What follows belongs to an exercise in optimizing a design on an open flow for small area; a production flow would make more cautious choices. At most, simulation tests tie the RTL to the original design; equivalence was not proved. Some runs may be left out. An edit can pass the tests and still lose a function that they never use. Function not checked in runs 3 and 12: the RTL went through the layout flow alone. The clock cells of runs 8 to 11 come from the design's own scripts or RTL, not from TritonCTS. The clock input has no modelled driver; a real chip could not lean on it and would need a root buffer or a full tree. No activity file was given, so power comes from the tool's default toggle rates.

`run.sh`:
```
#!/bin/bash
# synth_recipe.tcl (not shown) runs the flow's synth.tcl, then flattens the netlist and writes it again
# the make line also repeats each setting of config.mk as NAME=value (left out here)
make -C /OpenROAD-flow-scripts/flow DESIGN_CONFIG=/design/flow/config.mk WORK_HOME=/design/flow/orfs CLKGATE_MAP_FILE= SYNTH_SCRIPT=/design/flow/synth_recipe.tcl finish
```
`config.mk`:
```
export PLATFORM = sky130hd
export DESIGN_NAME = sound_main
export DESIGN_NICKNAME = sound_main
export VERILOG_FILES = /design/flow/design.v
export SDC_FILE = /design/flow/constraint.sdc
export NUM_CORES = 4
export LEC_CHECK = 0
export CAP_MARGIN = 20
export CORE_MARGIN = 2
export CORE_UTILIZATION = 40
export SLEW_MARGIN = 20
```
`constraint.sdc`:
```
create_clock -name core_clock -period 5.0 [get_ports {clock}]
set_input_delay 1.0000 -clock core_clock [delete_from_list [all_inputs] [get_ports {clock}]]
set_output_delay 1.0000 -clock core_clock [all_outputs]
set_load 0.01 [all_outputs]
```
`design.v`:
```
module sound_main(
	input  wire       clock,
	input  wire       reset,
	input  wire       mode_8chans,
	input  wire       mode_pan4ch,
	input  wire       mode_inv7b,
	input  wire       in_wrtoggle,
	input  wire       in_datnvol,
	input  wire [2:0] in_wraddr,
	input  wire [7:0] in_data,
	output wire       dac_clock,
	output wire       dac_leftright,
	output wire       dac_data
);
	reg [2:0] fifth;
	reg [6:0] sync;
	wire f4 = fifth[2];
	always @(posedge clock)
	if( reset )
		fifth <= 3'd0;
	else if( f4 )
		fifth <= 3'd0;
	else
		fifth <= fifth + 3'd1;
	always @(posedge clock)
	if( reset )
		sync <= 7'd0;
	else if( f4 )
		sync <= sync + 7'd1;
	assign dac_clock     = sync[0];
	assign dac_leftright = sync[6];
	wire [5:0] s   = sync[5:0];
	wire       lrp = ~sync[6];
	wire [1:0] c   = s[3:2];  
	wire [2:0] psi = {s[2]^s[0], s[1], s[0]} + fifth;
	wire ev_vol = (s[5:4]==2'd0) & (
	              (s[3:0]==4'd0  & fifth==3'd1) |
	              (s[3:0]==4'd4  & fifth==3'd4) |
	              (s[3:0]==4'd9  & fifth==3'd2) |
	              (s[3:0]==4'd14 & fifth==3'd0) );
	wire ev_dat = (s[5:4]==2'd0) & (
	              (s[3:0]==4'd0  & fifth==3'd3) |
	              (s[3:0]==4'd5  & fifth==3'd1) |
	              (s[3:0]==4'd9  & fifth==3'd4) |
	              (s[3:0]==4'd14 & fifth==3'd2) );
	wire ev_first = (s[5:4]==2'd0) & (
	              (s[3:0]==4'd0  & fifth==3'd4) |
	              (s[3:0]==4'd5  & fifth==3'd2) |
	              (s[3:0]==4'd10 & fifth==3'd0) |
	              (s[3:0]==4'd14 & fifth==3'd3) );
	wire active = (s < 6'd18);           
	wire clr0   = (s[5:2] == 4'd0);      
	wire load_int = f4 & (&s);
	reg        p1;
	reg        pend;
	reg [47:0] rv;  
	reg [63:0] rd;  
	wire       wreq = in_wrtoggle ^ p1;
	wire [2:0] tgt  = in_wraddr + psi;
	wire       at7  = (tgt == 3'd7);
	wire       land = (wreq | pend) & at7;
	always @(posedge clock)
	begin
		p1   <= in_wrtoggle;
		pend <= ~reset & (wreq | pend) & ~at7;
	end
	wire [5:0] ins_v = (land & ~in_datnvol) ? in_data[5:0] : rv[47:42];
	wire [7:0] ins_d = (land &  in_datnvol) ? in_data      : rd[63:56];
	always @(posedge clock)
	begin
		rv <= { rv[41:0], ins_v };
		rd <= { rd[55:0], ins_d };
	end
	wire       hv = c[1] & (mode_8chans | mode_pan4ch);
	wire [1:0] qv = {hv, 1'b0} + {1'b0, lrp} - {1'b0, c[1]};
	wire [1:0] qd = mode_8chans ? ( {1'b0, c[1]} + {1'b0, lrp} + 2'd1 ) :
	                mode_pan4ch ? 2'd1 :
	                              ( {1'b0, lrp} - {1'b0, c[1]} + 2'd1 );
	reg [5:0] vol_rd;
	reg [7:0] dat_rd;
	always @*
	begin
		case( qv )
		2'd0: vol_rd = rv[11:6];
		2'd1: vol_rd = rv[23:18];
		2'd2: vol_rd = rv[35:30];
		default: vol_rd = rv[47:42];
		endcase
		case( qd )
		2'd0: dat_rd = rd[15:8];
		2'd1: dat_rd = rd[31:24];
		2'd2: dat_rd = rd[47:40];
		default: dat_rd = rd[63:56];
		endcase
	end
	wire fwd_v = pend & ~in_datnvol & (tgt == {qv, 1'b1});
	wire fwd_d = pend &  in_datnvol & (tgt == {qd, 1'b1});
	reg  [5:0] vol;
	reg  [7:0] sh;
	reg  [6:0] sr;
	reg        cy;
	reg [22:0] ring;
	reg [15:0] word;
	always @(posedge clock)
	if( ev_vol )
		vol <= fwd_v ? in_data[5:0] : vol_rd;
	wire [5:0] add = sh[0] ? vol : 6'd0;
	wire [6:0] su  = sr[6:1] + add;
	wire sgn = sh[7] ^ (ev_first & ~mode_inv7b);
	always @(posedge clock)
	begin
		sr <= ev_dat ? 7'd0 : su;
		if( ev_dat )
			sh <= fwd_d ? in_data : dat_rd;
		else
			sh <= { sgn, sgn, sh[6:1] };
	end
	wire       mo = su[0] & active;
	wire       od = ring[0] & ~clr0;
	wire [1:0] ts = {1'b0, cy} + {1'b0, mo} + {1'b0, od};
	always @(posedge clock)
	begin
		ring <= { ts[0], ring[22:1] };
		cy   <= ts[1] & active & ~ev_dat;
	end
	always @(posedge clock)
	if( load_int )
		word <= ring[22:7];
	wire [4:0] j = sync[5:1];
	wire [3:0] bi = 4'd0 - j[3:0];
	assign dac_data = ( (j != 5'd0) && (j <= 5'd16) ) ? word[bi] : 1'b0;
endmodule
```
Figure 1. Placed cells, one color a class (run 1).
Fill, decap, tap and diode cells in gray.
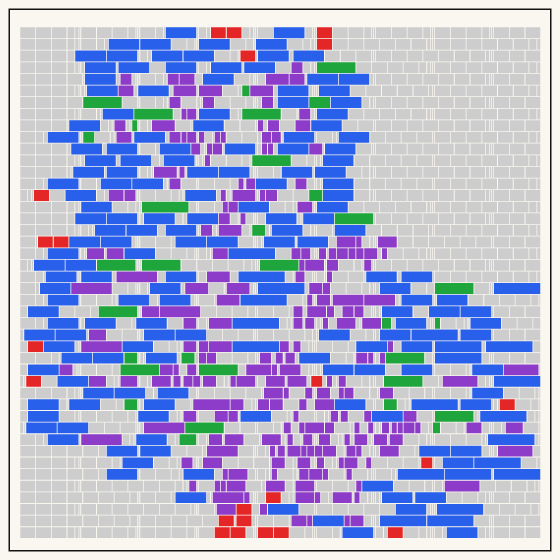
| color | class | cells |
|---|---|---|
| green | clock drivers and dummy loads | 32 |
| red | other buffers and delay cells | 22 |
| purple | all other logic | 234 |
| blue | flip-flops | 184 |

Figure 2. Cell area per tile (run 1).
Scale bar: 50 µm. 13 x 13 tiles, from black (low) to pale yellow (high), 0 to 100% covered.
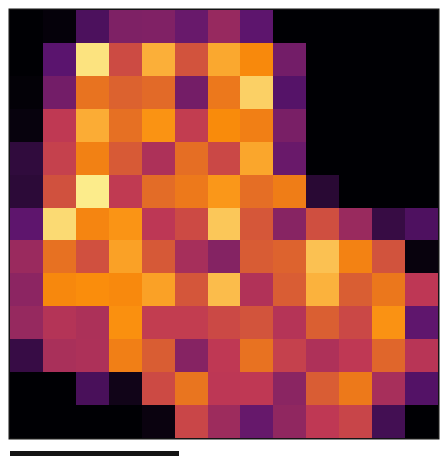
mean over tiles: 42%
emptiest ninth of the die: top right
tiles over 75% full: 12%
fullest tile: 96%

==> run summary, run 1 <==
combinational power 434 µW; largest net degree at the start of global routing 23; number of remaining DRC errors 0; compound-gate portion of the synthesized area just under 7%; CTS H-tree depth 4; Worst path depth 7; vias per cell 4.86; DR WL/cell 15.8 µm; FFs & Latches 184; r2r startpoint sync[1]; clk root buf clkbuf_16; CP max-delay cell dfxtp_1; simple logic cell fraction of the synthesized area 6.83%; met3 usage 4.13%; fmax 245 MHz; multi-input combinational area share 28.3%; Worst Tran Pin Value 992 ps; GR Util met1 18.0%; Initial DRT Pass Iterations 4; nature of the critical path endpoint primary output; Max FO, Critical Path 9; setup ws final 915 ps; post-route cell area ~0.0069 mm²; most used routing layer met2; clock-cell share of area 8.15%; CP Launch Type register; Final Hold Viols 0; worst hold path type reg2reg; Setup crit start sync[1]; vias between 3,000 and 4,000; cell count after synthesis 433; clkbuf count 20; Area-dominant class sequential cells; relative max-transition margin 33.9%; number of buffers created by CTS 17; # fillers 1,268; Final ANT Viol Nets 0; violation count after the first detailed-route iteration 91; Synth Net Count about 480; accumulated negative setup slack 0 ps; Int Pwr 2900 µW; ys async rst share 0%; Yosys reg bits approximately 180; Seq/Total Area, Yosys between 60% and 70%; buffering overhead 3.11%; CP arrival between 3000 and 4000 ps; Post-CTS Resized 0; fin cells roughly 660; hold path start rd[37]; Top Metal Used met4; Area after DPL 0.00636 mm²; worst skew pair latency 420 ps; Starting Density 41.1%; Hold Path Sink rd[45]; Clock power frac 33.2%; max reg flops 64; hold path cells 0; PortBufs 20; register area 0.00390 mm²; post-synthesis adder-cell area fraction 5.93%; Die ar. between 0.015 and 0.02 mm²; delay-heaviest family, CP buffers and inverters; Antenna diodes 0; RSZ-0062 raised after global routing false; final cycle utilization of the critical path 81.7%; Tapcells 184; Cells after DPL 624; post-layout util between 40% and 50%; multi-input logic area 0.00196 mm²; wire length on met2 4740 µm; skew final approximately 6.2 ps; Routed WL between 10,000 and 15,000 µm; die width 126 µm; CTS tree built; final number of max-transition violations 0; gr usage total roughly 14%; #MultiIn Comb 220; maximum clock insertion buffer count 2; routability cong. about 0.80; Reg clk slew, reported paths 70 ps; Pwr top sequential cells; number of flops mapped to enable cells by yosys 22; Non-clock buffers 22; largest area contributor in the netlist dfxtp_1; most numerous cell in the Yosys netlist dfxtp_1; core footprint 0.0146 mm²; Power Clock 1270 µW; Syn Area/Cell 13.8 µm²; Sw Ratio 23.9%; status no timing/DRC/antenna violations; hold buffer count at cts 0; VDD IR-drop max 0.000335 V; most frequent cells in the layout dfxtp_1, nor2_1, ha_1, edfxtp_1, nand2_1; area grow syn2layout 15.6%; largest family of logic cells by synthesized area multiplexers; slowest stage delay, CP 650 ps; WL met1 5110 µm; end point of the critical path dac_data; layout cells sized above 1 13.6%; Cell Area, Synth 0.00599 mm²; buffer and inverter count on the worst path 2; first-pass GRT wire length 17,300 µm; Max Cap Viol 0; switching power ~910 µW; commonest cells in the netlist dfxtp_1, edfxtp_1, ha_1, nor2_1, nand2_1; Total Nets Final 503; M2 GR Usage 22.1%; YS warnings 1; Critical Path, Cell by Cell inv_1, ha_1, mux4_2, mux2_2, nor2_1, a211oi_1, clkdlybuf4s50_1; area share of xor/xnor cells in the synthesized design 3.45%; crit path time final between 4000 and 5000 ps; FP Rows 44; Seq power 2110 µW; Placement Setup Slack 842 ps; post-CTS setup buffer count 0; Primary FF master, synth dfxtp_1; reg2reg path depth 9; most common cell after layout, fill and taps aside dfxtp_1; Detailed Place HPWL 6910 µm; register-to-register setup slack 1440 ps; combinational share of power between 10% and 20%; Final setup viols 0; CTS sink count approximately 180; fraction of synthesized area in multiplexers a little under a tenth; global route overflow 0; Synth area leaders dfxtp_1, edfxtp_1, ha_1; # IOs 21; number of antenna violations at the first check in global routing 0; critical path type reg2out; P per Cell Area 551 mW/mm²; Worst Path Required 4000 ps; Leak Pwr 0.00275 µW; Yosys top cell area share approximately 54%; number of global-route vias before repair 3,324; Seq/total area a little under three fifths; met3 wire length 283 µm; Overall Power 3810 µW; Seq pwr share between 50 and 60%; nonclk inv count 14; die height approximately 130 µm; reg2reg end vol[4]; worst hold slack between 300 and 400 ps; Yosys cell types 49
Figure 3. Floorplan with the power grid (run 1).
Scale bar: 50 µm. Pins as bars on the die edge. Tap cells in gray.
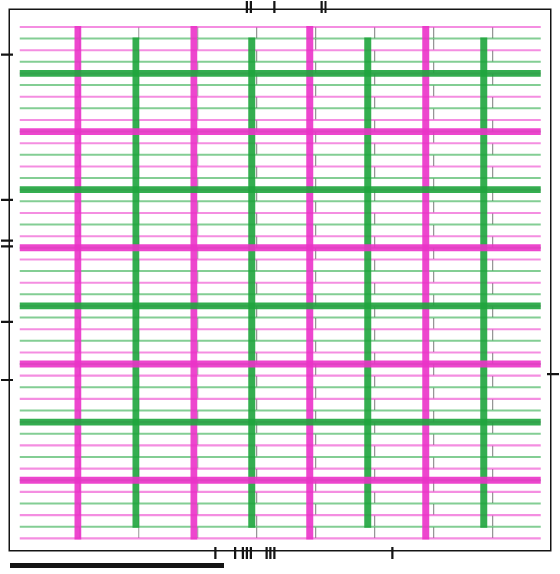
| color | net |
|---|---|
| green | VDD |
| magenta | VSS |
met1 rails: 45
tap cells: 184
signal pins: 21
met5 straps: 8

## Run 2: what changed since run 1
--- a/config.mk
+++ b/config.mk
@@ -5,7 +5,11 @@
 export SDC_FILE = /design/flow/constraint.sdc
 export NUM_CORES = 4
 export LEC_CHECK = 0
+export ABC_AREA = 1
 export CAP_MARGIN = 20
 export CORE_MARGIN = 2
-export CORE_UTILIZATION = 40
+export CORE_UTILIZATION = 60
+export CTS_BUF_LIST = sky130_fd_sc_hd__clkbuf_8
+export CTS_CLUSTER_DIAMETER = 100
+export CTS_CLUSTER_SIZE = 40
 export SLEW_MARGIN = 20
==> run summary, run 2 <==
Final Hold Viols 0 (unchanged); fmax 251 MHz (+2.7%); Max Cap Viol 0 (unchanged); accumulated negative setup slack 0 ps (unchanged); CTS H-tree depth 4 (unchanged); WL met1 5430 µm (+6.4%); met3 wire length 465 µm (+64%); Tapcells 136 (-26%); Die ar. 0.0112 mm² (-30%); # fillers 813 (-36%); Final setup viols 0 (unchanged); end point of the critical path dac_data; GR Util met1 30.2% (+12 points); post-CTS setup buffer count 0 (unchanged); Reg clk slew, reported paths 90 ps (+20 ps); clock-cell share of area 5.75% (-2.4 points); Top Metal Used met4; Seq/Total Area, Yosys 62.5% (-2.7 points); Power Clock 983 µW (-23%); Hold Path Sink rv[30]; Sw Ratio 27.0% (+3.1 points); CP max-delay cell dfxtp_1; buffer and inverter count on the worst path 2 (unchanged); ys async rst share 0% (unchanged); cell count after synthesis 626 (+45%); die width 106 µm (-16%); Cell Area, Synth 0.00624 mm² (+4.3%); skew final 10.2 ps (+3.96 ps); final number of max-transition violations 0 (unchanged); area share of xor/xnor cells in the synthesized design 0.561% (-2.9 points); crit path time final 3980 ps (-108 ps); Yosys cell types 37 (-24%); core footprint 0.0102 mm² (-30%); reg2reg end sh[3]; r2r startpoint sync[1]; Syn Area/Cell 9.98 µm² (-28%); YS warnings 1 (unchanged); combinational share of power 12.3% (+0.9 points); vias 4,122 (+29%); DR WL/cell 14.1 µm (-11%); Initial DRT Pass Iterations 4 (unchanged); Final ANT Viol Nets 0 (unchanged); worst hold path type reg2reg; post-synthesis adder-cell area fraction 5.69% (-0.24 points); Area-dominant class sequential cells; most numerous cell in the Yosys netlist dfxtp_1; hold path start rv[24]; routability cong. 0.895 (+12%); RSZ-0062 raised after global routing false; M2 GR Usage 33.9% (+12 points); fin cells 805 (+23%); Detailed Place HPWL 8150 µm (+18%); switching power 936 µW (+2.6%); number of remaining DRC errors 0 (unchanged); multi-input combinational area share 29.2% (+0.94 points); Primary FF master, synth dfxtp_1; Synth area leaders dfxtp_1, edfxtp_1, nand2_1; largest net degree at the start of global routing 19 (-17%); Routed WL 11,300 µm (+9.4%); critical path type reg2out; # IOs 21 (unchanged); status no timing/DRC/antenna violations; register-to-register setup slack 2000 ps (+560 ps); Max FO, Critical Path 15 (+6); Overall Power 3460 µW (-9.1%); Placement Setup Slack 1390 ps (+545 ps); Pwr top sequential cells; largest area contributor in the netlist dfxtp_1; Seq/total area 56.1% (-0.34 points); CP arrival 2980 ps (-100 ps); clkbuf count 17 (-15%); met3 usage 6.62% (+2.5 points); largest family of logic cells by synthesized area simple AND/OR/NAND/NOR gates; gr usage total 22.6% (+8.5 points); PortBufs 20 (unchanged); combinational power 427 µW (-2%); Int Pwr 2530 µW (-13%); commonest cells in the netlist dfxtp_1, nand2_1, nand3_1; slowest stage delay, CP 570 ps (-80 ps); Yosys top cell area share 51.9% (-2.2 points); layout cells sized above 1 10.3% (-3.2 points); FP Rows 37 (-16%); most used routing layer met2; VDD IR-drop max 0.000367 V (+9.5%); relative max-transition margin 46.2% (+12 points); number of antenna violations at the first check in global routing 0 (unchanged); maximum clock insertion buffer count 2 (unchanged); delay-heaviest family, CP buffers and inverters; nonclk inv count 63 (+49); simple logic cell fraction of the synthesized area 20.1% (+13 points); fraction of synthesized area in multiplexers 0% (-9.5 points); Worst Tran Pin Value 803 ps (-189 ps); nature of the critical path endpoint primary output; register area 0.00390 mm² (unchanged); clk root buf clkbuf_8; die height 106 µm (-16%); reg2reg path depth 10 (+1); Area after DPL 0.00656 mm² (+3.2%); Total Nets Final 700 (+39%); Critical Path, Cell by Cell inv_1, ha_1, nor2_1, o21ai_0, o211ai_1, nand3_1, a21oi_1, clkdlybuf4s50_1; FFs & Latches 184 (unchanged); global route overflow 0 (unchanged); Synth Net Count 670 (+40%); number of buffers created by CTS 17 (unchanged); post-layout util 68.1% (+21 points); worst hold slack 331 ps (+11.5 ps); setup ws final 1020 ps (+108 ps); Starting Density 61.0% (+20 points); worst skew pair latency 460 ps (+40 ps); Antenna diodes 0 (unchanged); hold path cells 0 (unchanged); P per Cell Area 498 mW/mm² (-9.7%); Worst path depth 8 (+1); Cells after DPL 773 (+24%); CTS tree built; CTS sink count 184 (unchanged); #MultiIn Comb 368 (+67%); number of flops mapped to enable cells by yosys 22 (unchanged); CP Launch Type register; Non-clock buffers 22 (unchanged); most frequent cells in the layout dfxtp_1, nand2_1, nand3_1; hold buffer count at cts 0 (unchanged); post-route cell area 0.00696 mm² (+0.61%)
Figure 4. Placed cells, one color a class (run 2).
Fill, decap, tap and diode cells in gray.
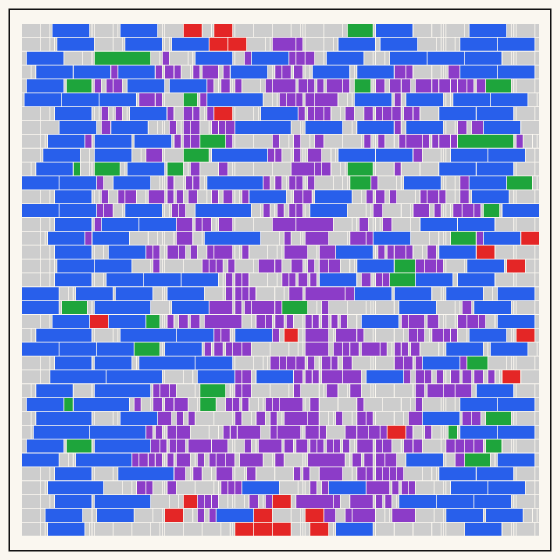
| color | class | cells |
|---|---|---|
| red | other buffers and delay cells | 22 |
| purple | all other logic | 431 |
| green | clock drivers and dummy loads | 32 |
| blue | flip-flops | 184 |

Figure 5. Sequential cells colored by netlist name (run 2).
Scale bar: 20 µm. Other sequential cells in the stronger gray, the rest of the logic in the fainter gray.
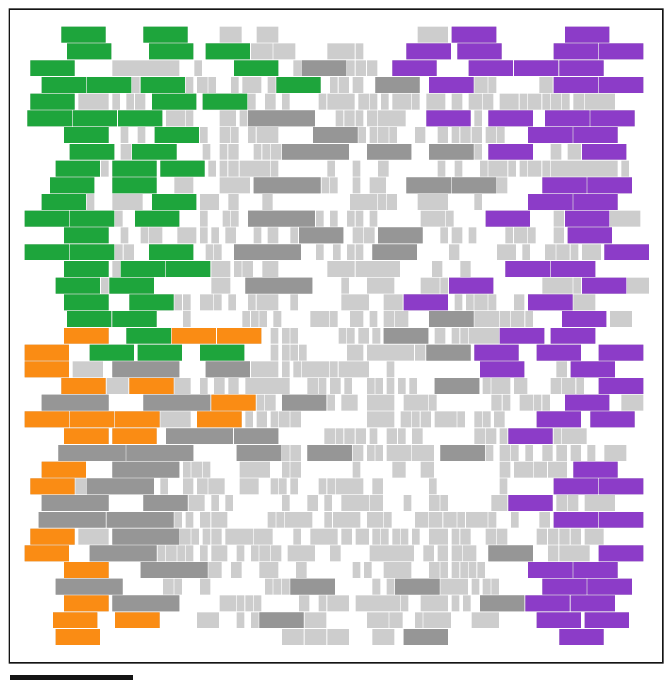
| color | signal | sequential cells |
|---|---|---|
| green | rv | 48 |
| purple | rd | 64 |
| orange | ring | 23 |
not colored: 49

Figure 6. A small window of the routed layout (run 2).
Region (70, 70) to (90, 90) µm. Cells in gray, sequential cells in the stronger gray; small squares are vias.
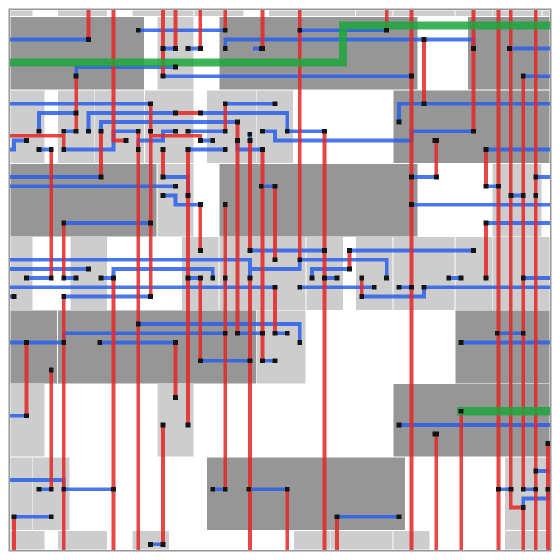
| color | layer |
|---|---|
| blue | met1 |
| green | met3 |
| red | met2 |
most frequent: nand2_1 (12), dfxtp_1 (8), nand3_1 (7)
sequential cells in the window: 8
cells with their middle in the window: 29
netlist names of flops here include: rd (6), sh (2)

## Run 3: what changed since run 2
--- a/design.v
+++ b/design.v
@@ -56,8 +56,7 @@
 	reg [47:0] rv;  
 	reg [63:0] rd;  
 	wire       wreq = in_wrtoggle ^ p1;
-	wire [2:0] tgt  = in_wraddr + psi;
-	wire       at7  = (tgt == 3'd7);
+	wire       at7  = ((in_wraddr ^ psi) == 3'd7);  
 	wire       land = (wreq | pend) & at7;
 	always @(posedge clock)
 	begin
@@ -93,8 +92,12 @@
 		default: dat_rd = rd[63:56];
 		endcase
 	end
-	wire fwd_v = pend & ~in_datnvol & (tgt == {qv, 1'b1});
-	wire fwd_d = pend &  in_datnvol & (tgt == {qd, 1'b1});
+	wire [2:0] av = { hv, lrp, c[0] };
+	wire [2:0] ad = mode_8chans ? { c[1], lrp, c[0] } :
+	                mode_pan4ch ? { 1'b0, c[1], c[0] } :
+	                              { 1'b0, lrp, c[0] };
+	wire fwd_v = pend & ~in_datnvol & (in_wraddr == av);
+	wire fwd_d = pend &  in_datnvol & (in_wraddr == ad);
 	reg  [5:0] vol;
 	reg  [7:0] sh;
 	reg  [6:0] sr;
@@ -123,10 +126,11 @@
 		ring <= { ts[0], ring[22:1] };
 		cy   <= ts[1] & active & ~ev_dat;
 	end
+	integer m;
 	always @(posedge clock)
 	if( load_int )
-		word <= ring[22:7];
+		for( m=0; m<16; m=m+1 )
+			word[m] <= ring[7 + ((16-m)%16)];
 	wire [4:0] j = sync[5:1];
-	wire [3:0] bi = 4'd0 - j[3:0];
-	assign dac_data = ( (j != 5'd0) && (j <= 5'd16) ) ? word[bi] : 1'b0;
+	assign dac_data = ( (j != 5'd0) && (j <= 5'd16) ) ? word[j[3:0]] : 1'b0;
 endmodule
==> config.mk (replaced) <==
export PLATFORM = sky130hd
export DESIGN_NAME = sound_main
export DESIGN_NICKNAME = sound_main
export VERILOG_FILES = /design/flow/design.v
export SDC_FILE = /design/flow/constraint.sdc
export NUM_CORES = 4
export LEC_CHECK = 0
export CAP_MARGIN = 20
export CORE_MARGIN = 2
export CORE_UTILIZATION = 40
export CTS_BUF_LIST = sky130_fd_sc_hd__clkbuf_8
export SLEW_MARGIN = 20
==> run summary, run 3 <==
status no timing/DRC/antenna violations; CP max-delay cell dfxtp_1; Seq/total area 58.6% (+2.5 points); Total Nets Final 496 (-29%); ys async rst share 0% (unchanged); GR Util met1 18.3% (-12 points); die height 126 µm (+19%); Cell Area, Synth 0.00594 mm² (-4.8%); VDD IR-drop max 0.000180 V (-51%); CTS sink count 184 (unchanged); Starting Density 40.9% (-20 points); hold path cells 0 (unchanged); commonest cells in the netlist dfxtp_1, edfxtp_1, nor2_1; slowest stage delay, CP 870 ps (+300 ps); Max FO, Critical Path 21 (+6); area share of xor/xnor cells in the synthesized design 2.88% (+2.3 points); combinational power 414 µW (-3%); hold buffer count at cts 0 (unchanged); Detailed Place HPWL 6970 µm (-14%); RSZ-0062 raised after global routing false; vias 3,197 (-22%); register area 0.00390 mm² (unchanged); area grow syn2layout 12.2%; FFs & Latches 184 (unchanged); nature of the critical path endpoint primary output; number of antenna violations at the first check in global routing 0 (unchanged); gr usage total 14.2% (-8.4 points); Worst Tran Pin Value 1070 ps (+265 ps); largest net degree at the start of global routing 23 (+4); Area-dominant class sequential cells; Reg clk slew, reported paths 100 ps (about the same); relative max-transition margin 28.3% (-18 points); most used routing layer met2; setup ws final 1360 ps (+334 ps); Routed WL 10,300 µm (-9.1%); r2r startpoint sync[3]; delay-heaviest family, CP flip-flops; largest family of logic cells by synthesized area multiplexers; Synth Net Count 470 (-30%); CP arrival 2640 ps (-340 ps); nonclk inv count 19 (-70%); die width 126 µm (+19%); Pwr top sequential cells; global route overflow 0 (unchanged); register-to-register setup slack 1780 ps (-220 ps); DR WL/cell 15.8 µm (+12%); #MultiIn Comb 212 (-42%); Die ar. 0.0158 mm² (+41%); clk root buf clkbuf_8; Initial DRT Pass Iterations 4 (unchanged); met3 usage 4.76% (-1.9 points); Final ANT Viol Nets 0 (unchanged); largest area contributor in the netlist dfxtp_1; switching power 880 µW (-6.0%); Primary FF master, synth dfxtp_1; Int Pwr 2450 µW (-3.0%); maximum clock insertion buffer count 2 (unchanged); post-layout util 45.9% (-22 points); Yosys cell types 48 (+30%); Area after DPL 0.00631 mm² (-3.8%); hold path start rv[1]; Max Cap Viol 0 (unchanged); reg2reg path depth 6 (-4); # fillers 1,328 (+63%); Yosys top cell area share 54.6% (+2.6 points); crit path time final 3640 ps (-334 ps); fin cells 653 (-19%); post-CTS setup buffer count 0 (unchanged); fraction of synthesized area in multiplexers 11.4% (+11 points); CP Launch Type register; Final Hold Viols 0 (unchanged); fmax 275 MHz (+9.2%); met3 wire length 352 µm (-24%); worst hold slack 318 ps (-13.4 ps); Tapcells 184 (+35%); most numerous cell in the Yosys netlist dfxtp_1; most frequent cells in the layout dfxtp_1, edfxtp_1, inv_1, nor2_1; Cells after DPL 621 (-20%); # IOs 21 (unchanged); post-synthesis adder-cell area fraction 5.01% (-0.68 points); PortBufs 20 (unchanged); CTS tree built; simple logic cell fraction of the synthesized area 7.69% (-12 points); reg2reg end sh[7]; post-route cell area 0.00667 mm² (-4.3%); combinational share of power 12.4% (about the same); Synth area leaders dfxtp_1, edfxtp_1, ha_1; Sw Ratio 26.4% (-0.62 points); Clock power frac between 20% and 30%; cell count after synthesis 430 (-31%); Syn Area/Cell 13.8 µm² (+39%); Overall Power 3330 µW (-3.8%); number of remaining DRC errors 0 (unchanged); clkbuf count 17 (unchanged); end point of the critical path dac_data; number of buffers created by CTS 17 (unchanged); final number of max-transition violations 0 (unchanged); number of flops mapped to enable cells by yosys 22 (unchanged); Critical Path, Cell by Cell mux4_2, nand3b_1, o21ai_0, o21a_1, clkdlybuf4s50_1; accumulated negative setup slack 0 ps (unchanged); Worst path depth 5 (-3); core footprint 0.0145 mm² (+42%); WL met1 5010 µm (-7.8%); clock-cell share of area 5.27% (-0.48 points); Antenna diodes 0 (unchanged); critical path type reg2out; FP Rows 44 (+19%); Final setup viols 0 (unchanged); Hold Path Sink rv[7]; multi-input combinational area share 28.4% (-0.78 points); Placement Setup Slack 1420 ps (+29.4 ps); CTS H-tree depth 4 (unchanged); Top Metal Used met4; YS warnings 1 (unchanged); worst hold path type reg2reg; Power Clock 891 µW (-9.4%); skew final 14.7 ps (+4.55 ps); Non-clock buffers 22 (unchanged); M2 GR Usage 21.7% (-12 points); worst skew pair latency 460 ps (about the same); buffer and inverter count on the worst path 1 (-1); P per Cell Area 500 mW/mm² (+0.50%); layout cells sized above 1 14.1% (+3.8 points)
Figure 7. Cell area per tile (run 3).
Scale bar: 50 µm. 13 x 13 tiles, from black (low) to pale yellow (high), 0 to 100% covered.
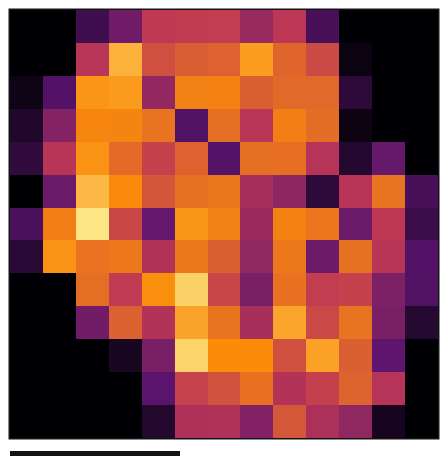
nearly empty tiles: 20%
mean over tiles: 41%
emptiest ninth of the die: bottom left

Figure 8. A small window of the routed layout (run 3).
Region (84, 84) to (104, 104) µm. Cells in gray, sequential cells in the stronger gray; small squares are vias.
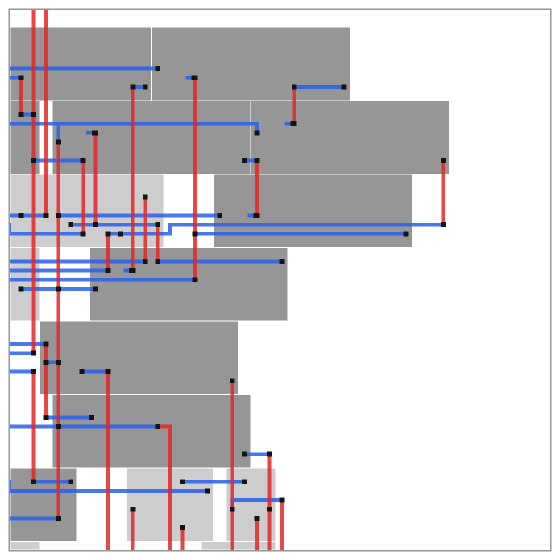
| color | layer |
|---|---|
| blue | met1 |
| red | met2 |
cells with their middle in the window: 11
most frequent: dfxtp_1 (8)
netlist names of flops here include: rd (6)
sequential cells in the window: 8

Figure 9. Sequential cells colored by netlist name (run 3).
Scale bar: 50 µm. Other sequential cells in the stronger gray, the rest of the logic in the fainter gray.
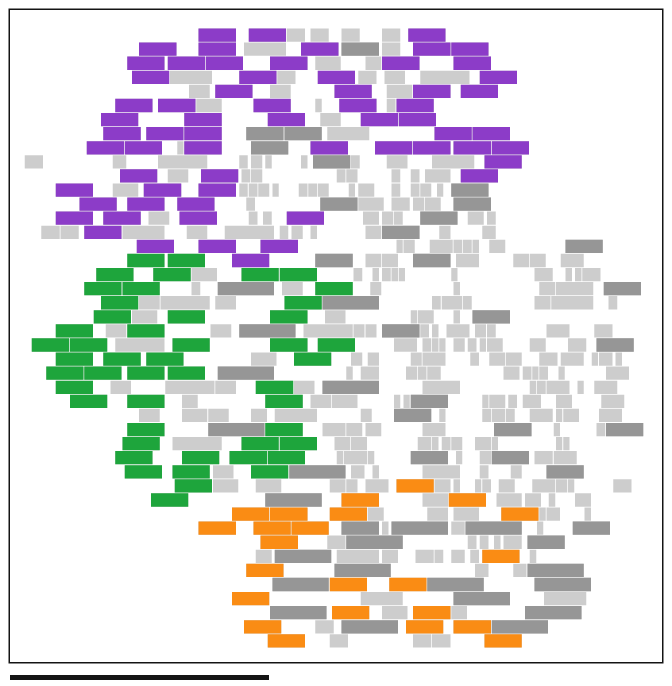
| color | signal | sequential cells |
|---|---|---|
| green | rv | 48 |
| orange | ring | 23 |
| purple | rd | 64 |
not colored: 49

## Run 4: what changed since run 3
--- a/design.v
+++ b/design.v
@@ -38,16 +38,13 @@
 	              (s[3:0]==4'd4  & fifth==3'd4) |
 	              (s[3:0]==4'd9  & fifth==3'd2) |
 	              (s[3:0]==4'd14 & fifth==3'd0) );
-	wire ev_dat = (s[5:4]==2'd0) & (
-	              (s[3:0]==4'd0  & fifth==3'd3) |
-	              (s[3:0]==4'd5  & fifth==3'd1) |
-	              (s[3:0]==4'd9  & fifth==3'd4) |
-	              (s[3:0]==4'd14 & fifth==3'd2) );
-	wire ev_first = (s[5:4]==2'd0) & (
-	              (s[3:0]==4'd0  & fifth==3'd4) |
-	              (s[3:0]==4'd5  & fifth==3'd2) |
-	              (s[3:0]==4'd10 & fifth==3'd0) |
-	              (s[3:0]==4'd14 & fifth==3'd3) );
+	reg ev_vol_d, ev_dat, ev_first;
+	always @(posedge clock)
+	begin
+		ev_vol_d <= ev_vol;
+		ev_dat   <= ev_vol_d;
+		ev_first <= ev_dat;
+	end
 	wire active = (s < 6'd18);           
 	wire clr0   = (s[5:2] == 4'd0);      
 	wire load_int = f4 & (&s);
--- a/config.mk
+++ b/config.mk
@@ -7,6 +7,6 @@
 export LEC_CHECK = 0
 export CAP_MARGIN = 20
 export CORE_MARGIN = 2
-export CORE_UTILIZATION = 40
+export CORE_UTILIZATION = 60
 export CTS_BUF_LIST = sky130_fd_sc_hd__clkbuf_8
 export SLEW_MARGIN = 20
Figure 10. Placed cells, one color a class (run 4).
Fill, decap, tap and diode cells in gray.
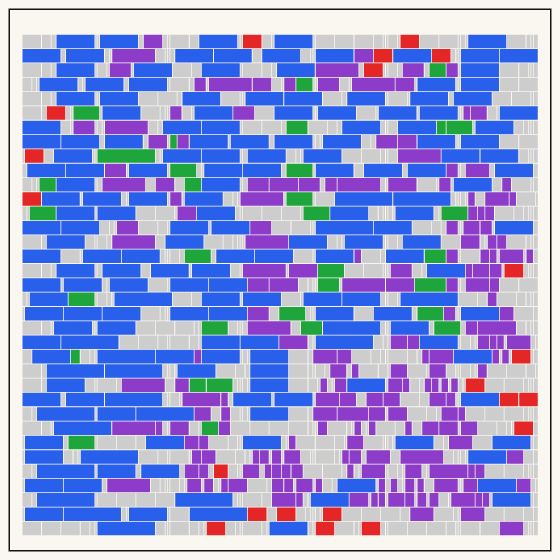
| color | class | cells |
|---|---|---|
| blue | flip-flops | 187 |
| red | other buffers and delay cells | 21 |
| purple | all other logic | 199 |
| green | clock drivers and dummy loads | 32 |

Figure 11. Sequential cells colored by netlist name (run 4).
Scale bar: 20 µm. Other sequential cells in the stronger gray, the rest of the logic in the fainter gray.
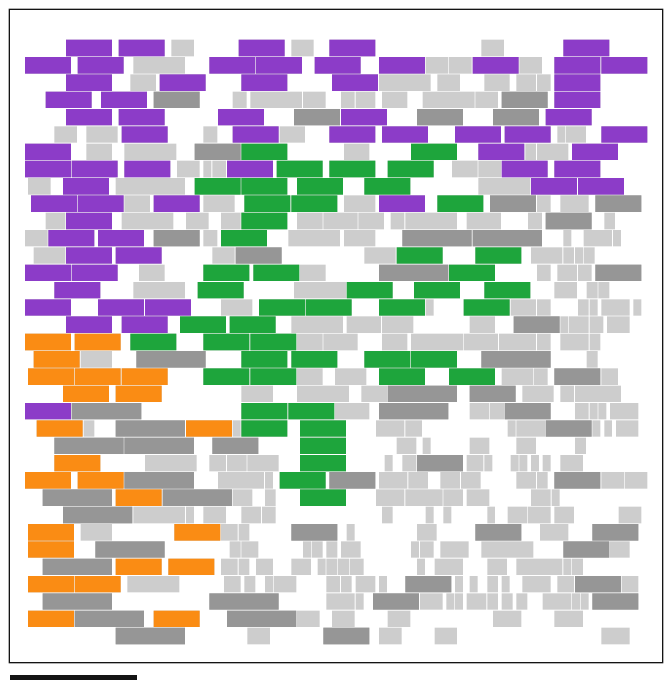
| color | signal | sequential cells |
|---|---|---|
| orange | ring | 23 |
| green | rv | 48 |
| purple | rd | 64 |

Figure 12. Cell area per tile (run 4).
Scale bar: 20 µm. 10 x 10 tiles, from black (low) to pale yellow (high), 0 to 100% covered.
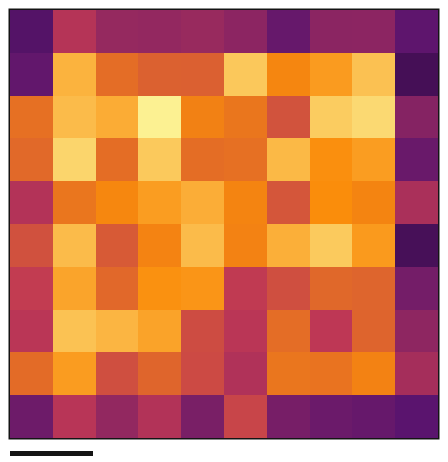
tiles over 75% full: 29%
fullest tile: 97%
emptiest ninth of the die: bottom right
mean over tiles: 61%

==> run summary, run 4 <==
Tapcells 129 (-30%); status no timing/DRC/antenna violations; CTS sink count 187 (+1.6%); Sw Ratio 24.2% (-2.2 points); worst hold path type reg2reg; Initial DRT Pass Iterations 4 (unchanged); post-synthesis adder-cell area fraction 4.90% (-0.11 points); # fillers 654 (-51%); fmax 285 MHz (+3.9%); Routed WL 9040 µm (-12%); met3 usage 5.29% (+0.53 points); worst hold slack 329 ps (+11.2 ps); Yosys top cell area share 56.7% (+2.1 points); layout cells sized above 1 15.0% (+0.96 points); Final setup viols 0 (unchanged); largest area contributor in the netlist dfxtp_1; gr usage total 19.5% (+5.3 points); reg2reg path depth 5 (-1); Non-clock buffers 21 (-4.5%); clkbuf count 17 (unchanged); multi-input combinational area share 26.6% (-1.8 points); largest net degree at the start of global routing 19 (-17%); fraction of synthesized area in multiplexers 11.7% (+0.27 points); Power Clock 958 µW (+7.5%); number of buffers created by CTS 17 (unchanged); #MultiIn Comb 180 (-15%); cell count after synthesis 399 (-7.2%); Syn Area/Cell 14.6 µm² (+5.7%); Clock power frac 30.8% (+4.1 points); largest family of logic cells by synthesized area multiplexers; register-to-register setup slack 1870 ps (+90 ps); hold buffer count at cts 0 (unchanged); Top Metal Used met4; Final ANT Viol Nets 0 (unchanged); YS warnings 1 (unchanged); skew final 11.1 ps (-3.60 ps); switching power 752 µW (-15%); r2r startpoint sync[3]; Int Pwr 2360 µW (-4.0%); Hold Path Sink rv[47]; Worst Tran Pin Value 987 ps (-80.1 ps); Max Cap Viol 0 (unchanged); Seq/total area 60.7% (+2.1 points); worst skew pair latency 440 ps (-20 ps); slowest stage delay, CP 660 ps (-210 ps); reg2reg end sh[6]; maximum clock insertion buffer count 2 (unchanged); Yosys cell types 44 (-8.3%); number of remaining DRC errors 0 (unchanged); CP arrival 2510 ps (-130 ps); CTS H-tree depth 4 (unchanged); WL met1 4480 µm (-10%); CP max-delay cell dfxtp_1; Detailed Place HPWL 6130 µm (-12%); hold path start rv[41]; violation count after the first detailed-route iteration 118; DR WL/cell 15.9 µm (+0.78%); Area-dominant class sequential cells; Reg clk slew, reported paths 100 ps (about the same); final number of max-transition violations 0 (unchanged); nature of the critical path endpoint primary output; hold path cells 0 (unchanged); setup ws final 1490 ps (+135 ps); CTS tree built; RSZ-0062 raised after global routing false; most used routing layer met2; die width 103 µm (-19%); Cell Area, Synth 0.00583 mm² (-2.0%); register area 0.00396 mm² (+1.5%); PortBufs 20 (unchanged); P per Cell Area 476 mW/mm² (-4.8%); critical path type reg2out; Antenna diodes 0 (unchanged); combinational power 231 µW (-44%); FFs & Latches 187 (+1.6%); core footprint 0.00933 mm² (-36%); delay-heaviest family, CP flip-flops; VDD IR-drop max 0.000392 V (+120%); area grow syn2layout 12.1% (about the same); accumulated negative setup slack 0 ps (unchanged); Synth area leaders dfxtp_1, edfxtp_1, mux4_2; global route overflow 0 (unchanged); area share of xor/xnor cells in the synthesized design 3.07% (+0.19 points); Primary FF master, synth dfxtp_1; FP Rows 35 (-20%); Final Hold Viols 0 (unchanged); clock-cell share of area 6.00% (+0.72 points); buffer and inverter count on the worst path 1 (unchanged); relative max-transition margin 33.9% (+5.6 points); # IOs 21 (unchanged); Total Nets Final 465 (-6.3%); die height 103 µm (-19%); post-layout util 70.0% (+24 points); Worst path depth 5 (unchanged); most frequent cells in the layout dfxtp_1, edfxtp_1, clkdlybuf4s50_1; post-route cell area 0.00653 mm² (-2.0%); Cells after DPL 536 (-14%); Pwr top sequential cells; combinational share of power 7.4% (-5.0 points); buffering overhead 3.18%; ys async rst share 0% (unchanged); met3 wire length 321 µm (-8.8%); commonest cells in the netlist dfxtp_1, edfxtp_1, ha_1, inv_1, mux4_2; number of antenna violations at the first check in global routing 0 (unchanged); M2 GR Usage 28.3% (+6.6 points); simple logic cell fraction of the synthesized area 6.36% (-1.3 points); nonclk inv count 19 (unchanged); Synth Net Count 438 (-6.8%); Overall Power 3110 µW (-6.7%); Critical Path, Cell by Cell mux4_2, nand3b_1, o21ai_0, o21a_1, clkdlybuf4s50_1
Figure 13. Top view of the die (run 4).
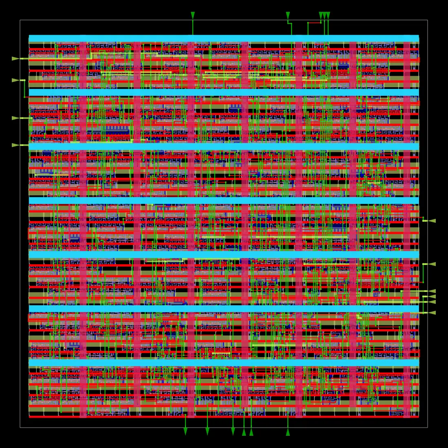

## Run 5: what changed since run 4
==> flow/run.sh (new file) <==
#!/bin/bash
# Standard ORFS layout (standard.sh), with two changes:
#  - port buffers use the smallest buffer cell, buf_1
#  - CTS without dummy loads, clkbuf_8 buffers
set -euo pipefail
export BUFFER_PORTS_ARGS="-buffer_cell sky130_fd_sc_hd__buf_1"
export CTS_ARGS="-sink_clustering_enable -repair_clock_nets -dont_use_dummy_load -buf_list sky130_fd_sc_hd__clkbuf_8"
bash standard.sh > standard_flow.log 2>&1
==> standard.sh (new file) <==
#!/bin/bash
# synth_recipe.tcl (not shown) runs the flow's synth.tcl, then flattens the netlist and writes it again
# the make line also repeats each setting of config.mk as NAME=value (left out here)
make -C /OpenROAD-flow-scripts/flow DESIGN_CONFIG=/design/flow/config.mk WORK_HOME=/design/flow/orfs CLKGATE_MAP_FILE= SYNTH_SCRIPT=/design/flow/synth_recipe.tcl "${@:-finish}"
--- a/config.mk
+++ b/config.mk
@@ -7,6 +7,5 @@
 export LEC_CHECK = 0
 export CAP_MARGIN = 20
 export CORE_MARGIN = 2
-export CORE_UTILIZATION = 60
-export CTS_BUF_LIST = sky130_fd_sc_hd__clkbuf_8
+export CORE_UTILIZATION = 75
 export SLEW_MARGIN = 20
removed: run.sh
Figure 14. Top view of the die (run 5).
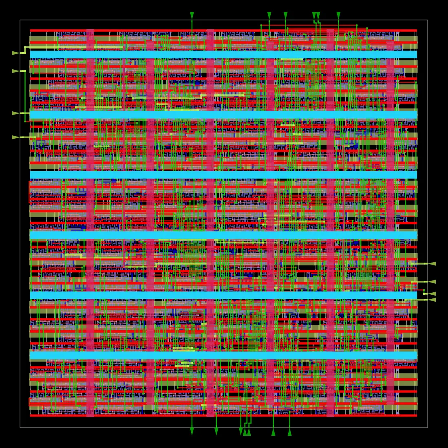
# IOs: 21
fin cells: 526
die width: 92.1 µm
die height: 92.1 µm

Figure 15. Sequential cells colored by netlist name (run 5).
Scale bar: 20 µm. Other sequential cells in the stronger gray, the rest of the logic in the fainter gray.
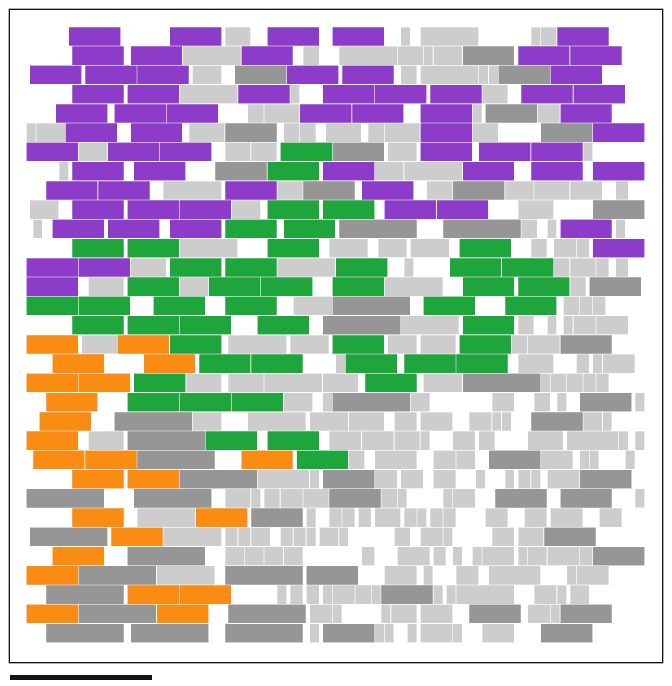
| color | signal | sequential cells |
|---|---|---|
| orange | ring | 23 |
| green | rv | 48 |
| purple | rd | 64 |
not colored: 52

Figure 16. A small window of the routed layout (run 5).
Region (59, 59) to (79, 79) µm. Cells in gray, sequential cells in the stronger gray; small squares are vias.
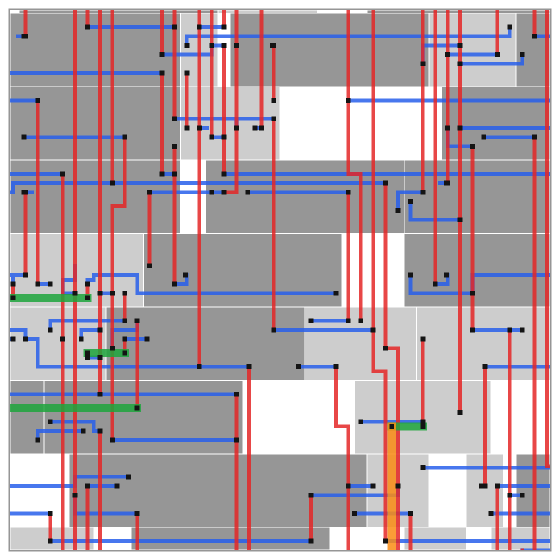
| color | layer |
|---|---|
| orange | met4 |
| green | met3 |
| red | met2 |
| blue | met1 |
cells with their middle in the window: 22
most frequent: dfxtp_1 (11), a221o_1 (2), clkbuf_8 (2)
sequential cells in the window: 12
netlist names of flops here include: rd (8), sh (2)

==> run summary, run 5 <==
status no timing/DRC/antenna violations; clkbuf count 17 (unchanged); post-layout util 81.8% (+12 points); YS warnings 1 (unchanged); worst hold slack 309 ps (-19.6 ps); Cell Area, Synth 0.00583 mm² (unchanged); Top Metal Used met4; Overall Power 2870 µW (-7.7%); RSZ-0062 raised after global routing false; fraction of synthesized area in multiplexers 11.7% (unchanged); Routed WL 9560 µm (+5.7%); Syn Area/Cell 14.6 µm² (unchanged); PortBufs 20 (unchanged); number of flops mapped to enable cells by yosys 22; CTS H-tree depth 4 (unchanged); core footprint 0.00761 mm² (-18%); switching power 634 µW (-16%); worst hold path type reg2reg; largest family of logic cells by synthesized area multiplexers; M2 GR Usage 39.4% (+11 points); Pwr top sequential cells; post-route cell area 0.00622 mm² (-4.8%); Critical Path, Cell by Cell mux4_2, nand3b_1, o21ai_0, o21a_1, buf_1; CTS sink count 187 (unchanged); area grow syn2layout 6.77%; Power Clock 714 µW (-25%); Tapcells 102 (-21%); relative max-transition margin 37.5% (+3.6 points); met3 wire length 259 µm (-19%); Hold Path Sink rv[21]; delay-heaviest family, CP flip-flops; # fillers 412 (-37%); FFs & Latches 187 (unchanged); FP Rows 32 (-8.6%); largest area contributor in the netlist dfxtp_1; Sw Ratio 22.1% (-2.1 points); buffering overhead 1.33% (-1.9 points); number of buffers created by CTS 17 (unchanged); CP max-delay cell dfxtp_1; Worst Tran Pin Value 933 ps (-54.4 ps); ys async rst share 0% (unchanged); critical path type reg2out; combinational power 223 µW (-3%); Seq/total area 63.7% (+3.0 points); VDD IR-drop max 0.000454 V (+16%); number of remaining DRC errors 0 (unchanged); hold path cells 0 (unchanged); Clock power frac 24.9% (-5.9 points); Worst path depth 5 (unchanged); accumulated negative setup slack 0 ps (unchanged); fmax 325 MHz (+14%); register area 0.00396 mm² (unchanged); cell count after synthesis 399 (unchanged); multi-input combinational area share 28.0% (+1.4 points); Setup crit start sync[1]; CTS tree built; Reg clk slew, reported paths 110 ps (about the same); Initial DRT Pass Iterations 4 (unchanged); hold path start rv[15]; buffer and inverter count on the worst path 1 (unchanged); DR WL/cell 18.2 µm (+14%); nature of the critical path endpoint primary output; Detailed Place HPWL 6580 µm (+7.4%); hold buffer count at cts 0 (unchanged); skew final 56.7 ps (+45.6 ps); #MultiIn Comb 180 (unchanged); Cells after DPL 509 (-5.0%); area share of xor/xnor cells in the synthesized design 3.07% (unchanged); commonest cells in the netlist dfxtp_1, edfxtp_1, ha_1, inv_1, mux4_2; Int Pwr 2240 µW (-5.1%); most used routing layer met2; most numerous cell in the Yosys netlist dfxtp_1; Max Cap Viol 0 (unchanged); Final ANT Viol Nets 0 (unchanged); r2r startpoint sync[3]; Primary FF master, synth dfxtp_1; Non-clock buffers 21 (unchanged); reg2reg end sh[3]; setup ws final 1920 ps (+431 ps); Final setup viols 0 (unchanged); CP arrival 2080 ps (-430 ps); Yosys top cell area share 56.7% (unchanged); number of antenna violations at the first check in global routing 0 (unchanged); met3 usage 5.51% (+0.22 points); WL met1 4560 µm (+1.8%); Area-dominant class sequential cells; Total Nets Final 465 (unchanged); violation count after the first detailed-route iteration 230 (+95%); Final Hold Viols 0 (unchanged); global route overflow 0 (unchanged); Synth Net Count 438 (unchanged); register-to-register setup slack 2090 ps (+220 ps); clock-cell share of area 3.76% (-2.2 points); Synth area leaders dfxtp_1, edfxtp_1, mux4_2; Antenna diodes 0 (unchanged); worst skew pair latency 440 ps (about the same); most frequent cells in the layout dfxtp_1, edfxtp_1, buf_1; Yosys cell types 44 (unchanged); maximum clock insertion buffer count 2 (unchanged); layout cells sized above 1 12.5% (-2.5 points); combinational share of power 7.8% (+0.4 points); P per Cell Area 461 mW/mm² (-3.0%)
## Run 6: what changed since run 5
--- a/config.mk
+++ b/config.mk
@@ -7,5 +7,6 @@
 export LEC_CHECK = 0
 export CAP_MARGIN = 20
 export CORE_MARGIN = 2
-export CORE_UTILIZATION = 75
+export CORE_UTILIZATION = 85
+export PLACE_DENSITY = 0.9
 export SLEW_MARGIN = 20
Figure 17. A small window of the routed layout (run 6).
Region (55, 55) to (75, 75) µm. Cells in gray, sequential cells in the stronger gray; small squares are vias.
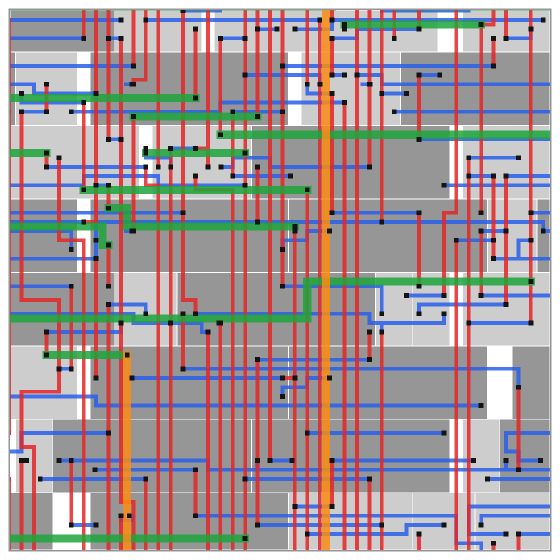
| color | layer |
|---|---|
| orange | met4 |
| blue | met1 |
| green | met3 |
| red | met2 |
most frequent: dfxtp_1 (13)
netlist names of flops here include: rd (9), rv (2)
cells with their middle in the window: 30
sequential cells in the window: 13

Figure 18. Top view of the die (run 6).
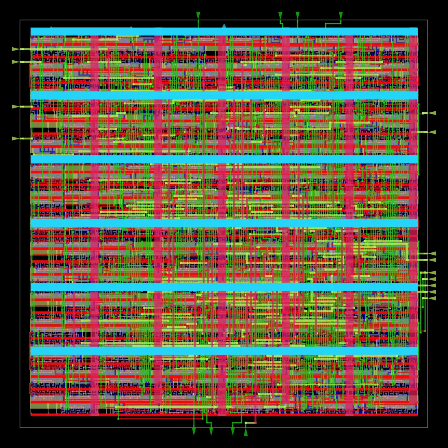
post-layout util: 92.2%
Routed WL: 13,900 µm

==> run summary, run 6 <==
hold path cells 0 (unchanged); r2r startpoint sync[3]; FP Rows 30 (-6.3%); most used routing layer met2; Power Clock 749 µW (+4.9%); Worst Tran Pin Value 1080 ps (+149 ps); fmax 299 MHz (-8.1%); Synth Net Count 438 (unchanged); die width 86.8 µm (-5.8%); relative max-transition margin 27.5% (-10 points); fraction of synthesized area in multiplexers 11.7% (unchanged); met3 wire length 1400 µm (+440%); status no timing/DRC/antenna violations; # IOs 21 (unchanged); area grow syn2layout 6.29%; WL met1 5090 µm (+12%); CTS H-tree depth 4 (unchanged); die height 86.8 µm (-5.8%); Int Pwr 2240 µW (+0.10%); number of antenna violations at the first check in global routing 0 (unchanged); nature of the critical path endpoint primary output; Worst path depth 5 (unchanged); Cells after DPL 487 (-4.3%); Post-CTS Resized 0; worst hold slack 301 ps (-8.01 ps); Setup crit start sync[1]; Area-dominant class sequential cells; register-to-register setup slack 1770 ps (-320 ps); skew final 34.5 ps (-22.2 ps); P per Cell Area 479 mW/mm² (+3.9%); Tapcells 80 (-22%); Synth area leaders dfxtp_1, edfxtp_1, mux4_2; hold path start rd[0]; Yosys reg bits between 150 and 200; Overall Power 2970 µW (+3.4%); CP arrival 2350 ps (+270 ps); Top Metal Used met4; DR WL/cell 27.7 µm (+52%); accumulated negative setup slack 0 ps (unchanged); post-CTS setup buffer count 0; Max Cap Viol 0 (unchanged); combinational power 250 µW (+12%); most frequent cells in the layout dfxtp_1, edfxtp_1, buf_1; cell count after synthesis 399 (unchanged); hold buffer count at cts 0 (unchanged); met3 usage 9.33% (+3.8 points); Detailed Place HPWL 8190 µm (+24%); Antenna diodes 0 (unchanged); delay-heaviest family, CP flip-flops; CP max-delay cell dfxtp_1; Primary FF master, synth dfxtp_1; # fillers 193 (-53%); Seq/total area 64.0% (+0.28 points); layout cells sized above 1 12.5% (unchanged); post-route cell area 0.00619 mm² (-0.44%); buffering overhead 1.33% (+0.0059 points); reg2reg end sh[0]; #MultiIn Comb 180 (unchanged); number of remaining DRC errors 0 (unchanged); fin cells 504 (-4.2%); RSZ-0062 raised after global routing false; clkbuf count 17 (unchanged); Non-clock buffers 21 (unchanged); most numerous cell in the Yosys netlist dfxtp_1; register area 0.00396 mm² (unchanged); Total Nets Final 465 (unchanged); Critical Path, Cell by Cell mux4_2, nand3b_1, o21ai_0, o21a_1, buf_1; Pwr top sequential cells; CTS sink count 187 (unchanged); core footprint 0.00672 mm² (-12%); global route overflow 0 (unchanged); Cell Area, Synth 0.00583 mm² (unchanged); number of buffers created by CTS 17 (unchanged); largest family of logic cells by synthesized area multiplexers; critical path type reg2out; worst skew pair latency 450 ps (about the same); Final ANT Viol Nets 0 (unchanged); Clock power frac 25.2% (+0.3 points); setup ws final 1650 ps (-271 ps); area share of xor/xnor cells in the synthesized design 3.07% (unchanged); number of flops mapped to enable cells by yosys 22 (unchanged); commonest cells in the netlist dfxtp_1, edfxtp_1, ha_1, inv_1, mux4_2; reg2reg path depth 5; Yosys top cell area share 56.7% (unchanged); Reg clk slew, reported paths 90 ps (-20 ps); Hold Path Sink rd[8]; Yosys cell types 44 (unchanged); clock-cell share of area 3.78% (+0.017 points); Syn Area/Cell 14.6 µm² (unchanged); VDD IR-drop max 0.000399 V (-12%); CTS tree built; Sw Ratio 24.6% (+2.5 points); largest area contributor in the netlist dfxtp_1; worst hold path type reg2reg; M2 GR Usage 64.3% (+25 points); Initial DRT Pass Iterations 5 (+1); buffer and inverter count on the worst path 1 (unchanged)
Figure 19. Placed cells, one color a class (run 6).
Fill, decap, tap and diode cells in gray.
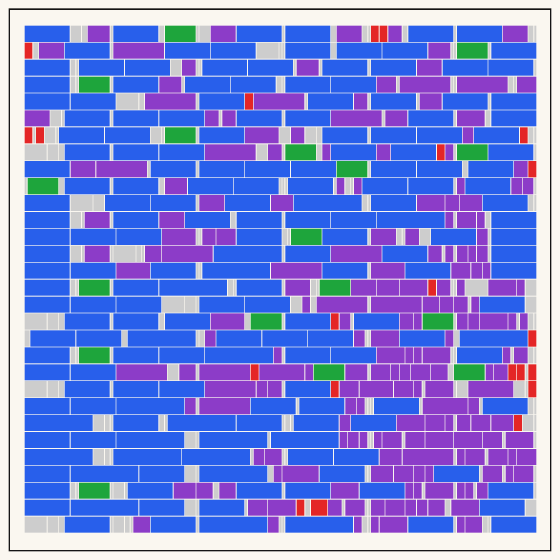
| color | class | cells |
|---|---|---|
| purple | all other logic | 199 |
| red | other buffers and delay cells | 21 |
| blue | flip-flops | 187 |
| green | cells driving clock nets | 17 |

## Run 7: what changed since run 6
--- a/config.mk
+++ b/config.mk
@@ -7,6 +7,5 @@
 export LEC_CHECK = 0
 export CAP_MARGIN = 20
 export CORE_MARGIN = 2
-export CORE_UTILIZATION = 85
-export PLACE_DENSITY = 0.9
+export CORE_UTILIZATION = 60
 export SLEW_MARGIN = 20
==> run summary, run 7 <==
Die ar. 0.0105 mm²; fin cells 553 (+9.7%); Routed WL 8840 µm (-37%); hold path cells 0 (unchanged); hold path start rd[16]; max reg flops 64; Clock power frac 24.9% (-0.3 points); Setup crit start sync[1]; #MultiIn Comb 180 (unchanged); worst hold slack 314 ps (+12.4 ps); Tapcells 129 (+61%); die width 103 µm (+18%); simple logic cell fraction of the synthesized area 6.36%; end point of the critical path dac_data; hold buffer count at cts 0 (unchanged); switching power approximately 620 µW; multi-input logic area between 0.0015 and 0.002 mm²; register area 0.00396 mm² (unchanged); Max Cap Viol 0 (unchanged); Yosys top cell area share 56.7% (unchanged); Pwr top sequential cells; Syn Area/Cell 14.6 µm² (unchanged); Reg clk slew, reported paths 80 ps (about the same); cell count after synthesis 399 (unchanged); most used routing layer met2; WL met1 4520 µm (-11%); Synth area leaders dfxtp_1, edfxtp_1, mux4_2; post-layout util 67.0% (-25 points); post-CTS setup buffer count 0 (unchanged); CTS sink count 187 (unchanged); largest family of logic cells by synthesized area multiplexers; area share of xor/xnor cells in the synthesized design 3.07% (unchanged); Critical Path, Cell by Cell mux4_2, nand3b_1, o21ai_0, o21a_1, buf_1; CP max-delay cell dfxtp_1; post-route cell area 0.00625 mm² (+0.99%); area grow syn2layout 7.35%; most frequent cells in the layout dfxtp_1, edfxtp_1, buf_1; clk root buf clkbuf_8; # fillers 706 (+270%); CTS tree built; Antenna diodes 0 (unchanged); core footprint 0.00933 mm² (+39%); Total Nets Final 465 (unchanged); layout cells sized above 1 12.5% (unchanged); M2 GR Usage 28.4% (-36 points); Final Hold Viols 0; Post-CTS Resized 0 (unchanged); reg2reg end sh[6]; Int Pwr 2230 µW (-0.19%); relative max-transition margin 35.6% (+8.0 points); clock-cell share of area 3.74% (-0.037 points); compound-gate portion of the synthesized area 3.78%; met3 wire length 210 µm (-85%); largest area contributor in the netlist dfxtp_1; Worst Path Required 4000 ps; fmax 320 MHz (+7.0%); CP Launch Type register; multi-input combinational area share 27.8%; VDD IR-drop max 0.000401 V (+0.60%); number of flops mapped to enable cells by yosys 22 (unchanged); Initial DRT Pass Iterations 5 (unchanged); CTS H-tree depth 4 (unchanged); slowest stage delay, CP 640 ps; combinational power 220 µW (-12%); violation count after the first detailed-route iteration 81; Hold Path Sink rd[24]; crit path time final 3130 ps; Cell Area, Synth 0.00583 mm² (unchanged); Final setup viols 0; delay-heaviest family, CP flip-flops; Starting Density ~62%; vias 2,865; Worst path depth 5 (unchanged); first-pass GRT wire length 14,700 µm; Overall Power 2850 µW (-4.0%); most common cell after layout, fill and taps aside dfxtp_1; Leak Pwr 0.00243 µW; buffering overhead 1.32% (-0.013 points); FP Rows 35 (+17%); status no timing/DRC/antenna violations; die height 103 µm (+18%); FFs & Latches 187; accumulated negative setup slack 0 ps (unchanged); number of remaining DRC errors 0 (unchanged); Top Metal Used met4; DR WL/cell 16.0 µm (-42%); setup ws final 1870 ps (+218 ps); Synth Net Count 438 (unchanged); Power Clock 709 µW (-5.3%); number of global-route vias before repair 2,880; r2r startpoint sync[3]; Final ANT Viol Nets 0 (unchanged); Worst Tran Pin Value 962 ps (-120 ps); nature of the critical path endpoint primary output; post-synthesis adder-cell area fraction under 10%; worst skew pair latency 440 ps (about the same); buffer and inverter count on the worst path 1 (unchanged); wire length on met2 just over 4000 µm; worst hold path type reg2reg; RSZ-0062 raised after global routing false; Seq/total area 63.4% (-0.63 points); Non-clock buffers 21 (unchanged); vias per cell between 5 and 6; GR Util met1 26.8%; combinational share of power 7.7%; largest net degree at the start of global routing 20; Max FO, Critical Path 12; Detailed Place HPWL 6220 µm (-24%); YS warnings 1; global route overflow 0 (unchanged); register-to-register setup slack 2000 ps (+230 ps); number of antenna violations at the first check in global routing 0 (unchanged); number of buffers created by CTS 17 (unchanged); most numerous cell in the Yosys netlist dfxtp_1; Area-dominant class sequential cells; Primary FF master, synth dfxtp_1; Yosys reg bits 187 (unchanged); Cells after DPL 536 (+10%); PortBufs 20; fraction of synthesized area in multiplexers 11.7% (unchanged); skew final 29.7 ps (-4.76 ps); critical path type reg2out; CP arrival 2130 ps (-220 ps); clkbuf count 17 (unchanged); Yosys cell types 44 (unchanged); commonest cells in the netlist dfxtp_1, edfxtp_1, ha_1, inv_1, mux4_2; # IOs 21 (unchanged); Sw Ratio 21.6% (-3.0 points); ys async rst share 0%; met3 usage 6.17% (-3.2 points); Seq pwr share 67.4%; P per Cell Area 456 mW/mm² (-4.9%); reg2reg path depth 5 (unchanged)
Figure 20. Sequential cells colored by netlist name (run 7).
Scale bar: 20 µm. Other sequential cells in the stronger gray, the rest of the logic in the fainter gray.
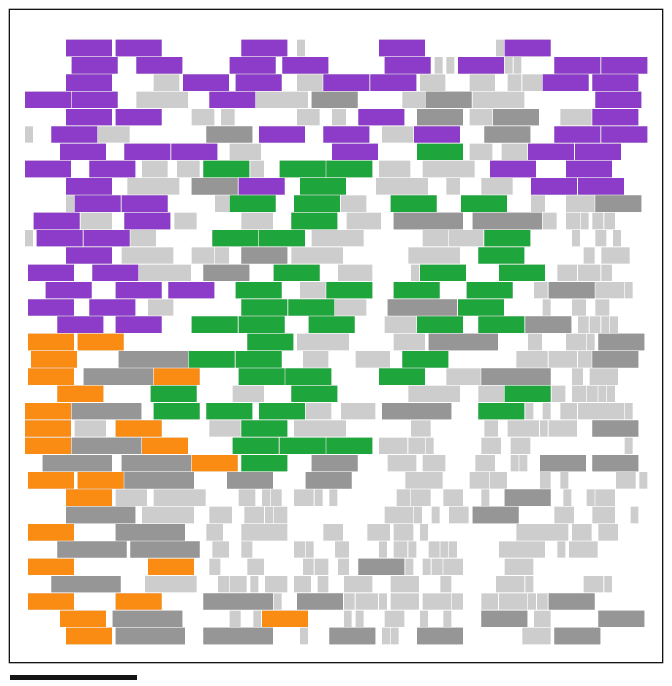
| color | signal | sequential cells |
|---|---|---|
| orange | ring | 23 |
| purple | rd | 64 |
| green | rv | 48 |
not colored: 52

Figure 21. Cell area per tile (run 7).
Scale bar: 20 µm. 10 x 10 tiles, from black (low) to pale yellow (high), 0 to 100% covered.
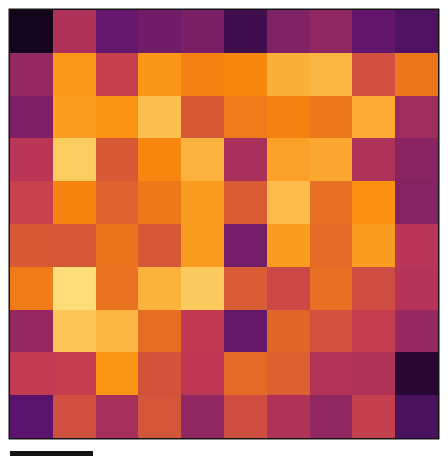
emptiest ninth of the die: bottom right
tiles over 75% full: 24%
fullest tile: 93%

Figure 22. Placed cells, one color a class (run 7).
Fill, decap, tap and diode cells in gray.
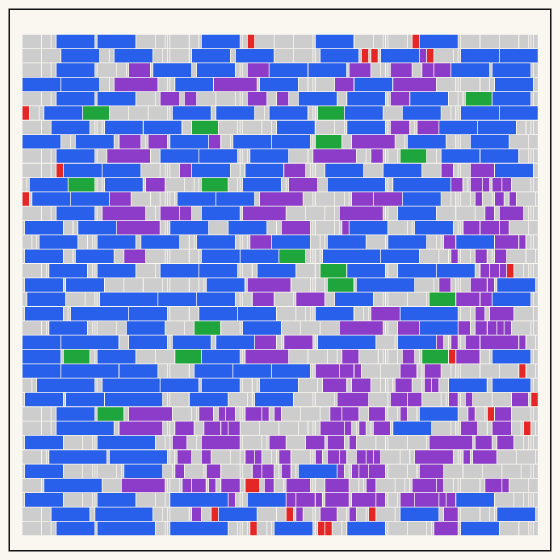
| color | class | cells |
|---|---|---|
| green | cells driving clock nets | 17 |
| blue | flip-flops | 187 |
| red | other buffers and delay cells | 21 |
| purple | all other logic | 199 |

Figure 23. A small window of the routed layout (run 7).
Region (67, 67) to (87, 87) µm. Cells in gray, sequential cells in the stronger gray; small squares are vias.
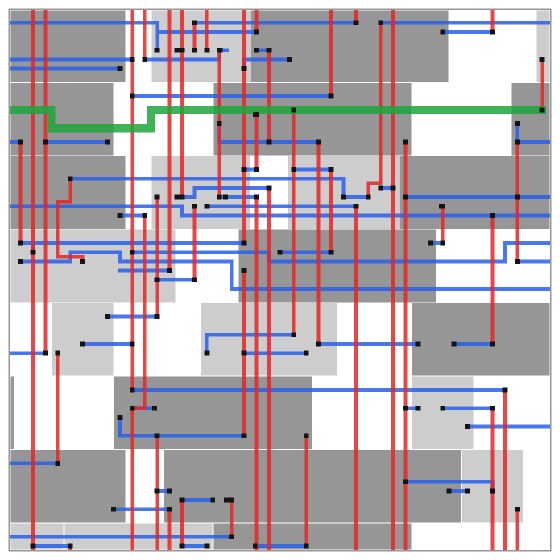

## Run 8: what changed since run 7
==> flow/run.sh (replaced) <==
#!/bin/bash
# Standard ORFS layout (standard.sh) with three changes:
#  - port buffers use the smallest buffer cell, buf_1
#  - the clock tree is built by flow/cts.tcl instead of TritonCTS: the clock
#    port drives one clkbuf_16, which drives 12 clkbuf_8, each driving one
#    k-means cluster of registers
#  - everything else (synthesis, floorplan, placement, routing, finishing) is
#    standard.sh's
set -euo pipefail
export BUFFER_PORTS_ARGS="-buffer_cell sky130_fd_sc_hd__buf_1"
bash standard.sh place > flow_place.log 2>&1
openroad -no_init -exit flow/cts.tcl > flow_cts.log 2>&1
bash standard.sh finish > flow_finish.log 2>&1
==> flow/cts.tcl (new file) <==
# Clock tree for the placed design: writes the CTS step's results, which
# standard.sh finish then routes.
set R orfs/results/sky130hd/sound_main/base
read_liberty $::env(FLOW_HOME)/platforms/sky130hd/lib/sky130_fd_sc_hd__tt_025C_1v80.lib
read_db $R/3_place.odb
read_sdc $R/3_place.sdc
source $::env(FLOW_HOME)/platforms/sky130hd/setRC.tcl
source flow/mycts.tcl
mycts_build 12 sky130_fd_sc_hd__clkbuf_8 sky130_fd_sc_hd__clkbuf_16
set_propagated_clock [all_clocks]
estimate_parasitics -placement
detailed_placement
check_placement -verbose
estimate_parasitics -placement
report_clock_skew
report_worst_slack -min
report_worst_slack -max
set worst 0
foreach pin [get_pins -hierarchical */CLK] { set s [get_property $pin slew_max]; if {$s > $worst} {set worst $s} }
puts "worst register clock pin slew: $worst"
write_db $R/4_1_cts.odb
write_sdc -no_timestamp $R/4_cts.sdc
==> flow/mycts.tcl (new file) <==
# Manual clock tree: the clock port drives NLEAF clock buffers, each driving
# the registers of one k-means cluster of register positions.
proc mycts_build { nleaf master_name {root_name ""} } {
  set block [ord::get_db_block]
  set db [ord::get_db]
  set master [$db findMaster $master_name]
  set clknet [$block findNet clock]
  set sinks {}
  foreach it [$clknet getITerms] {
    set inst [$it getInst]
    set bb [$inst getBBox]
    set x [expr {([$bb xMin] + [$bb xMax]) / 2.0}]
    set y [expr {([$bb yMin] + [$bb yMax]) / 2.0}]
    lappend sinks [list $it $x $y]
  }
  set n [llength $sinks]
  # k-means, initial centres spread along the sorted x+y order
  set sorted [lsort -real -index 1 $sinks]
  set cx {}; set cy {}
  for {set k 0} {$k < $nleaf} {incr k} {
    set s [lindex $sorted [expr {int(($k + 0.5) * $n / $nleaf)}]]
    lappend cx [lindex $s 1]; lappend cy [lindex $s 2]
  }
  # grid-ish init: split by x then y for nleaf=4
  if {$nleaf == 4} {
    set xs [lsort -real [lmap s $sinks {lindex $s 1}]]
    set ys [lsort -real [lmap s $sinks {lindex $s 2}]]
    set x1 [lindex $xs [expr {$n/4}]]; set x3 [lindex $xs [expr {3*$n/4}]]
    set y1 [lindex $ys [expr {$n/4}]]; set y3 [lindex $ys [expr {3*$n/4}]]
    set cx [list $x1 $x3 $x1 $x3]; set cy [list $y1 $y1 $y3 $y3]
  }
  for {set iter 0} {$iter < 50} {incr iter} {
    set assign {}
    foreach s $sinks {
      set best 0; set bd 1e30
      for {set k 0} {$k < $nleaf} {incr k} {
        set d [expr {abs([lindex $s 1]-[lindex $cx $k]) + abs([lindex $s 2]-[lindex $cy $k])}]
        if {$d < $bd} {set bd $d; set best $k}
      }
      lappend assign $best
    }
    # balance: cap cluster size
    set ncx {}; set ncy {}
    for {set k 0} {$k < $nleaf} {incr k} {
      set sx 0; set sy 0; set c 0
      foreach s $sinks a $assign { if {$a == $k} { set sx [expr {$sx + [lindex $s 1]}]; set sy [expr {$sy + [lindex $s 2]}]; incr c } }
      if {$c > 0} { lappend ncx [expr {$sx/$c}]; lappend ncy [expr {$sy/$c}] } else { lappend ncx [lindex $cx $k]; lappend ncy [lindex $cy $k] }
    }
    set cx $ncx; set cy $ncy
  }
  set drv $clknet
  if {$root_name ne ""} {
    set rm [$db findMaster $root_name]
    set rinst [odb::dbInst_create $block $rm "mycts_root"]
    set sx 0; set sy 0
    for {set k 0} {$k < $nleaf} {incr k} { set sx [expr {$sx + [lindex $cx $k]}]; set sy [expr {$sy + [lindex $cy $k]}] }
    $rinst setLocation [expr {int($sx/$nleaf - [$rm getWidth]/2)}] [expr {int($sy/$nleaf - [$rm getHeight]/2)}]
    $rinst setPlacementStatus PLACED
    set drv [odb::dbNet_create $block "clknet_mycts_root"]
    $drv setSigType CLOCK
    [$rinst findITerm A] connect $clknet
    [$rinst findITerm X] connect $drv
  }
  for {set k 0} {$k < $nleaf} {incr k} {
    set inst [odb::dbInst_create $block $master "mycts_leaf_$k"]
    set w [$master getWidth]; set h [$master getHeight]
    $inst setLocation [expr {int([lindex $cx $k] - $w/2)}] [expr {int([lindex $cy $k] - $h/2)}]
    $inst setPlacementStatus PLACED
    set net [odb::dbNet_create $block "clknet_mycts_$k"]
    $net setSigType CLOCK
    [$inst findITerm A] connect $drv
    [$inst findITerm X] connect $net
    set c 0
    foreach s $sinks a $assign {
      if {$a == $k} { set it [lindex $s 0]; $it disconnect; $it connect $net; incr c }
    }
    puts "MYCTS leaf $k at [lindex $cx $k] [lindex $cy $k]: $c sinks"
  }
  $clknet setSigType CLOCK
}
Figure 24. A small window of the routed layout (run 8).
Region (67, 67) to (87, 87) µm. Cells in gray, sequential cells in the stronger gray; small squares are vias.
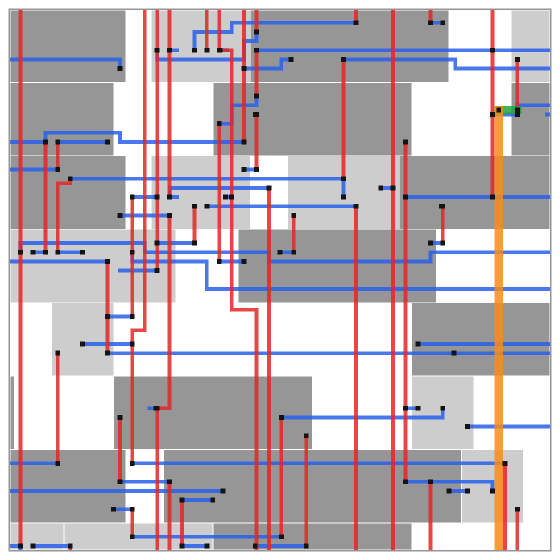
| color | layer |
|---|---|
| red | met2 |
| orange | met4 |
| blue | met1 |
| green | met3 |
sequential cells in the window: 10
most frequent: dfxtp_1 (9), and2_1 (2), a221o_1 (2)
cells with their middle in the window: 17
netlist names of flops here include: rd (4), sh (3), rv (2)

Figure 25. Sequential cells colored by netlist name (run 8).
Scale bar: 20 µm. Other sequential cells in the stronger gray, the rest of the logic in the fainter gray.
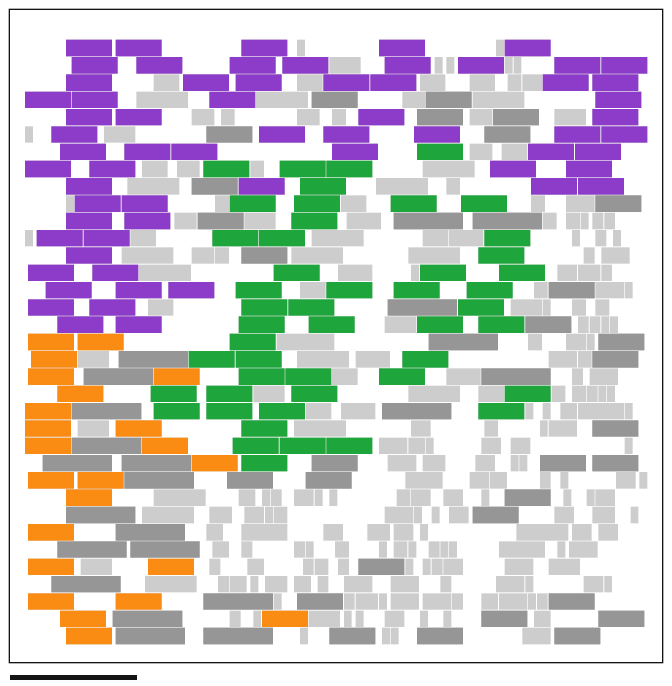
| color | signal | sequential cells |
|---|---|---|
| orange | ring | 23 |
| purple | rd | 64 |
| green | rv | 48 |

==> run summary, run 8 <==
status no timing/DRC/antenna violations; number of remaining DRC errors 0 (unchanged); number of flops mapped to enable cells by yosys 22 (unchanged); Sw Ratio 21.6% (-0.036 points); skew final 43.1 ps (+13.3 ps); crit path time final 3070 ps (-61.5 ps); largest area contributor in the netlist dfxtp_1; reg2reg path depth 5 (unchanged); multi-input logic area 0.00174 mm² (unchanged); fraction of synthesized area in multiplexers 11.7% (unchanged); Seq pwr share 68.8% (+1.4 points); simple logic cell fraction of the synthesized area 6.36% (unchanged); M2 GR Usage 27.2% (-1.2 points); Antenna diodes 0 (unchanged); #MultiIn Comb 180 (unchanged); largest family of logic cells by synthesized area multiplexers; CP max-delay cell dfxtp_1; Yosys top cell area share 56.7% (unchanged); layout cells sized above 1 11.7% (-0.83 points); # fillers 709 (+0.42%); reg2reg end sh[6]; Total Nets Final 461 (-0.86%); buffer and inverter count on the worst path 1 (unchanged); GR Util met1 26.4% (-0.46 points); r2r startpoint sync[3]; Int Pwr 2190 µW (-2.2%); Synth Net Count 438 (unchanged); area grow syn2layout 6.59%; worst skew pair latency 380 ps (-60 ps); Clock power frac 23.3% (-1.6 points); Cell Area, Synth 0.00583 mm² (unchanged); first-pass GRT wire length 14,300 µm (-2.5%); Yosys cell types 44 (unchanged); register area 0.00396 mm² (unchanged); number of antenna violations at the first check in global routing 0 (unchanged); area share of xor/xnor cells in the synthesized design 3.07% (unchanged); setup ws final 1930 ps (+61.5 ps); VDD IR-drop max 0.000399 V (-0.71%); met3 usage 1.56% (-4.6 points); most used routing layer met2; commonest cells in the netlist dfxtp_1, edfxtp_1, ha_1, inv_1, mux4_2; gr usage total 17.2%; Reg clk slew, reported paths 110 ps (+30 ps); Worst path depth 5 (unchanged); cell count after synthesis 399 (unchanged); Pwr top sequential cells; vias per cell 5.16 (-0.36%); most frequent cells in the layout dfxtp_1, edfxtp_1, buf_1; final cycle utilization of the critical path approximately three fifths; Max FO, Critical Path 12 (unchanged); Leak Pwr 0.00241 µW (-0.97%); combinational power 219 µW (about the same); Worst Path Required 4000 ps (about the same); accumulated negative setup slack 0 ps (unchanged); RSZ-0062 raised after global routing false; Detailed Place HPWL 6220 µm (unchanged); PortBufs 20 (unchanged); post-synthesis adder-cell area fraction 4.90% (unchanged); largest net degree at the start of global routing 22 (+10%); Worst Tran Pin Value 947 ps (-15.2 ps); Final ANT Viol Nets 0 (unchanged); most common cell after layout, fill and taps aside dfxtp_1; routability cong. 0.721; final number of max-transition violations 0; WL met1 4400 µm (-2.6%); compound-gate portion of the synthesized area 3.78% (unchanged); Routed WL 8700 µm (-1.6%); Critical Path, Cell by Cell mux4_2, nand3b_1, o21ai_0, o21a_1, buf_1; CP arrival 2070 ps (-60 ps); YS warnings 1 (unchanged); P per Cell Area 449 mW/mm² (-1.6%); Area-dominant class sequential cells; fmax 326 MHz (+2.0%); Initial DRT Pass Iterations 4 (-1); Power Clock 649 µW (-8.5%); DR WL/cell 15.8 µm (-0.89%); FFs & Latches 187 (unchanged); Area after DPL 0.00601 mm²; Tapcells 129 (unchanged); Die ar. 0.0105 mm² (unchanged); post-layout util 66.6% (-0.47 points); Seq/Total Area, Yosys 68.0%; hold path start rv[5]; Primary FF master, synth dfxtp_1; # IOs 21 (unchanged); Placement Setup Slack about 2000 ps; ys async rst share 0% (unchanged); combinational share of power 7.9% (+0.2 points); critical path type reg2out; Max Cap Viol 0 (unchanged); nature of the critical path endpoint primary output; Seq power about 1900 µW; multi-input combinational area share 28.0% (+0.20 points); Final Hold Viols 0 (unchanged); number of global-route vias before repair 2,812 (-2.4%); die height 103 µm (unchanged); violation count after the first detailed-route iteration 102 (+26%); global route overflow 0 (unchanged); Seq/total area 63.8% (+0.45 points); switching power 600 µW (-2.4%); post-route cell area 0.00621 mm² (-0.70%); delay-heaviest family, CP flip-flops; Hold Path Sink rv[11]; FP Rows 35 (unchanged); wire length on met2 3830 µm (-5.1%); Cells after DPL 536 (unchanged); Setup crit start sync[1]; hold path cells 0 (unchanged); CP Launch Type register; Yosys reg bits 187 (unchanged); Final setup viols 0 (unchanged); fin cells 549 (-0.72%); worst hold path type reg2reg; register-to-register setup slack 2060 ps (+60 ps); vias 2,834 (-1.1%); Syn Area/Cell 14.6 µm² (unchanged); most numerous cell in the Yosys netlist dfxtp_1; Synth area leaders dfxtp_1, edfxtp_1, mux4_2; nonclk inv count 19; Overall Power 2790 µW (-2.3%); max reg flops 64 (unchanged); end point of the critical path dac_data; relative max-transition margin 36.6% (+1.0 points); worst hold slack 308 ps (-5.34 ps); slowest stage delay, CP 640 ps (about the same); met3 wire length 305 µm (+45%); Starting Density 62.5% (unchanged); Top Metal Used met4; core footprint 0.00933 mm² (unchanged); die width 103 µm (unchanged)
Figure 26. Placed cells, one color a class (run 8).
Fill, decap, tap and diode cells in gray.
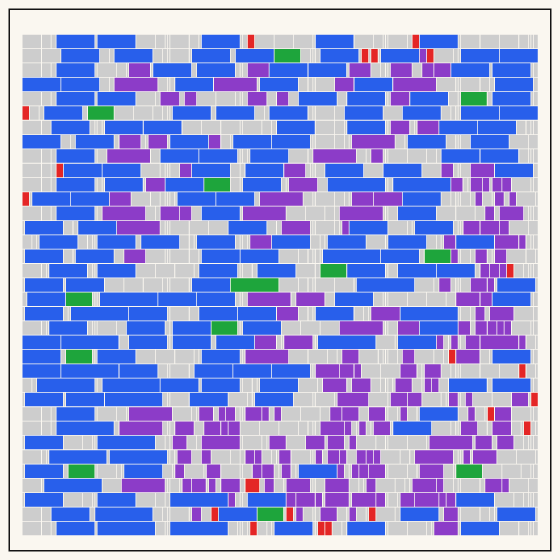
| color | class | cells |
|---|---|---|
| green | cells driving clock nets | 13 |
| blue | flip-flops | 187 |
| purple | all other logic | 199 |
| red | other buffers and delay cells | 21 |

## Run 9: what changed since run 8
==> flow/run.sh (replaced) <==
#!/bin/bash
# Standard ORFS layout (standard.sh) with two changes:
#  - port buffers use the smallest buffer cell, buf_1
#  - the clock tree is built by flow/cts.tcl instead of TritonCTS: the clock
#    port drives one root clock buffer, which drives one leaf clock buffer per
#    k-means cluster of registers. The configurations below are tried from the
#    smallest up; the first whose worst register clock-pin slew (placement
#    estimate) is at most 115 ps is kept.
# Synthesis, floorplan, placement, routing and finishing are standard.sh's.
set -euo pipefail
export BUFFER_PORTS_ARGS="-buffer_cell sky130_fd_sc_hd__buf_1"
bash standard.sh place > flow_place.log 2>&1
ok=0
n=0
for cfg in \
  "12 sky130_fd_sc_hd__clkbuf_8 sky130_fd_sc_hd__clkbuf_4 sky130_fd_sc_hd__clkbuf_4 10" \
  "12 sky130_fd_sc_hd__clkbuf_8 sky130_fd_sc_hd__clkbuf_4 none 0" \
  "13 sky130_fd_sc_hd__clkbuf_8 sky130_fd_sc_hd__clkbuf_8 none 0" \
  "14 sky130_fd_sc_hd__clkbuf_8 sky130_fd_sc_hd__clkbuf_16 none 0" \
  "16 sky130_fd_sc_hd__clkbuf_8 sky130_fd_sc_hd__clkbuf_16 none 0" \
  "20 sky130_fd_sc_hd__clkbuf_8 sky130_fd_sc_hd__clkbuf_16 none 0" ; do
  n=$((n+1))
  if MYCTS_CFG="$cfg" MYCTS_MAX_SLEW=0.115 openroad -no_init -exit flow/cts.tcl > flow_cts_$n.log 2>&1; then
    ok=1
    break
  fi
done
if [ $ok = 0 ]; then
  # fall back to the standard clock tree
  export CTS_ARGS="-sink_clustering_enable -repair_clock_nets -dont_use_dummy_load -buf_list sky130_fd_sc_hd__clkbuf_8"
fi
bash standard.sh finish > flow_finish.log 2>&1
==> flow/cts.tcl (replaced) <==
# Clock tree for the placed design (configuration in MYCTS_CFG: leaves, leaf
# buffer, root buffer, small-leaf buffer or none, largest cluster given the
# small buffer). Writes the CTS step's results only when the worst register
# clock-pin slew is at most MYCTS_MAX_SLEW (ns); exits with 3 otherwise.
set R orfs/results/sky130hd/sound_main/base
read_liberty $::env(FLOW_HOME)/platforms/sky130hd/lib/sky130_fd_sc_hd__tt_025C_1v80.lib
read_db $R/3_place.odb
read_sdc $R/3_place.sdc
source $::env(FLOW_HOME)/platforms/sky130hd/setRC.tcl
source flow/mycts.tcl
lassign $::env(MYCTS_CFG) nleaf leaf root small smax
if {$small eq "none"} { set small "" }
mycts_build $nleaf $leaf $root $small $smax
set_propagated_clock [all_clocks]
estimate_parasitics -placement
detailed_placement
check_placement -verbose
estimate_parasitics -placement
report_clock_skew
report_worst_slack -min
report_worst_slack -max
set worst 0
foreach pin [get_pins -hierarchical */CLK] { set s [get_property $pin slew_max]; if {$s > $worst} {set worst $s} }
puts "worst register clock pin slew: $worst"
if {$worst > $::env(MYCTS_MAX_SLEW)} {
  puts "slew above the limit: configuration refused"
  exit 3
}
write_db $R/4_1_cts.odb
write_sdc -no_timestamp $R/4_cts.sdc
--- a/flow/mycts.tcl
+++ b/flow/mycts.tcl
@@ -1,6 +1,6 @@
 # Manual clock tree: the clock port drives NLEAF clock buffers, each driving
 # the registers of one k-means cluster of register positions.
-proc mycts_build { nleaf master_name {root_name ""} } {
+proc mycts_build { nleaf master_name {root_name ""} {small_name ""} {small_max 0} } {
   set block [ord::get_db_block]
   set db [ord::get_db]
   set master [$db findMaster $master_name]
@@ -62,6 +62,10 @@
     [$rinst findITerm X] connect $drv
   }
   for {set k 0} {$k < $nleaf} {incr k} {
+    set cnt 0
+    foreach a $assign { if {$a == $k} { incr cnt } }
+    set master [$db findMaster $master_name]
+    if {$small_name ne "" && $cnt <= $small_max} { set master [$db findMaster $small_name] }
     set inst [odb::dbInst_create $block $master "mycts_leaf_$k"]
     set w [$master getWidth]; set h [$master getHeight]
     $inst setLocation [expr {int([lindex $cx $k] - $w/2)}] [expr {int([lindex $cy $k] - $h/2)}]
Figure 27. Cell area per tile (run 9).
Scale bar: 20 µm. 10 x 10 tiles, from black (low) to pale yellow (high), 0 to 100% covered.
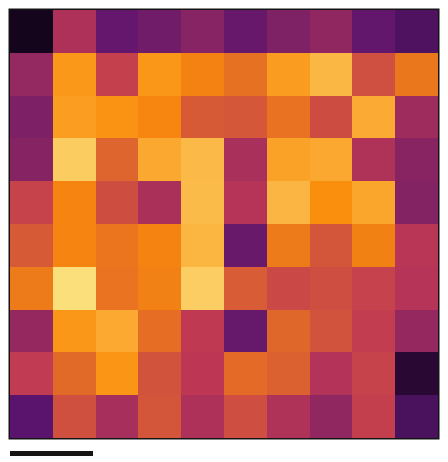
emptiest ninth of the die: bottom right
tiles over 75% full: 22%
fullest tile: 93%
mean over tiles: 57%

Figure 28. Placed cells, one color a class (run 9).
Fill, decap, tap and diode cells in gray.
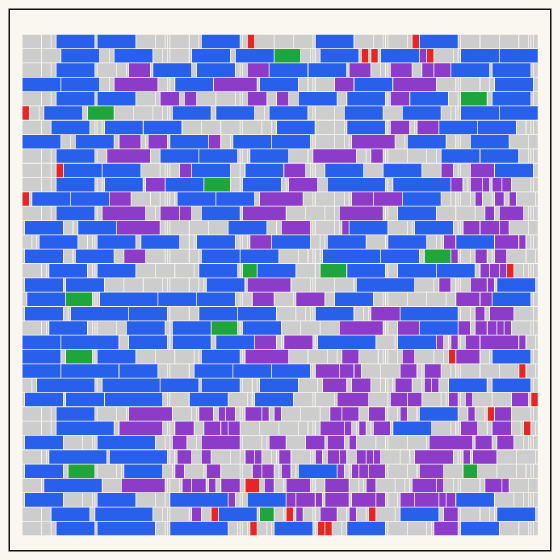
| color | class | cells |
|---|---|---|
| green | cells driving clock nets | 13 |
| purple | all other logic | 199 |
| blue | flip-flops | 187 |
| red | other buffers and delay cells | 21 |

==> run summary, run 9 <==
reg2reg path depth 5 (unchanged); area grow syn2layout 6.08%; register-to-register setup slack 2010 ps (-50 ps); multi-input logic area 0.00174 mm² (unchanged); worst hold path type reg2reg; Seq/total area 64.1% (+0.31 points); vias per cell 5.17 (+0.25%); accumulated negative setup slack 0 ps (unchanged); M2 GR Usage 27.6% (+0.40 points); area share of xor/xnor cells in the synthesized design 3.07% (unchanged); multi-input combinational area share 28.2% (+0.14 points); most common cell after layout, fill and taps aside dfxtp_1; cell count after synthesis 399 (unchanged); # IOs 21 (unchanged); status no timing/DRC/antenna violations; most frequent cells in the layout dfxtp_1, edfxtp_1, buf_1; simple logic cell fraction of the synthesized area 6.36% (unchanged); layout cells sized above 1 11.7% (unchanged); RSZ-0062 raised after global routing false; Cells after DPL 536 (unchanged); largest family of logic cells by synthesized area multiplexers; register area 0.00396 mm² (unchanged); Die ar. 0.0105 mm² (unchanged); Routed WL 8730 µm (+0.31%); end point of the critical path dac_data; Seq power 1920 µW (about the same); Hold Path Sink rv[11]; gr usage total 17.3% (+0.029 points); largest area contributor in the netlist dfxtp_1; global route overflow 0 (unchanged); combinational share of power 8.0% (about the same); most used routing layer met2; die height 103 µm (unchanged); P per Cell Area 442 mW/mm² (-1.4%); Seq/Total Area, Yosys 68.0% (unchanged); Placement Setup Slack 1980 ps (unchanged); Yosys top cell area share 56.7% (unchanged); delay-heaviest family, CP flip-flops; violation count after the first detailed-route iteration 101 (-0.98%); met3 usage 2.03% (+0.47 points); final cycle utilization of the critical path 65.5% (+4.1 points); combinational power 219 µW (about the same); Reg clk slew, reported paths 110 ps (about the same); Sw Ratio 21.9% (+0.32 points); largest net degree at the start of global routing 22 (unchanged); nonclk inv count 19 (unchanged); worst hold slack 309 ps (+0.416 ps); die width 103 µm (unchanged); Worst Tran Pin Value 945 ps (-1.52 ps); Power Clock 597 µW (-8.0%); fin cells 549 (unchanged); fraction of synthesized area in multiplexers 11.7% (unchanged); Worst path depth 5 (unchanged); Primary FF master, synth dfxtp_1; most numerous cell in the Yosys netlist dfxtp_1; post-layout util 66.3% (-0.32 points); Initial DRT Pass Iterations 4 (unchanged); switching power 598 µW (-0.36%); vias 2,841 (+0.25%); post-route cell area 0.00618 mm² (-0.48%); CP max-delay cell dfxtp_1; Cell Area, Synth 0.00583 mm² (unchanged); Final ANT Viol Nets 0 (unchanged); Final setup viols 0 (unchanged); Synth area leaders dfxtp_1, edfxtp_1, mux4_2; number of flops mapped to enable cells by yosys 22 (unchanged); FFs & Latches 187 (unchanged); Setup crit start sync[1]; number of remaining DRC errors 0 (unchanged); Starting Density 62.5% (unchanged); Final Hold Viols 0 (unchanged); final number of max-transition violations 0 (unchanged); Overall Power 2730 µW (-1.8%); max reg flops 64 (unchanged); Tapcells 129 (unchanged); first-pass GRT wire length 14,400 µm (+0.48%); nature of the critical path endpoint primary output; skew final 30.6 ps (-12.5 ps); reg2reg end sh[6]; hold path start rv[5]; Worst Path Required 4000 ps (about the same); VDD IR-drop max 0.000380 V (-4.7%); Antenna diodes 0 (unchanged); Area after DPL 0.00601 mm² (unchanged); buffer and inverter count on the worst path 1 (unchanged); #MultiIn Comb 180 (unchanged); wire length on met2 3880 µm (+1.3%); DR WL/cell 15.9 µm (+0.31%); FP Rows 35 (unchanged); compound-gate portion of the synthesized area 3.78% (unchanged); Pwr top sequential cells; Syn Area/Cell 14.6 µm² (unchanged); setup ws final 1730 ps (-206 ps); number of antenna violations at the first check in global routing 0 (unchanged); number of global-route vias before repair 2,829 (+0.60%); routability cong. 0.721 (unchanged); slowest stage delay, CP 650 ps (about the same); CP arrival 2270 ps (+200 ps); # fillers 714 (+0.71%); worst skew pair latency 560 ps (+180 ps); Int Pwr 2140 µW (-2.3%); Area-dominant class sequential cells; post-synthesis adder-cell area fraction 4.90% (unchanged); met3 wire length 344 µm (+13%); Total Nets Final 461 (unchanged); Yosys cell types 44 (unchanged); core footprint 0.00933 mm² (unchanged); Critical Path, Cell by Cell mux4_2, nand3b_1, o21ai_0, o21a_1, buf_1; Seq pwr share 70.1% (+1.3 points); YS warnings 1 (unchanged)
Figure 29. A small window of the routed layout (run 9).
Region (67, 67) to (87, 87) µm. Cells in gray, sequential cells in the stronger gray; small squares are vias.
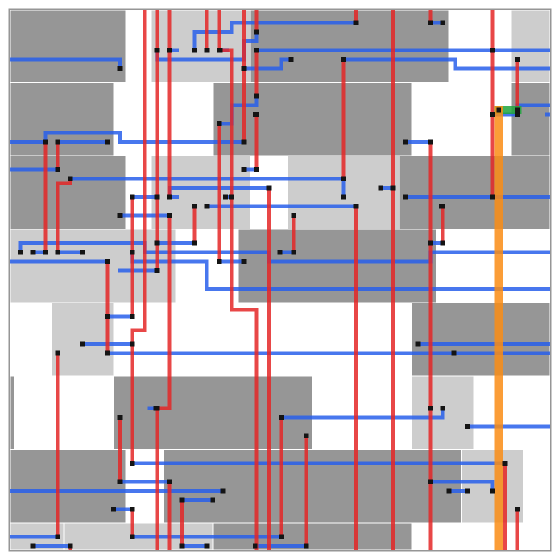
| color | layer |
|---|---|
| green | met3 |
| red | met2 |
| orange | met4 |
| blue | met1 |
most frequent: dfxtp_1 (9), and2_1 (2), a221o_1 (2)
netlist names of flops here include: rd (4), sh (3), rv (2)
cells with their middle in the window: 17
sequential cells in the window: 10

Figure 30. Sequential cells colored by netlist name (run 9).
Scale bar: 20 µm. Other sequential cells in the stronger gray, the rest of the logic in the fainter gray.
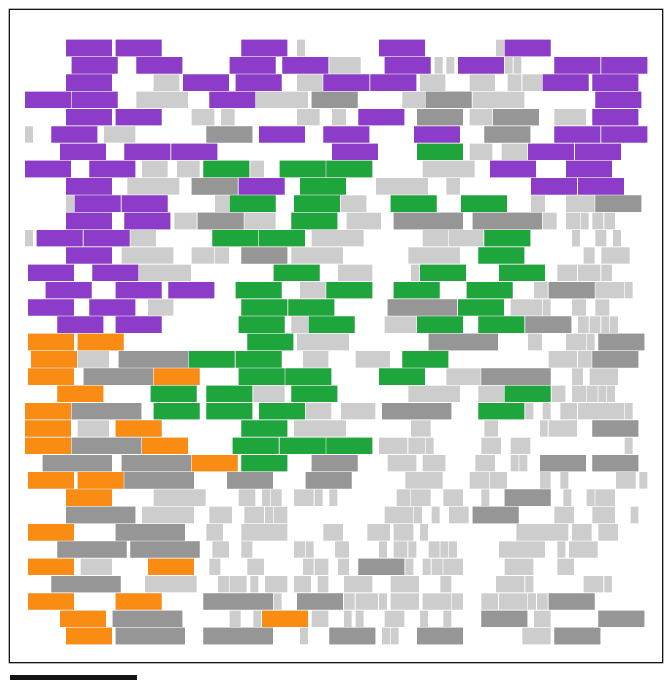

## Run 10: what changed since run 9
--- a/design.v
+++ b/design.v
@@ -98,31 +98,25 @@
 	reg  [5:0] vol;
 	reg  [7:0] sh;
 	reg  [6:0] sr;
-	reg        cy;
 	reg [22:0] ring;
 	reg [15:0] word;
 	always @(posedge clock)
 	if( ev_vol )
 		vol <= fwd_v ? in_data[5:0] : vol_rd;
-	wire [5:0] add = sh[0] ? vol : 6'd0;
-	wire [6:0] su  = sr[6:1] + add;
+	wire       od  = ring[0] & ~clr0;
+	wire [5:0] add = (sh[0] & active) ? vol : 6'd0;
+	wire [6:0] su  = sr[6:1] + add + {6'd0, od};
 	wire sgn = sh[7] ^ (ev_first & ~mode_inv7b);
 	always @(posedge clock)
 	begin
-		sr <= ev_dat ? 7'd0 : su;
+		sr <= (ev_dat | ~active) ? 7'd0 : su;
 		if( ev_dat )
 			sh <= fwd_d ? in_data : dat_rd;
 		else
 			sh <= { sgn, sgn, sh[6:1] };
 	end
-	wire       mo = su[0] & active;
-	wire       od = ring[0] & ~clr0;
-	wire [1:0] ts = {1'b0, cy} + {1'b0, mo} + {1'b0, od};
 	always @(posedge clock)
-	begin
-		ring <= { ts[0], ring[22:1] };
-		cy   <= ts[1] & active & ~ev_dat;
-	end
+		ring <= { su[0], ring[22:1] };
 	integer m;
 	always @(posedge clock)
 	if( load_int )
Figure 31. Sequential cells colored by netlist name (run 10).
Scale bar: 20 µm. Other sequential cells in the stronger gray, the rest of the logic in the fainter gray.
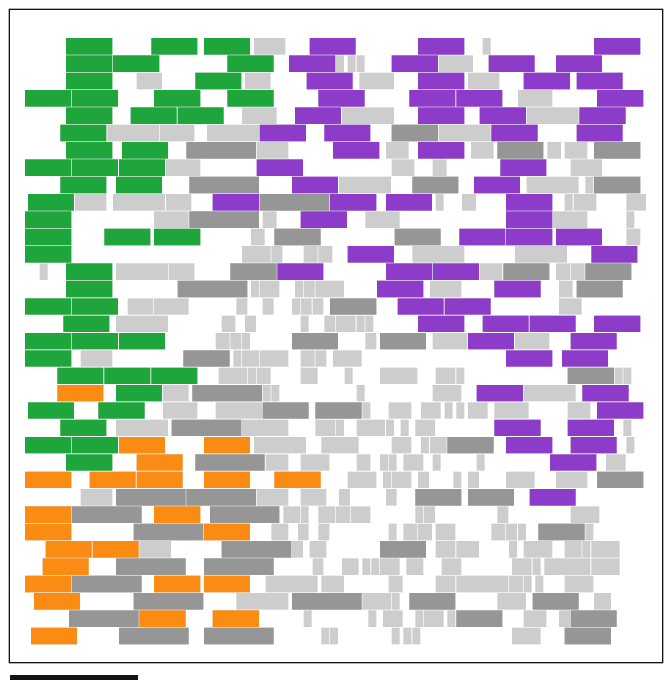
| color | signal | sequential cells |
|---|---|---|
| purple | rd | 64 |
| green | rv | 48 |
| orange | ring | 23 |
not colored: 51

Figure 32. A small window of the routed layout (run 10).
Region (67, 67) to (87, 87) µm. Cells in gray, sequential cells in the stronger gray; small squares are vias.
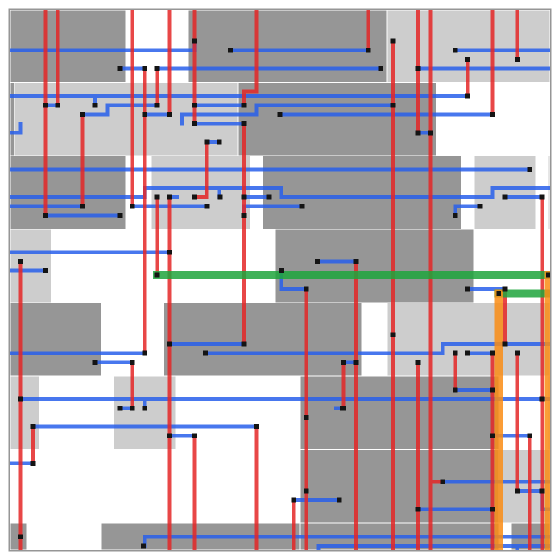
| color | layer |
|---|---|
| green | met3 |
| red | met2 |
| blue | met1 |
| orange | met4 |
cells with their middle in the window: 17
netlist names of flops here include: rd (8), sh (1)
sequential cells in the window: 9
most frequent: dfxtp_1 (9), mux4_2 (3), nor2b_1 (3)

==> run summary, run 10 <==
Overall Power 2740 µW (+0.37%); final cycle utilization of the critical path 66.8% (+1.3 points); Antenna diodes 0 (unchanged); Initial DRT Pass Iterations 4 (unchanged); skew final 24.7 ps (-5.89 ps); CP Launch Type register; setup ws final 1660 ps (-63.8 ps); global route overflow 0 (unchanged); M2 GR Usage 27.8% (+0.18 points); nature of the critical path endpoint primary output; number of flops mapped to enable cells by yosys 22 (unchanged); Area after DPL 0.00598 mm² (-0.50%); status no timing/DRC/antenna violations; Worst Path Required 4000 ps (about the same); worst hold slack 325 ps (+16.7 ps); most common cell after layout, fill and taps aside dfxtp_1; switching power 601 µW (+0.39%); Seq/Total Area, Yosys 68.1% (about the same); P per Cell Area 446 mW/mm² (+0.84%); largest family of logic cells by synthesized area multiplexers; FFs & Latches 186 (-0.53%); Starting Density 62.4% (-0.069 points); crit path time final 3340 ps; post-route cell area 0.00615 mm² (-0.47%); reg2reg end sh[6]; layout cells sized above 1 12.4% (+0.74 points); Primary FF master, synth dfxtp_1; Placement Setup Slack 1880 ps (-97.9 ps); post-layout util 66.3% (about the same); # fillers 718 (+0.56%); first-pass GRT wire length 14,600 µm (+1.9%); FP Rows 35 (unchanged); critical path type reg2out; register area 0.00394 mm² (-0.51%); combinational share of power 7.7% (-0.3 points); Reg clk slew, reported paths 110 ps (about the same); CP max-delay cell dfxtp_1; met3 wire length 404 µm (+17%); area grow syn2layout 6.20%; hold path cells 0; Pwr top sequential cells; combinational power 211 µW (-4%); Top Metal Used met4; ys async rst share 0%; Yosys reg bits 186; Seq power 1920 µW (about the same); number of remaining DRC errors 0 (unchanged); Synth area leaders dfxtp_1, edfxtp_1, mux4_2; met3 usage 2.67% (+0.63 points); gr usage total 18.1% (+0.83 points); most used routing layer met1; DR WL/cell 16.7 µm (+5.3%); compound-gate portion of the synthesized area 4.04% (+0.26 points); r2r startpoint sync[3]; cell count after synthesis 388 (-2.8%); Tapcells 129 (unchanged); Final setup viols 0 (unchanged); relative max-transition margin 42.6%; fin cells 540 (-1.6%); Die ar. 0.0105 mm² (-0.55%); accumulated negative setup slack 0 ps (unchanged); simple logic cell fraction of the synthesized area 5.94% (-0.42 points); Area-dominant class sequential cells; most numerous cell in the Yosys netlist dfxtp_1; hold path start rd[22]; Yosys top cell area share 56.7% (about the same); buffer and inverter count on the worst path 1 (unchanged); Seq/total area 64.1% (about the same); multi-input logic area 0.00174 mm² (about the same); vias per cell 5.19 (+0.27%); Max Cap Viol 0; end point of the critical path dac_data; Int Pwr 2140 µW (+0.37%); routability cong. 0.758 (+5.1%); Hold Path Sink rd[30]; fmax 300 MHz; Final ANT Viol Nets 0 (unchanged); most frequent cells in the layout dfxtp_1, edfxtp_1, buf_1; core footprint 0.00928 mm² (-0.47%); number of global-route vias before repair 2,829 (unchanged); Clock power frac between 20% and 30%; Routed WL 9040 µm (+3.6%); Critical Path, Cell by Cell mux4_2, nand3b_1, o21ai_0, o21a_1, buf_1; Worst path depth 5 (unchanged); Cell Area, Synth 0.00579 mm² (-0.58%); YS warnings 1 (unchanged); CP arrival 2340 ps (+70 ps); die height 102 µm (-0.28%); max reg flops 64 (unchanged); worst skew pair latency 570 ps (about the same); multi-input combinational area share 28.3% (+0.11 points); post-synthesis adder-cell area fraction 4.71% (-0.19 points); Syn Area/Cell 14.9 µm² (+2.2%); Setup crit start sync[1]; number of antenna violations at the first check in global routing 0 (unchanged); Cells after DPL 527 (-1.7%); commonest cells in the netlist dfxtp_1, edfxtp_1, ha_1, mux4_2, nor2_1; GR Util met1 27.9%; area share of xor/xnor cells in the synthesized design 3.24% (+0.17 points); violation count after the first detailed-route iteration 76 (-25%); largest area contributor in the netlist dfxtp_1; Synth Net Count 426; reg2reg path depth 5 (unchanged); # IOs 21 (unchanged); worst hold path type reg2reg; #MultiIn Comb 176 (-2.2%); Final Hold Viols 0 (unchanged); Sw Ratio 21.9% (about the same); Seq pwr share 70.0% (about the same); VDD IR-drop max 0.000328 V (-14%); slowest stage delay, CP 700 ps (+50 ps); Leak Pwr 0.00241 µW; largest net degree at the start of global routing 22 (unchanged); Max FO, Critical Path 12; PortBufs 20; Worst Tran Pin Value 857 ps (-88.0 ps); Yosys cell types 42 (-4.5%); final number of max-transition violations 0 (unchanged); wire length on met2 3930 µm (+1.4%); WL met1 4520 µm; Power Clock 612 µW (+3%); register-to-register setup slack 1930 ps (-80 ps); Total Nets Final 451 (-2.2%); delay-heaviest family, CP flip-flops; nonclk inv count 14 (-5); vias 2,802 (-1.4%); fraction of synthesized area in multiplexers 12.1% (+0.41 points); die width 102 µm (-0.28%); RSZ-0062 raised after global routing false
Figure 33. Placed cells, one color a class (run 10).
Fill, decap, tap and diode cells in gray.
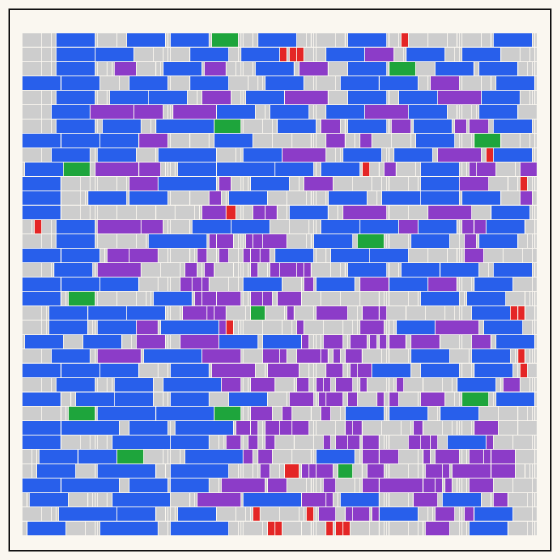
| color | class | cells |
|---|---|---|
| red | other buffers and delay cells | 22 |
| green | cells driving clock nets | 13 |
| blue | flip-flops | 186 |
| purple | all other logic | 190 |

## Run 11: what changed since run 10
--- a/flow/run.sh
+++ b/flow/run.sh
@@ -1,6 +1,8 @@
 #!/bin/bash
-# Standard ORFS layout (standard.sh) with two changes:
+# Standard ORFS layout (standard.sh) with three changes:
 #  - port buffers use the smallest buffer cell, buf_1
+#  - after placement, combinational cells go back to their smallest size
+#    where that keeps slew and capacitance within limits (flow/downsize.tcl)
 #  - the clock tree is built by flow/cts.tcl instead of TritonCTS: the clock
 #    port drives one root clock buffer, which drives one leaf clock buffer per
 #    k-means cluster of registers. The configurations below are tried from the
--- a/flow/cts.tcl
+++ b/flow/cts.tcl
@@ -1,4 +1,4 @@
-# Clock tree for the placed design (configuration in MYCTS_CFG: leaves, leaf
+# Downsizing and clock tree for the placed design (configuration in MYCTS_CFG: leaves, leaf
 # buffer, root buffer, small-leaf buffer or none, largest cluster given the
 # small buffer). Writes the CTS step's results only when the worst register
 # clock-pin slew is at most MYCTS_MAX_SLEW (ns); exits with 3 otherwise.
@@ -8,6 +8,17 @@
 read_sdc $R/3_place.sdc
 source $::env(FLOW_HOME)/platforms/sky130hd/setRC.tcl
 source flow/mycts.tcl
+source flow/downsize.tcl
+
+# Area recovery: each combinational cell that synthesis or placement sized up
+# goes back to its family's smallest cell; repair_design then fixes any slew
+# or capacitance violation this makes.
+estimate_parasitics -placement
+puts "cell area before downsizing: [area]"
+downsize_all
+estimate_parasitics -placement
+repair_design -slew_margin 20 -cap_margin 20
+puts "cell area after downsizing: [area]"
 lassign $::env(MYCTS_CFG) nleaf leaf root small smax
 if {$small eq "none"} { set small "" }
 mycts_build $nleaf $leaf $root $small $smax
==> flow/downsize.tcl (new file) <==
proc area {} { set a 0; foreach i [[ord::get_db_block] getInsts] { set m [$i getMaster]; if {[string match "*tap*" [$m getName]] || [string match "*fill*" [$m getName]]} continue; set a [expr $a + [$m getWidth]*[$m getHeight]/1e6] }; return $a }
# smallest-area master of each cell family (name without the _N drive suffix)
proc downsize_all {} {
  set db [ord::get_db]
  set fam [dict create]
  foreach lib [$db getLibs] {
    foreach m [$lib getMasters] {
      set n [$m getName]
      if {![regexp {^(sky130_fd_sc_hd__[a-z0-9]+)_([0-9]+)$} $n -> base drv]} continue
      set a [expr {[$m getWidth]*[$m getHeight]}]
      if {![dict exists $fam $base] || $a < [lindex [dict get $fam $base] 1]} { dict set fam $base [list $n $a] }
    }
  }
  set dont [list]
  catch { set dont $::env(DONT_USE_CELLS) }
  set count 0
  foreach inst [[ord::get_db_block] getInsts] {
    set m [$inst getMaster]; set n [$m getName]
    if {[$m isSequential] || [string match "*clkbuf*" $n] || [string match "*clkinv*" $n] || [string match "*tap*" $n] || [string match "*fill*" $n] || [string match "*decap*" $n]} continue
    if {![regexp {^(sky130_fd_sc_hd__[a-z0-9]+)_([0-9]+)$} $n -> base drv]} continue
    if {![dict exists $fam $base]} continue
    set best [lindex [dict get $fam $base] 0]
    if {$best ne $n} {
      replace_cell [$inst getName] $best
      incr count
    }
  }
  puts "downsized $count instances"
}
Figure 34. A small window of the routed layout (run 11).
Region (67, 67) to (87, 87) µm. Cells in gray, sequential cells in the stronger gray; small squares are vias.
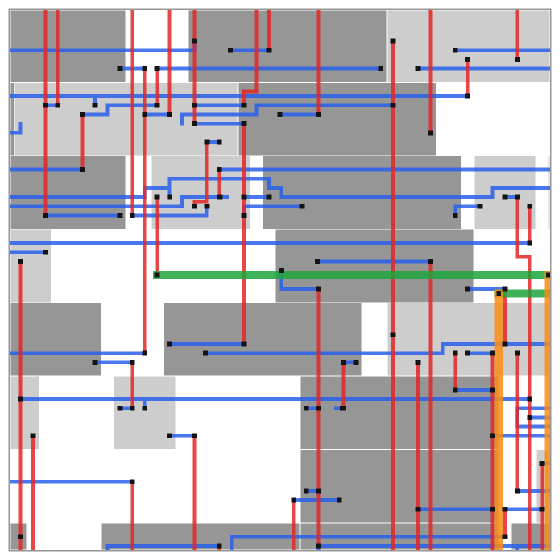
| color | layer |
|---|---|
| green | met3 |
| orange | met4 |
| red | met2 |
| blue | met1 |
cells with their middle in the window: 17
sequential cells in the window: 9
netlist names of flops here include: rd (8), sh (1)
most frequent: dfxtp_1 (9), mux4_2 (3), nor2b_1 (3)

Figure 35. Placed cells, one color a class (run 11).
Fill, decap, tap and diode cells in gray.
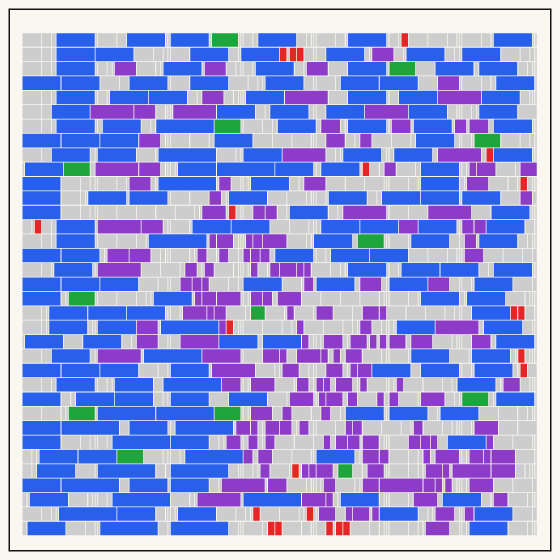
| color | class | cells |
|---|---|---|
| green | cells driving clock nets | 13 |
| blue | flip-flops | 186 |
| purple | all other logic | 190 |
| red | other buffers and delay cells | 22 |

==> run summary, run 11 <==
PortBufs 20 (unchanged); Power Clock 613 µW (about the same); delay-heaviest family, CP flip-flops; Cell Area, Synth 0.00579 mm² (unchanged); WL met1 4610 µm (+2.0%); Placement Setup Slack 1880 ps (unchanged); core footprint 0.00928 mm² (unchanged); number of flops mapped to enable cells by yosys 22 (unchanged); combinational power 193 µW (-9%); Seq/total area 65.0% (+0.93 points); Sw Ratio 22.0% (+0.10 points); Yosys top cell area share 56.7% (unchanged); Primary FF master, synth dfxtp_1; Seq pwr share 70.4% (+0.4 points); Clock power frac 22.5% (+0.2 points); simple logic cell fraction of the synthesized area 5.94% (unchanged); CP Launch Type register; Leak Pwr 0.00237 µW (-1.5%); # IOs 21 (unchanged); register area 0.00394 mm² (unchanged); number of global-route vias before repair 2,852 (+0.81%); Total Nets Final 451 (unchanged); Max Cap Viol 0 (unchanged); Yosys cell types 42 (unchanged); CP arrival 2340 ps (about the same); GR Util met1 27.9% (+0.078 points); most common cell after layout, fill and taps aside dfxtp_1; area share of xor/xnor cells in the synthesized design 3.24% (unchanged); die width 102 µm (unchanged); largest net degree at the start of global routing 22 (unchanged); M2 GR Usage 27.8% (+0.051 points); final cycle utilization of the critical path 66.9% (+0.13 points); reg2reg end sr[6]; YS warnings 1 (unchanged); ys async rst share 0% (unchanged); fmax 299 MHz (-0.19%); die height 102 µm (unchanged); fin cells 540 (unchanged); met3 usage 2.67% (unchanged); Synth Net Count 426 (unchanged); critical path type reg2out; multi-input combinational area share 27.3% (-0.95 points); Critical Path, Cell by Cell mux4_2, nand3b_1, o21ai_0, o21a_1, buf_1; max reg flops 64 (unchanged); vias per cell 5.21 (+0.39%); wire length on met2 3910 µm (-0.48%); #MultiIn Comb 176 (unchanged); nonclk inv count 14 (unchanged); multi-input logic area 0.00166 mm² (-4.7%); relative max-transition margin 36.4% (-6.3 points); Routed WL 9070 µm (+0.34%); Overall Power 2730 µW (-0.61%); Synth area leaders dfxtp_1, edfxtp_1, mux4_2; global route overflow 0 (unchanged); Syn Area/Cell 14.9 µm² (unchanged); Final setup viols 0 (unchanged); Setup crit start sync[1]; post-route cell area 0.00606 mm² (-1.4%); worst hold slack 325 ps (-0.710 ps); area grow syn2layout 4.69%; DR WL/cell 16.8 µm (+0.34%); Top Metal Used met4; hold path start rd[22]; status no timing/DRC/antenna violations; # fillers 741 (+3.2%); hold path cells 0 (unchanged); Starting Density 62.4% (unchanged); Initial DRT Pass Iterations 4 (unchanged); Cells after DPL 527 (unchanged); RSZ-0062 raised after global routing false; largest family of logic cells by synthesized area multiplexers; slowest stage delay, CP 700 ps (about the same); Detailed Place HPWL about 6400 µm; Yosys reg bits 186 (unchanged); buffer and inverter count on the worst path 1 (unchanged); post-layout util 65.3% (-0.94 points); FFs & Latches 186 (unchanged); post-synthesis adder-cell area fraction 4.71% (unchanged); accumulated negative setup slack 0 ps (unchanged); Worst Path Required 4000 ps (about the same); commonest cells in the netlist dfxtp_1, edfxtp_1, ha_1, mux4_2, nor2_1; register-to-register setup slack 1940 ps (about the same); met3 wire length 365 µm (-9.7%); FP Rows 35 (unchanged); vias 2,813 (+0.39%); most frequent cells in the layout dfxtp_1, buf_1, edfxtp_1; setup ws final 1660 ps (-6.48 ps); Final ANT Viol Nets 0 (unchanged); gr usage total 18.1% (+0.041 points); Area-dominant class sequential cells; VDD IR-drop max 0.000328 V (about the same); number of antenna violations at the first check in global routing 0 (unchanged); end point of the critical path dac_data; CP max-delay cell dfxtp_1; layout cells sized above 1 7.54% (-4.9 points); Worst Tran Pin Value 954 ps (+97.1 ps); largest area contributor in the netlist dfxtp_1; fraction of synthesized area in multiplexers 12.1% (unchanged); Max FO, Critical Path 12 (unchanged); Seq power 1920 µW (about the same); compound-gate portion of the synthesized area 4.04% (unchanged); routability cong. 0.758 (unchanged); P per Cell Area 450 mW/mm² (+0.82%); first-pass GRT wire length 14,700 µm (+0.33%); most numerous cell in the Yosys netlist dfxtp_1; reg2reg path depth 11 (+6); Int Pwr 2130 µW (-0.74%); Worst path depth 5 (unchanged); combinational share of power 7.1% (-0.6 points); worst skew pair latency 570 ps (about the same); Seq/Total Area, Yosys 68.1% (unchanged); switching power 600 µW (-0.13%); Pwr top sequential cells; r2r startpoint sync[1]; Hold Path Sink rd[30]; Die ar. 0.0105 mm² (unchanged); Reg clk slew, reported paths 110 ps (about the same); most used routing layer met1; skew final 25.7 ps (+1.00 ps); number of remaining DRC errors 0 (unchanged); Tapcells 129 (unchanged); final number of max-transition violations 0 (unchanged); crit path time final 3340 ps (+6.48 ps); Area after DPL 0.00598 mm² (unchanged); Final Hold Viols 0 (unchanged); cell count after synthesis 388 (unchanged); Antenna diodes 0 (unchanged); worst hold path type reg2reg; nature of the critical path endpoint primary output; violation count after the first detailed-route iteration 74 (-2.6%)
Figure 36. Cell area per tile (run 11).
Scale bar: 20 µm. 10 x 10 tiles, from black (low) to pale yellow (high), 0 to 100% covered.
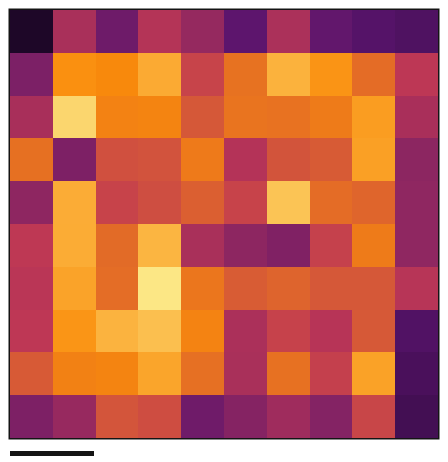
emptiest ninth of the die: bottom right
tiles over 75% full: 18%
mean over tiles: 56%

## Run 12: large edit since run 11, in outline
design.v: 127 -> 387 lines; modules unchanged: 0
  mem512b: new, 18 lines
  sound_dac: new, 60 lines
  sound_mulacc: new, 76 lines
  sound_main: edited, 127 -> 233 lines
==> module sound_mulacc as of run 12 <==
module sound_mulacc(
	clock,    
	vol_in,   
	dat_in,   
	mode_inv7b,  
	load,     
	clr_sum,  
	ready,    
	sum_out   
);
	input clock;
	input [5:0] vol_in;
	input [7:0] dat_in;
	input mode_inv7b;
	input load;
	input clr_sum;
	output reg ready;
	output reg [15:0] sum_out;
	wire [5:0] add_data;
	wire [6:0] sum_unreg;
	reg [6:0] sum_reg;
	reg [7:0] shifter;
	reg [5:0] adder;
	wire   mul_out;
	reg [3:0] counter;
	reg clr_sum_reg;
	wire [1:0] temp_sum;
	wire carry_in;
	wire old_data_in;
	reg old_carry;
	always @(posedge clock)
	begin
		if( load )
			ready <= 1'b0;
		if( counter[3:0] == 4'd15 )
			ready <= 1'b1;
		if( load )
			counter <= 4'd0;
		else
			counter <= counter + 4'd1;
	end
	assign add_data = ( shifter[0] ) ? adder : 6'd0;  
	assign sum_unreg[6:0] = sum_reg[6:1] + add_data[5:0];  
	assign mul_out = sum_unreg[0];
	always @(posedge clock)
	begin
		if( !load )  
		begin
			sum_reg[6:0] <= sum_unreg[6:0];
			shifter[6:0] <= shifter[7:1];
		end
		else  
		begin
			sum_reg[6:0] <= 7'd0;
			shifter[7]   <= ~(mode_inv7b^dat_in[7]);    
			shifter[6:0] <=  dat_in[6:0];
			adder <= vol_in;
		end
	end
	always @(posedge clock)
	begin
		if( load )
			clr_sum_reg <= clr_sum;
	end
	assign carry_in = (counter==4'd0) ? 1'b0 : old_carry;
	assign old_data_in = (clr_sum_reg) ? 1'b0 : sum_out[0];
	assign temp_sum[1:0] = carry_in + mul_out + old_data_in;
	always @(posedge clock)
	begin
		if( !ready )
		begin
			sum_out[15:0] <= { temp_sum[0], sum_out[15:1] };
			old_carry <= temp_sum[1];
		end
	end
endmodule
==> module sound_dac as of run 12 <==
module sound_dac(
	clock,          
	reset,          
	dac_clock,      
	dac_leftright,  
	dac_data,       
	load,           
	datain          
);
	input clock;
	input reset;
	output dac_clock;
	output dac_leftright;
	output dac_data;
	output reg load;
	input [15:0] datain;
	reg [16:0] data;  
	reg [2:0] fifth;  
	reg [6:0] sync;  
	wire load_int;
	always @(posedge clock)
	begin
		if( reset )
			fifth <= 3'b000;
		else if( fifth[2] )
			fifth <= 3'b000;
		else
			fifth <= fifth + 3'd1;
	end
	always @(posedge clock)
	begin
		if( reset )
			sync <= 7'd0;
		else if( fifth[2] )  sync <= sync + 7'd1;
	end
	assign load_int = fifth[2] & (&sync[5:0]);
	always @(posedge clock)
	begin
		if( reset )
			load <= 1'b0;
		else
			load <= load_int;
	end
	always @(posedge clock)
	begin
		if( reset )
			data <= 17'd0;
		else if( fifth[2] && sync[0] )
		begin
			if( load_int )
				data[15:0] <= datain;
			else
				data[15:0] <= { data[14:0], 1'b0 };  
			data[16] <= data[15];
		end
	end
	assign dac_leftright = sync[6];
	assign dac_clock = sync[0];
	assign dac_data  = data[16];
endmodule
==> module mem512b as of run 12 <==
module mem512b
(
	input  wire clk,
	input  wire re,
	input  wire [8:0] rdaddr,
	output reg  [7:0] dataout,
	input  wire we,
	input  wire [8:0] wraddr,
	input  wire [7:0] datain
);
	reg [7:0] mem[0:15];  
	always @(posedge clk)
	if( re )
		dataout <= mem[rdaddr[3:0]];
	always @(posedge clk)
	if( we )
		mem[wraddr[3:0]] <= datain;
endmodule
==> run.sh (new file) <==
#!/bin/bash
# synth_recipe.tcl (not shown) runs the flow's synth.tcl, then flattens the netlist and writes it again
# the make line also repeats each setting of config.mk as NAME=value (left out here)
make -C /OpenROAD-flow-scripts/flow DESIGN_CONFIG=/design/flow/config.mk WORK_HOME=/design/flow/orfs CLKGATE_MAP_FILE= SYNTH_SCRIPT=/design/flow/synth_recipe.tcl finish
--- a/config.mk
+++ b/config.mk
@@ -8,4 +8,4 @@
 export CAP_MARGIN = 20
 export CORE_MARGIN = 2
-export CORE_UTILIZATION = 60
+export CORE_UTILIZATION = 40
 export SLEW_MARGIN = 20
removed: flow/run.sh
removed: flow/cts.tcl
removed: flow/downsize.tcl
removed: flow/mycts.tcl
removed: standard.sh
Figure 37. Placed cells, one color a class (run 12).
Fill, decap, tap and diode cells in gray.
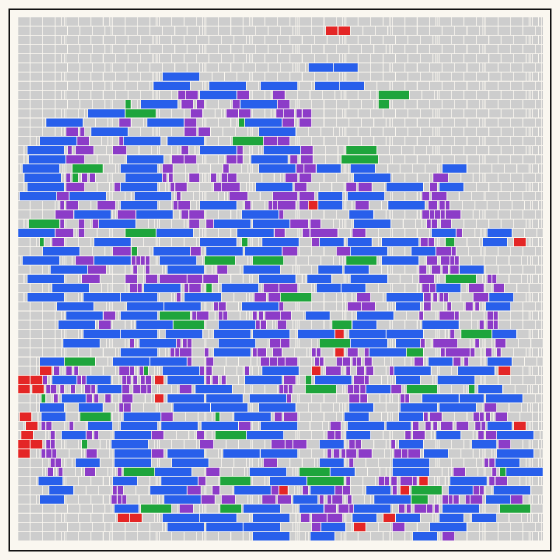
| color | class | cells |
|---|---|---|
| red | other buffers and delay cells | 29 |
| blue | flip-flops | 245 |
| purple | all other logic | 421 |
| green | clock drivers and dummy loads | 49 |

Figure 38. Cell area per tile (run 12).
Scale bar: 50 µm. 16 x 16 tiles, from black (low) to pale yellow (high), 0 to 100% covered.
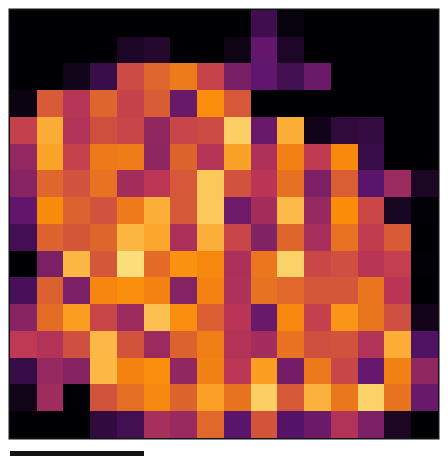
fullest tile: 93%
mean over tiles: 42%
nearly empty tiles: 20%

==> run summary, run 12 <==
multi-input logic area 0.00289 mm² (+74%); post-CTS setup buffer count 0; Int Pwr 3700 µW (+74%); Final setup viols 0 (unchanged); post-layout util 45.9% (-19 points); Reg clk slew, reported paths 60 ps (-50 ps); gr usage total 15.1% (-3.0 points); WL met1 8130 µm (+76%); Critical Path, Cell by Cell clkdlybuf4s50_1; core footprint 0.0241 mm² (+160%); CP max-delay cell clkdlybuf4s50_1; delay-heaviest family, CP buffers and inverters; hold path cells 0 (unchanged); nonclk inv count 19 (+5); DR WL/cell 18.1 µm (+7.5%); post-route cell area 0.0111 mm² (+83%); YS warnings 4 (+3); most used routing layer met2; ys async rst share 0% (unchanged); most numerous cell in the Yosys netlist edfxtp_1; setup ws final 1560 ps (-94.9 ps); vias per cell 5.17 (-0.78%); reg2reg path depth 6 (-5); area grow syn2layout 14.0%; # fillers 2,175 (+190%); Seq/Total Area, Yosys 67.5% (-0.57 points); Initial DRT Pass Iterations 4 (unchanged); worst hold slack 330 ps (+4.92 ps); Synth area leaders edfxtp_1, dfxtp_1, mux2i_1; accumulated negative setup slack 0 ps (unchanged); Syn Area/Cell 13.8 µm² (-7.5%); RSZ-0062 raised after global routing false; hold buffer count at cts 0; fraction of synthesized area in multiplexers 8.35% (-3.7 points); nature of the critical path endpoint register; GR Util met1 18.7% (-9.3 points); number of global-route vias before repair 5,618 (+97%); Area-dominant class sequential cells; CTS H-tree depth 1; Starting Density 40.3% (-22 points); slowest stage delay, CP 400 ps (-300 ps); number of flops mapped to enable cells by yosys 165 (+650%); Cells after DPL 1,020 (+94%); met3 wire length 783 µm (+110%); clock-cell share of area ~8%; Non-clock buffers 29; violation count after the first detailed-route iteration 270 (+260%); number of remaining DRC errors 0 (unchanged); post-synthesis adder-cell area fraction 1.83% (-2.9 points); worst hold path type reg2reg; Setup crit start in_wrtoggle; area share of xor/xnor cells in the synthesized design 1.17% (-2.1 points); Overall Power 4820 µW (+77%); combinational power 395 µW (+100%); global route overflow 0 (unchanged); worst skew pair latency 580 ps (about the same); Seq/total area 59.2% (-5.8 points); Clock power frac 39.9% (+17 points); Die ar. 0.0255 mm² (+140%); Area after DPL 0.0102 mm² (+70%); number of buffers created by CTS 26; #MultiIn Comb 402 (+130%); met3 usage 2.49% (-0.17 points); Max FO, Critical Path 1 (-11); layout cells sized above 1 14.9% (+7.4 points); Detailed Place HPWL 12,600 µm (+97%); combinational share of power 8.2% (+1.1 points); switching power 1120 µW (+87%); P per Cell Area 435 mW/mm² (-3.3%); M2 GR Usage 26.3% (-1.5 points); Sw Ratio 23.2% (+1.3 points); Hold Path Sink int_mode_pan4ch; wire length on met2 9650 µm (+150%); Worst Tran Pin Value 1140 ps (+182 ps); Top Metal Used met4; Worst Path Required 2960 ps (-1040 ps); Placement Setup Slack 963 ps (-918 ps); Primary FF master, synth edfxtp_1; Tapcells 324 (+150%); register-to-register setup slack 2020 ps (+80 ps); status no timing/DRC/antenna violations; Total Nets Final 755 (+67%); end point of the critical path wrtgl1; Leak Pwr 0.00391 µW (+65%); r2r startpoint datnvol; relative max-transition margin 24.2% (-12 points); largest family of logic cells by synthesized area simple AND/OR/NAND/NOR gates; CP arrival 1400 ps (-940 ps); clkbuf count 30; Worst path depth 1 (-4); buffer and inverter count on the worst path 1 (unchanged); Max Cap Viol 0 (unchanged); reg2reg end my_mem.dataout[3]; buffering overhead 2.42%; Final ANT Viol Nets 0 (unchanged); Yosys top cell area share 51.0% (-5.7 points); Power Clock 1920 µW (+210%); FFs & Latches 245 (+32%); CTS sink count 245; simple logic cell fraction of the synthesized area 10.4% (+4.5 points); compound-gate portion of the synthesized area 7.90% (+3.9 points); routability cong. 0.805 (+6.1%); Seq power 2500 µW (+30%); largest area contributor in the netlist edfxtp_1; maximum clock insertion buffer count 3; Antenna diodes 0 (unchanged); max reg flops 128 (+100%); register area 0.00656 mm² (+66%); die width 160 µm (+56%); Synth Net Count 734 (+72%); most common cell after layout, fill and taps aside edfxtp_1; Final Hold Viols 0 (unchanged); Seq pwr share 51.9% (-19 points); multi-input combinational area share 26.1% (-1.2 points); PortBufs 20 (unchanged); critical path type in2reg; Post-CTS Resized 0; hold path start sync_mode_pan4ch; final number of max-transition violations 0 (unchanged); largest net degree at the start of global routing 31 (+41%); Pwr top sequential cells; cell count after synthesis 703 (+81%); # IOs 21 (unchanged); most frequent cells in the layout edfxtp_1, nand2_1, dfxtp_1; CTS tree built; commonest cells in the netlist edfxtp_1, nand2_1, dfxtp_1; Cell Area, Synth 0.00971 mm² (+68%); skew final 48.1 ps (+22.4 ps); Yosys cell types 61 (+45%); Yosys reg bits 245 (+32%); first-pass GRT wire length 30,400 µm (+110%); clk root buf clkbuf_16; number of antenna violations at the first check in global routing 0 (unchanged); vias 5,520 (+96%); VDD IR-drop max 0.000264 V (-20%); CP Launch Type primary input
Figure 39. Top view of the die (run 12).
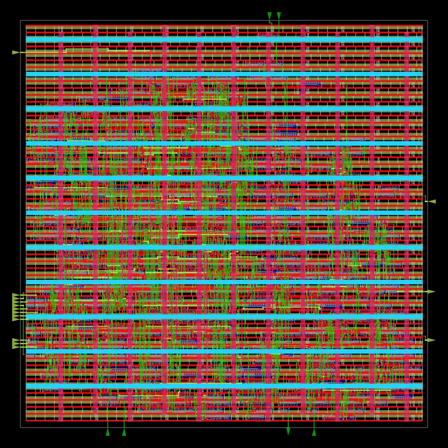
FP Rows: 57
Routed WL: 19,300 µm
die height: 160 µm
fin cells: 1,068

-- what the ideal ports hide --
The flow's constraints put no driver on any port. The routed layouts listed below were extracted and timed again, unchanged, in two steps.
Step 1: set_driving_cell puts a clkbuf_16 on clock and a buf_2 on each other input, an assumption about the parent block.
Step 2 also shifts input and output timing later by t, the mid clock arrival at the registers, as if the neighbouring blocks saw the same clock.
Slacks: no drivers / after step 1 / after step 2; pairs: no drivers / after step 1.
run | t, ns | slack for setup (ns) | slew at the worst register clock pin (ns)
run 1 | 0.459 | 0.915 / 0.874 / 0.830 | 0.07 / 0.07
run 2 | 0.492 | 1.024 / 0.989 / 1.402 | 0.09 / 0.09
run 3 | 0.497 | 1.358 / 1.316 / 1.427 | 0.10 / 0.10
run 4 | 0.468 | 1.493 / 1.457 / 1.661 | 0.10 / 0.10
run 5 | 0.448 | 1.924 / 1.889 / 1.957 | 0.11 / 0.11
run 6 | 0.468 | 1.652 / 1.620 / 1.706 | 0.10 / 0.10
run 7 | 0.453 | 1.871 / 1.839 / 1.993 | 0.10 / 0.10
run 8 | 0.392 | 1.932 / 1.900 / 2.020 | 0.11 / 0.11
run 9 | 0.568 | 1.726 / 1.699 / 2.015 | 0.11 / 0.11
run 10 | 0.582 | 1.662 / 1.634 / 1.926 | 0.11 / 0.11
run 11 | 0.584 | 1.656 / 1.627 / 1.569 | 0.11 / 0.11
After both steps setup and hold are still met in every run listed. The setup slack of run 11, which loses most, moves by -0.029 ns with the drivers and by -0.087 ns with both steps.
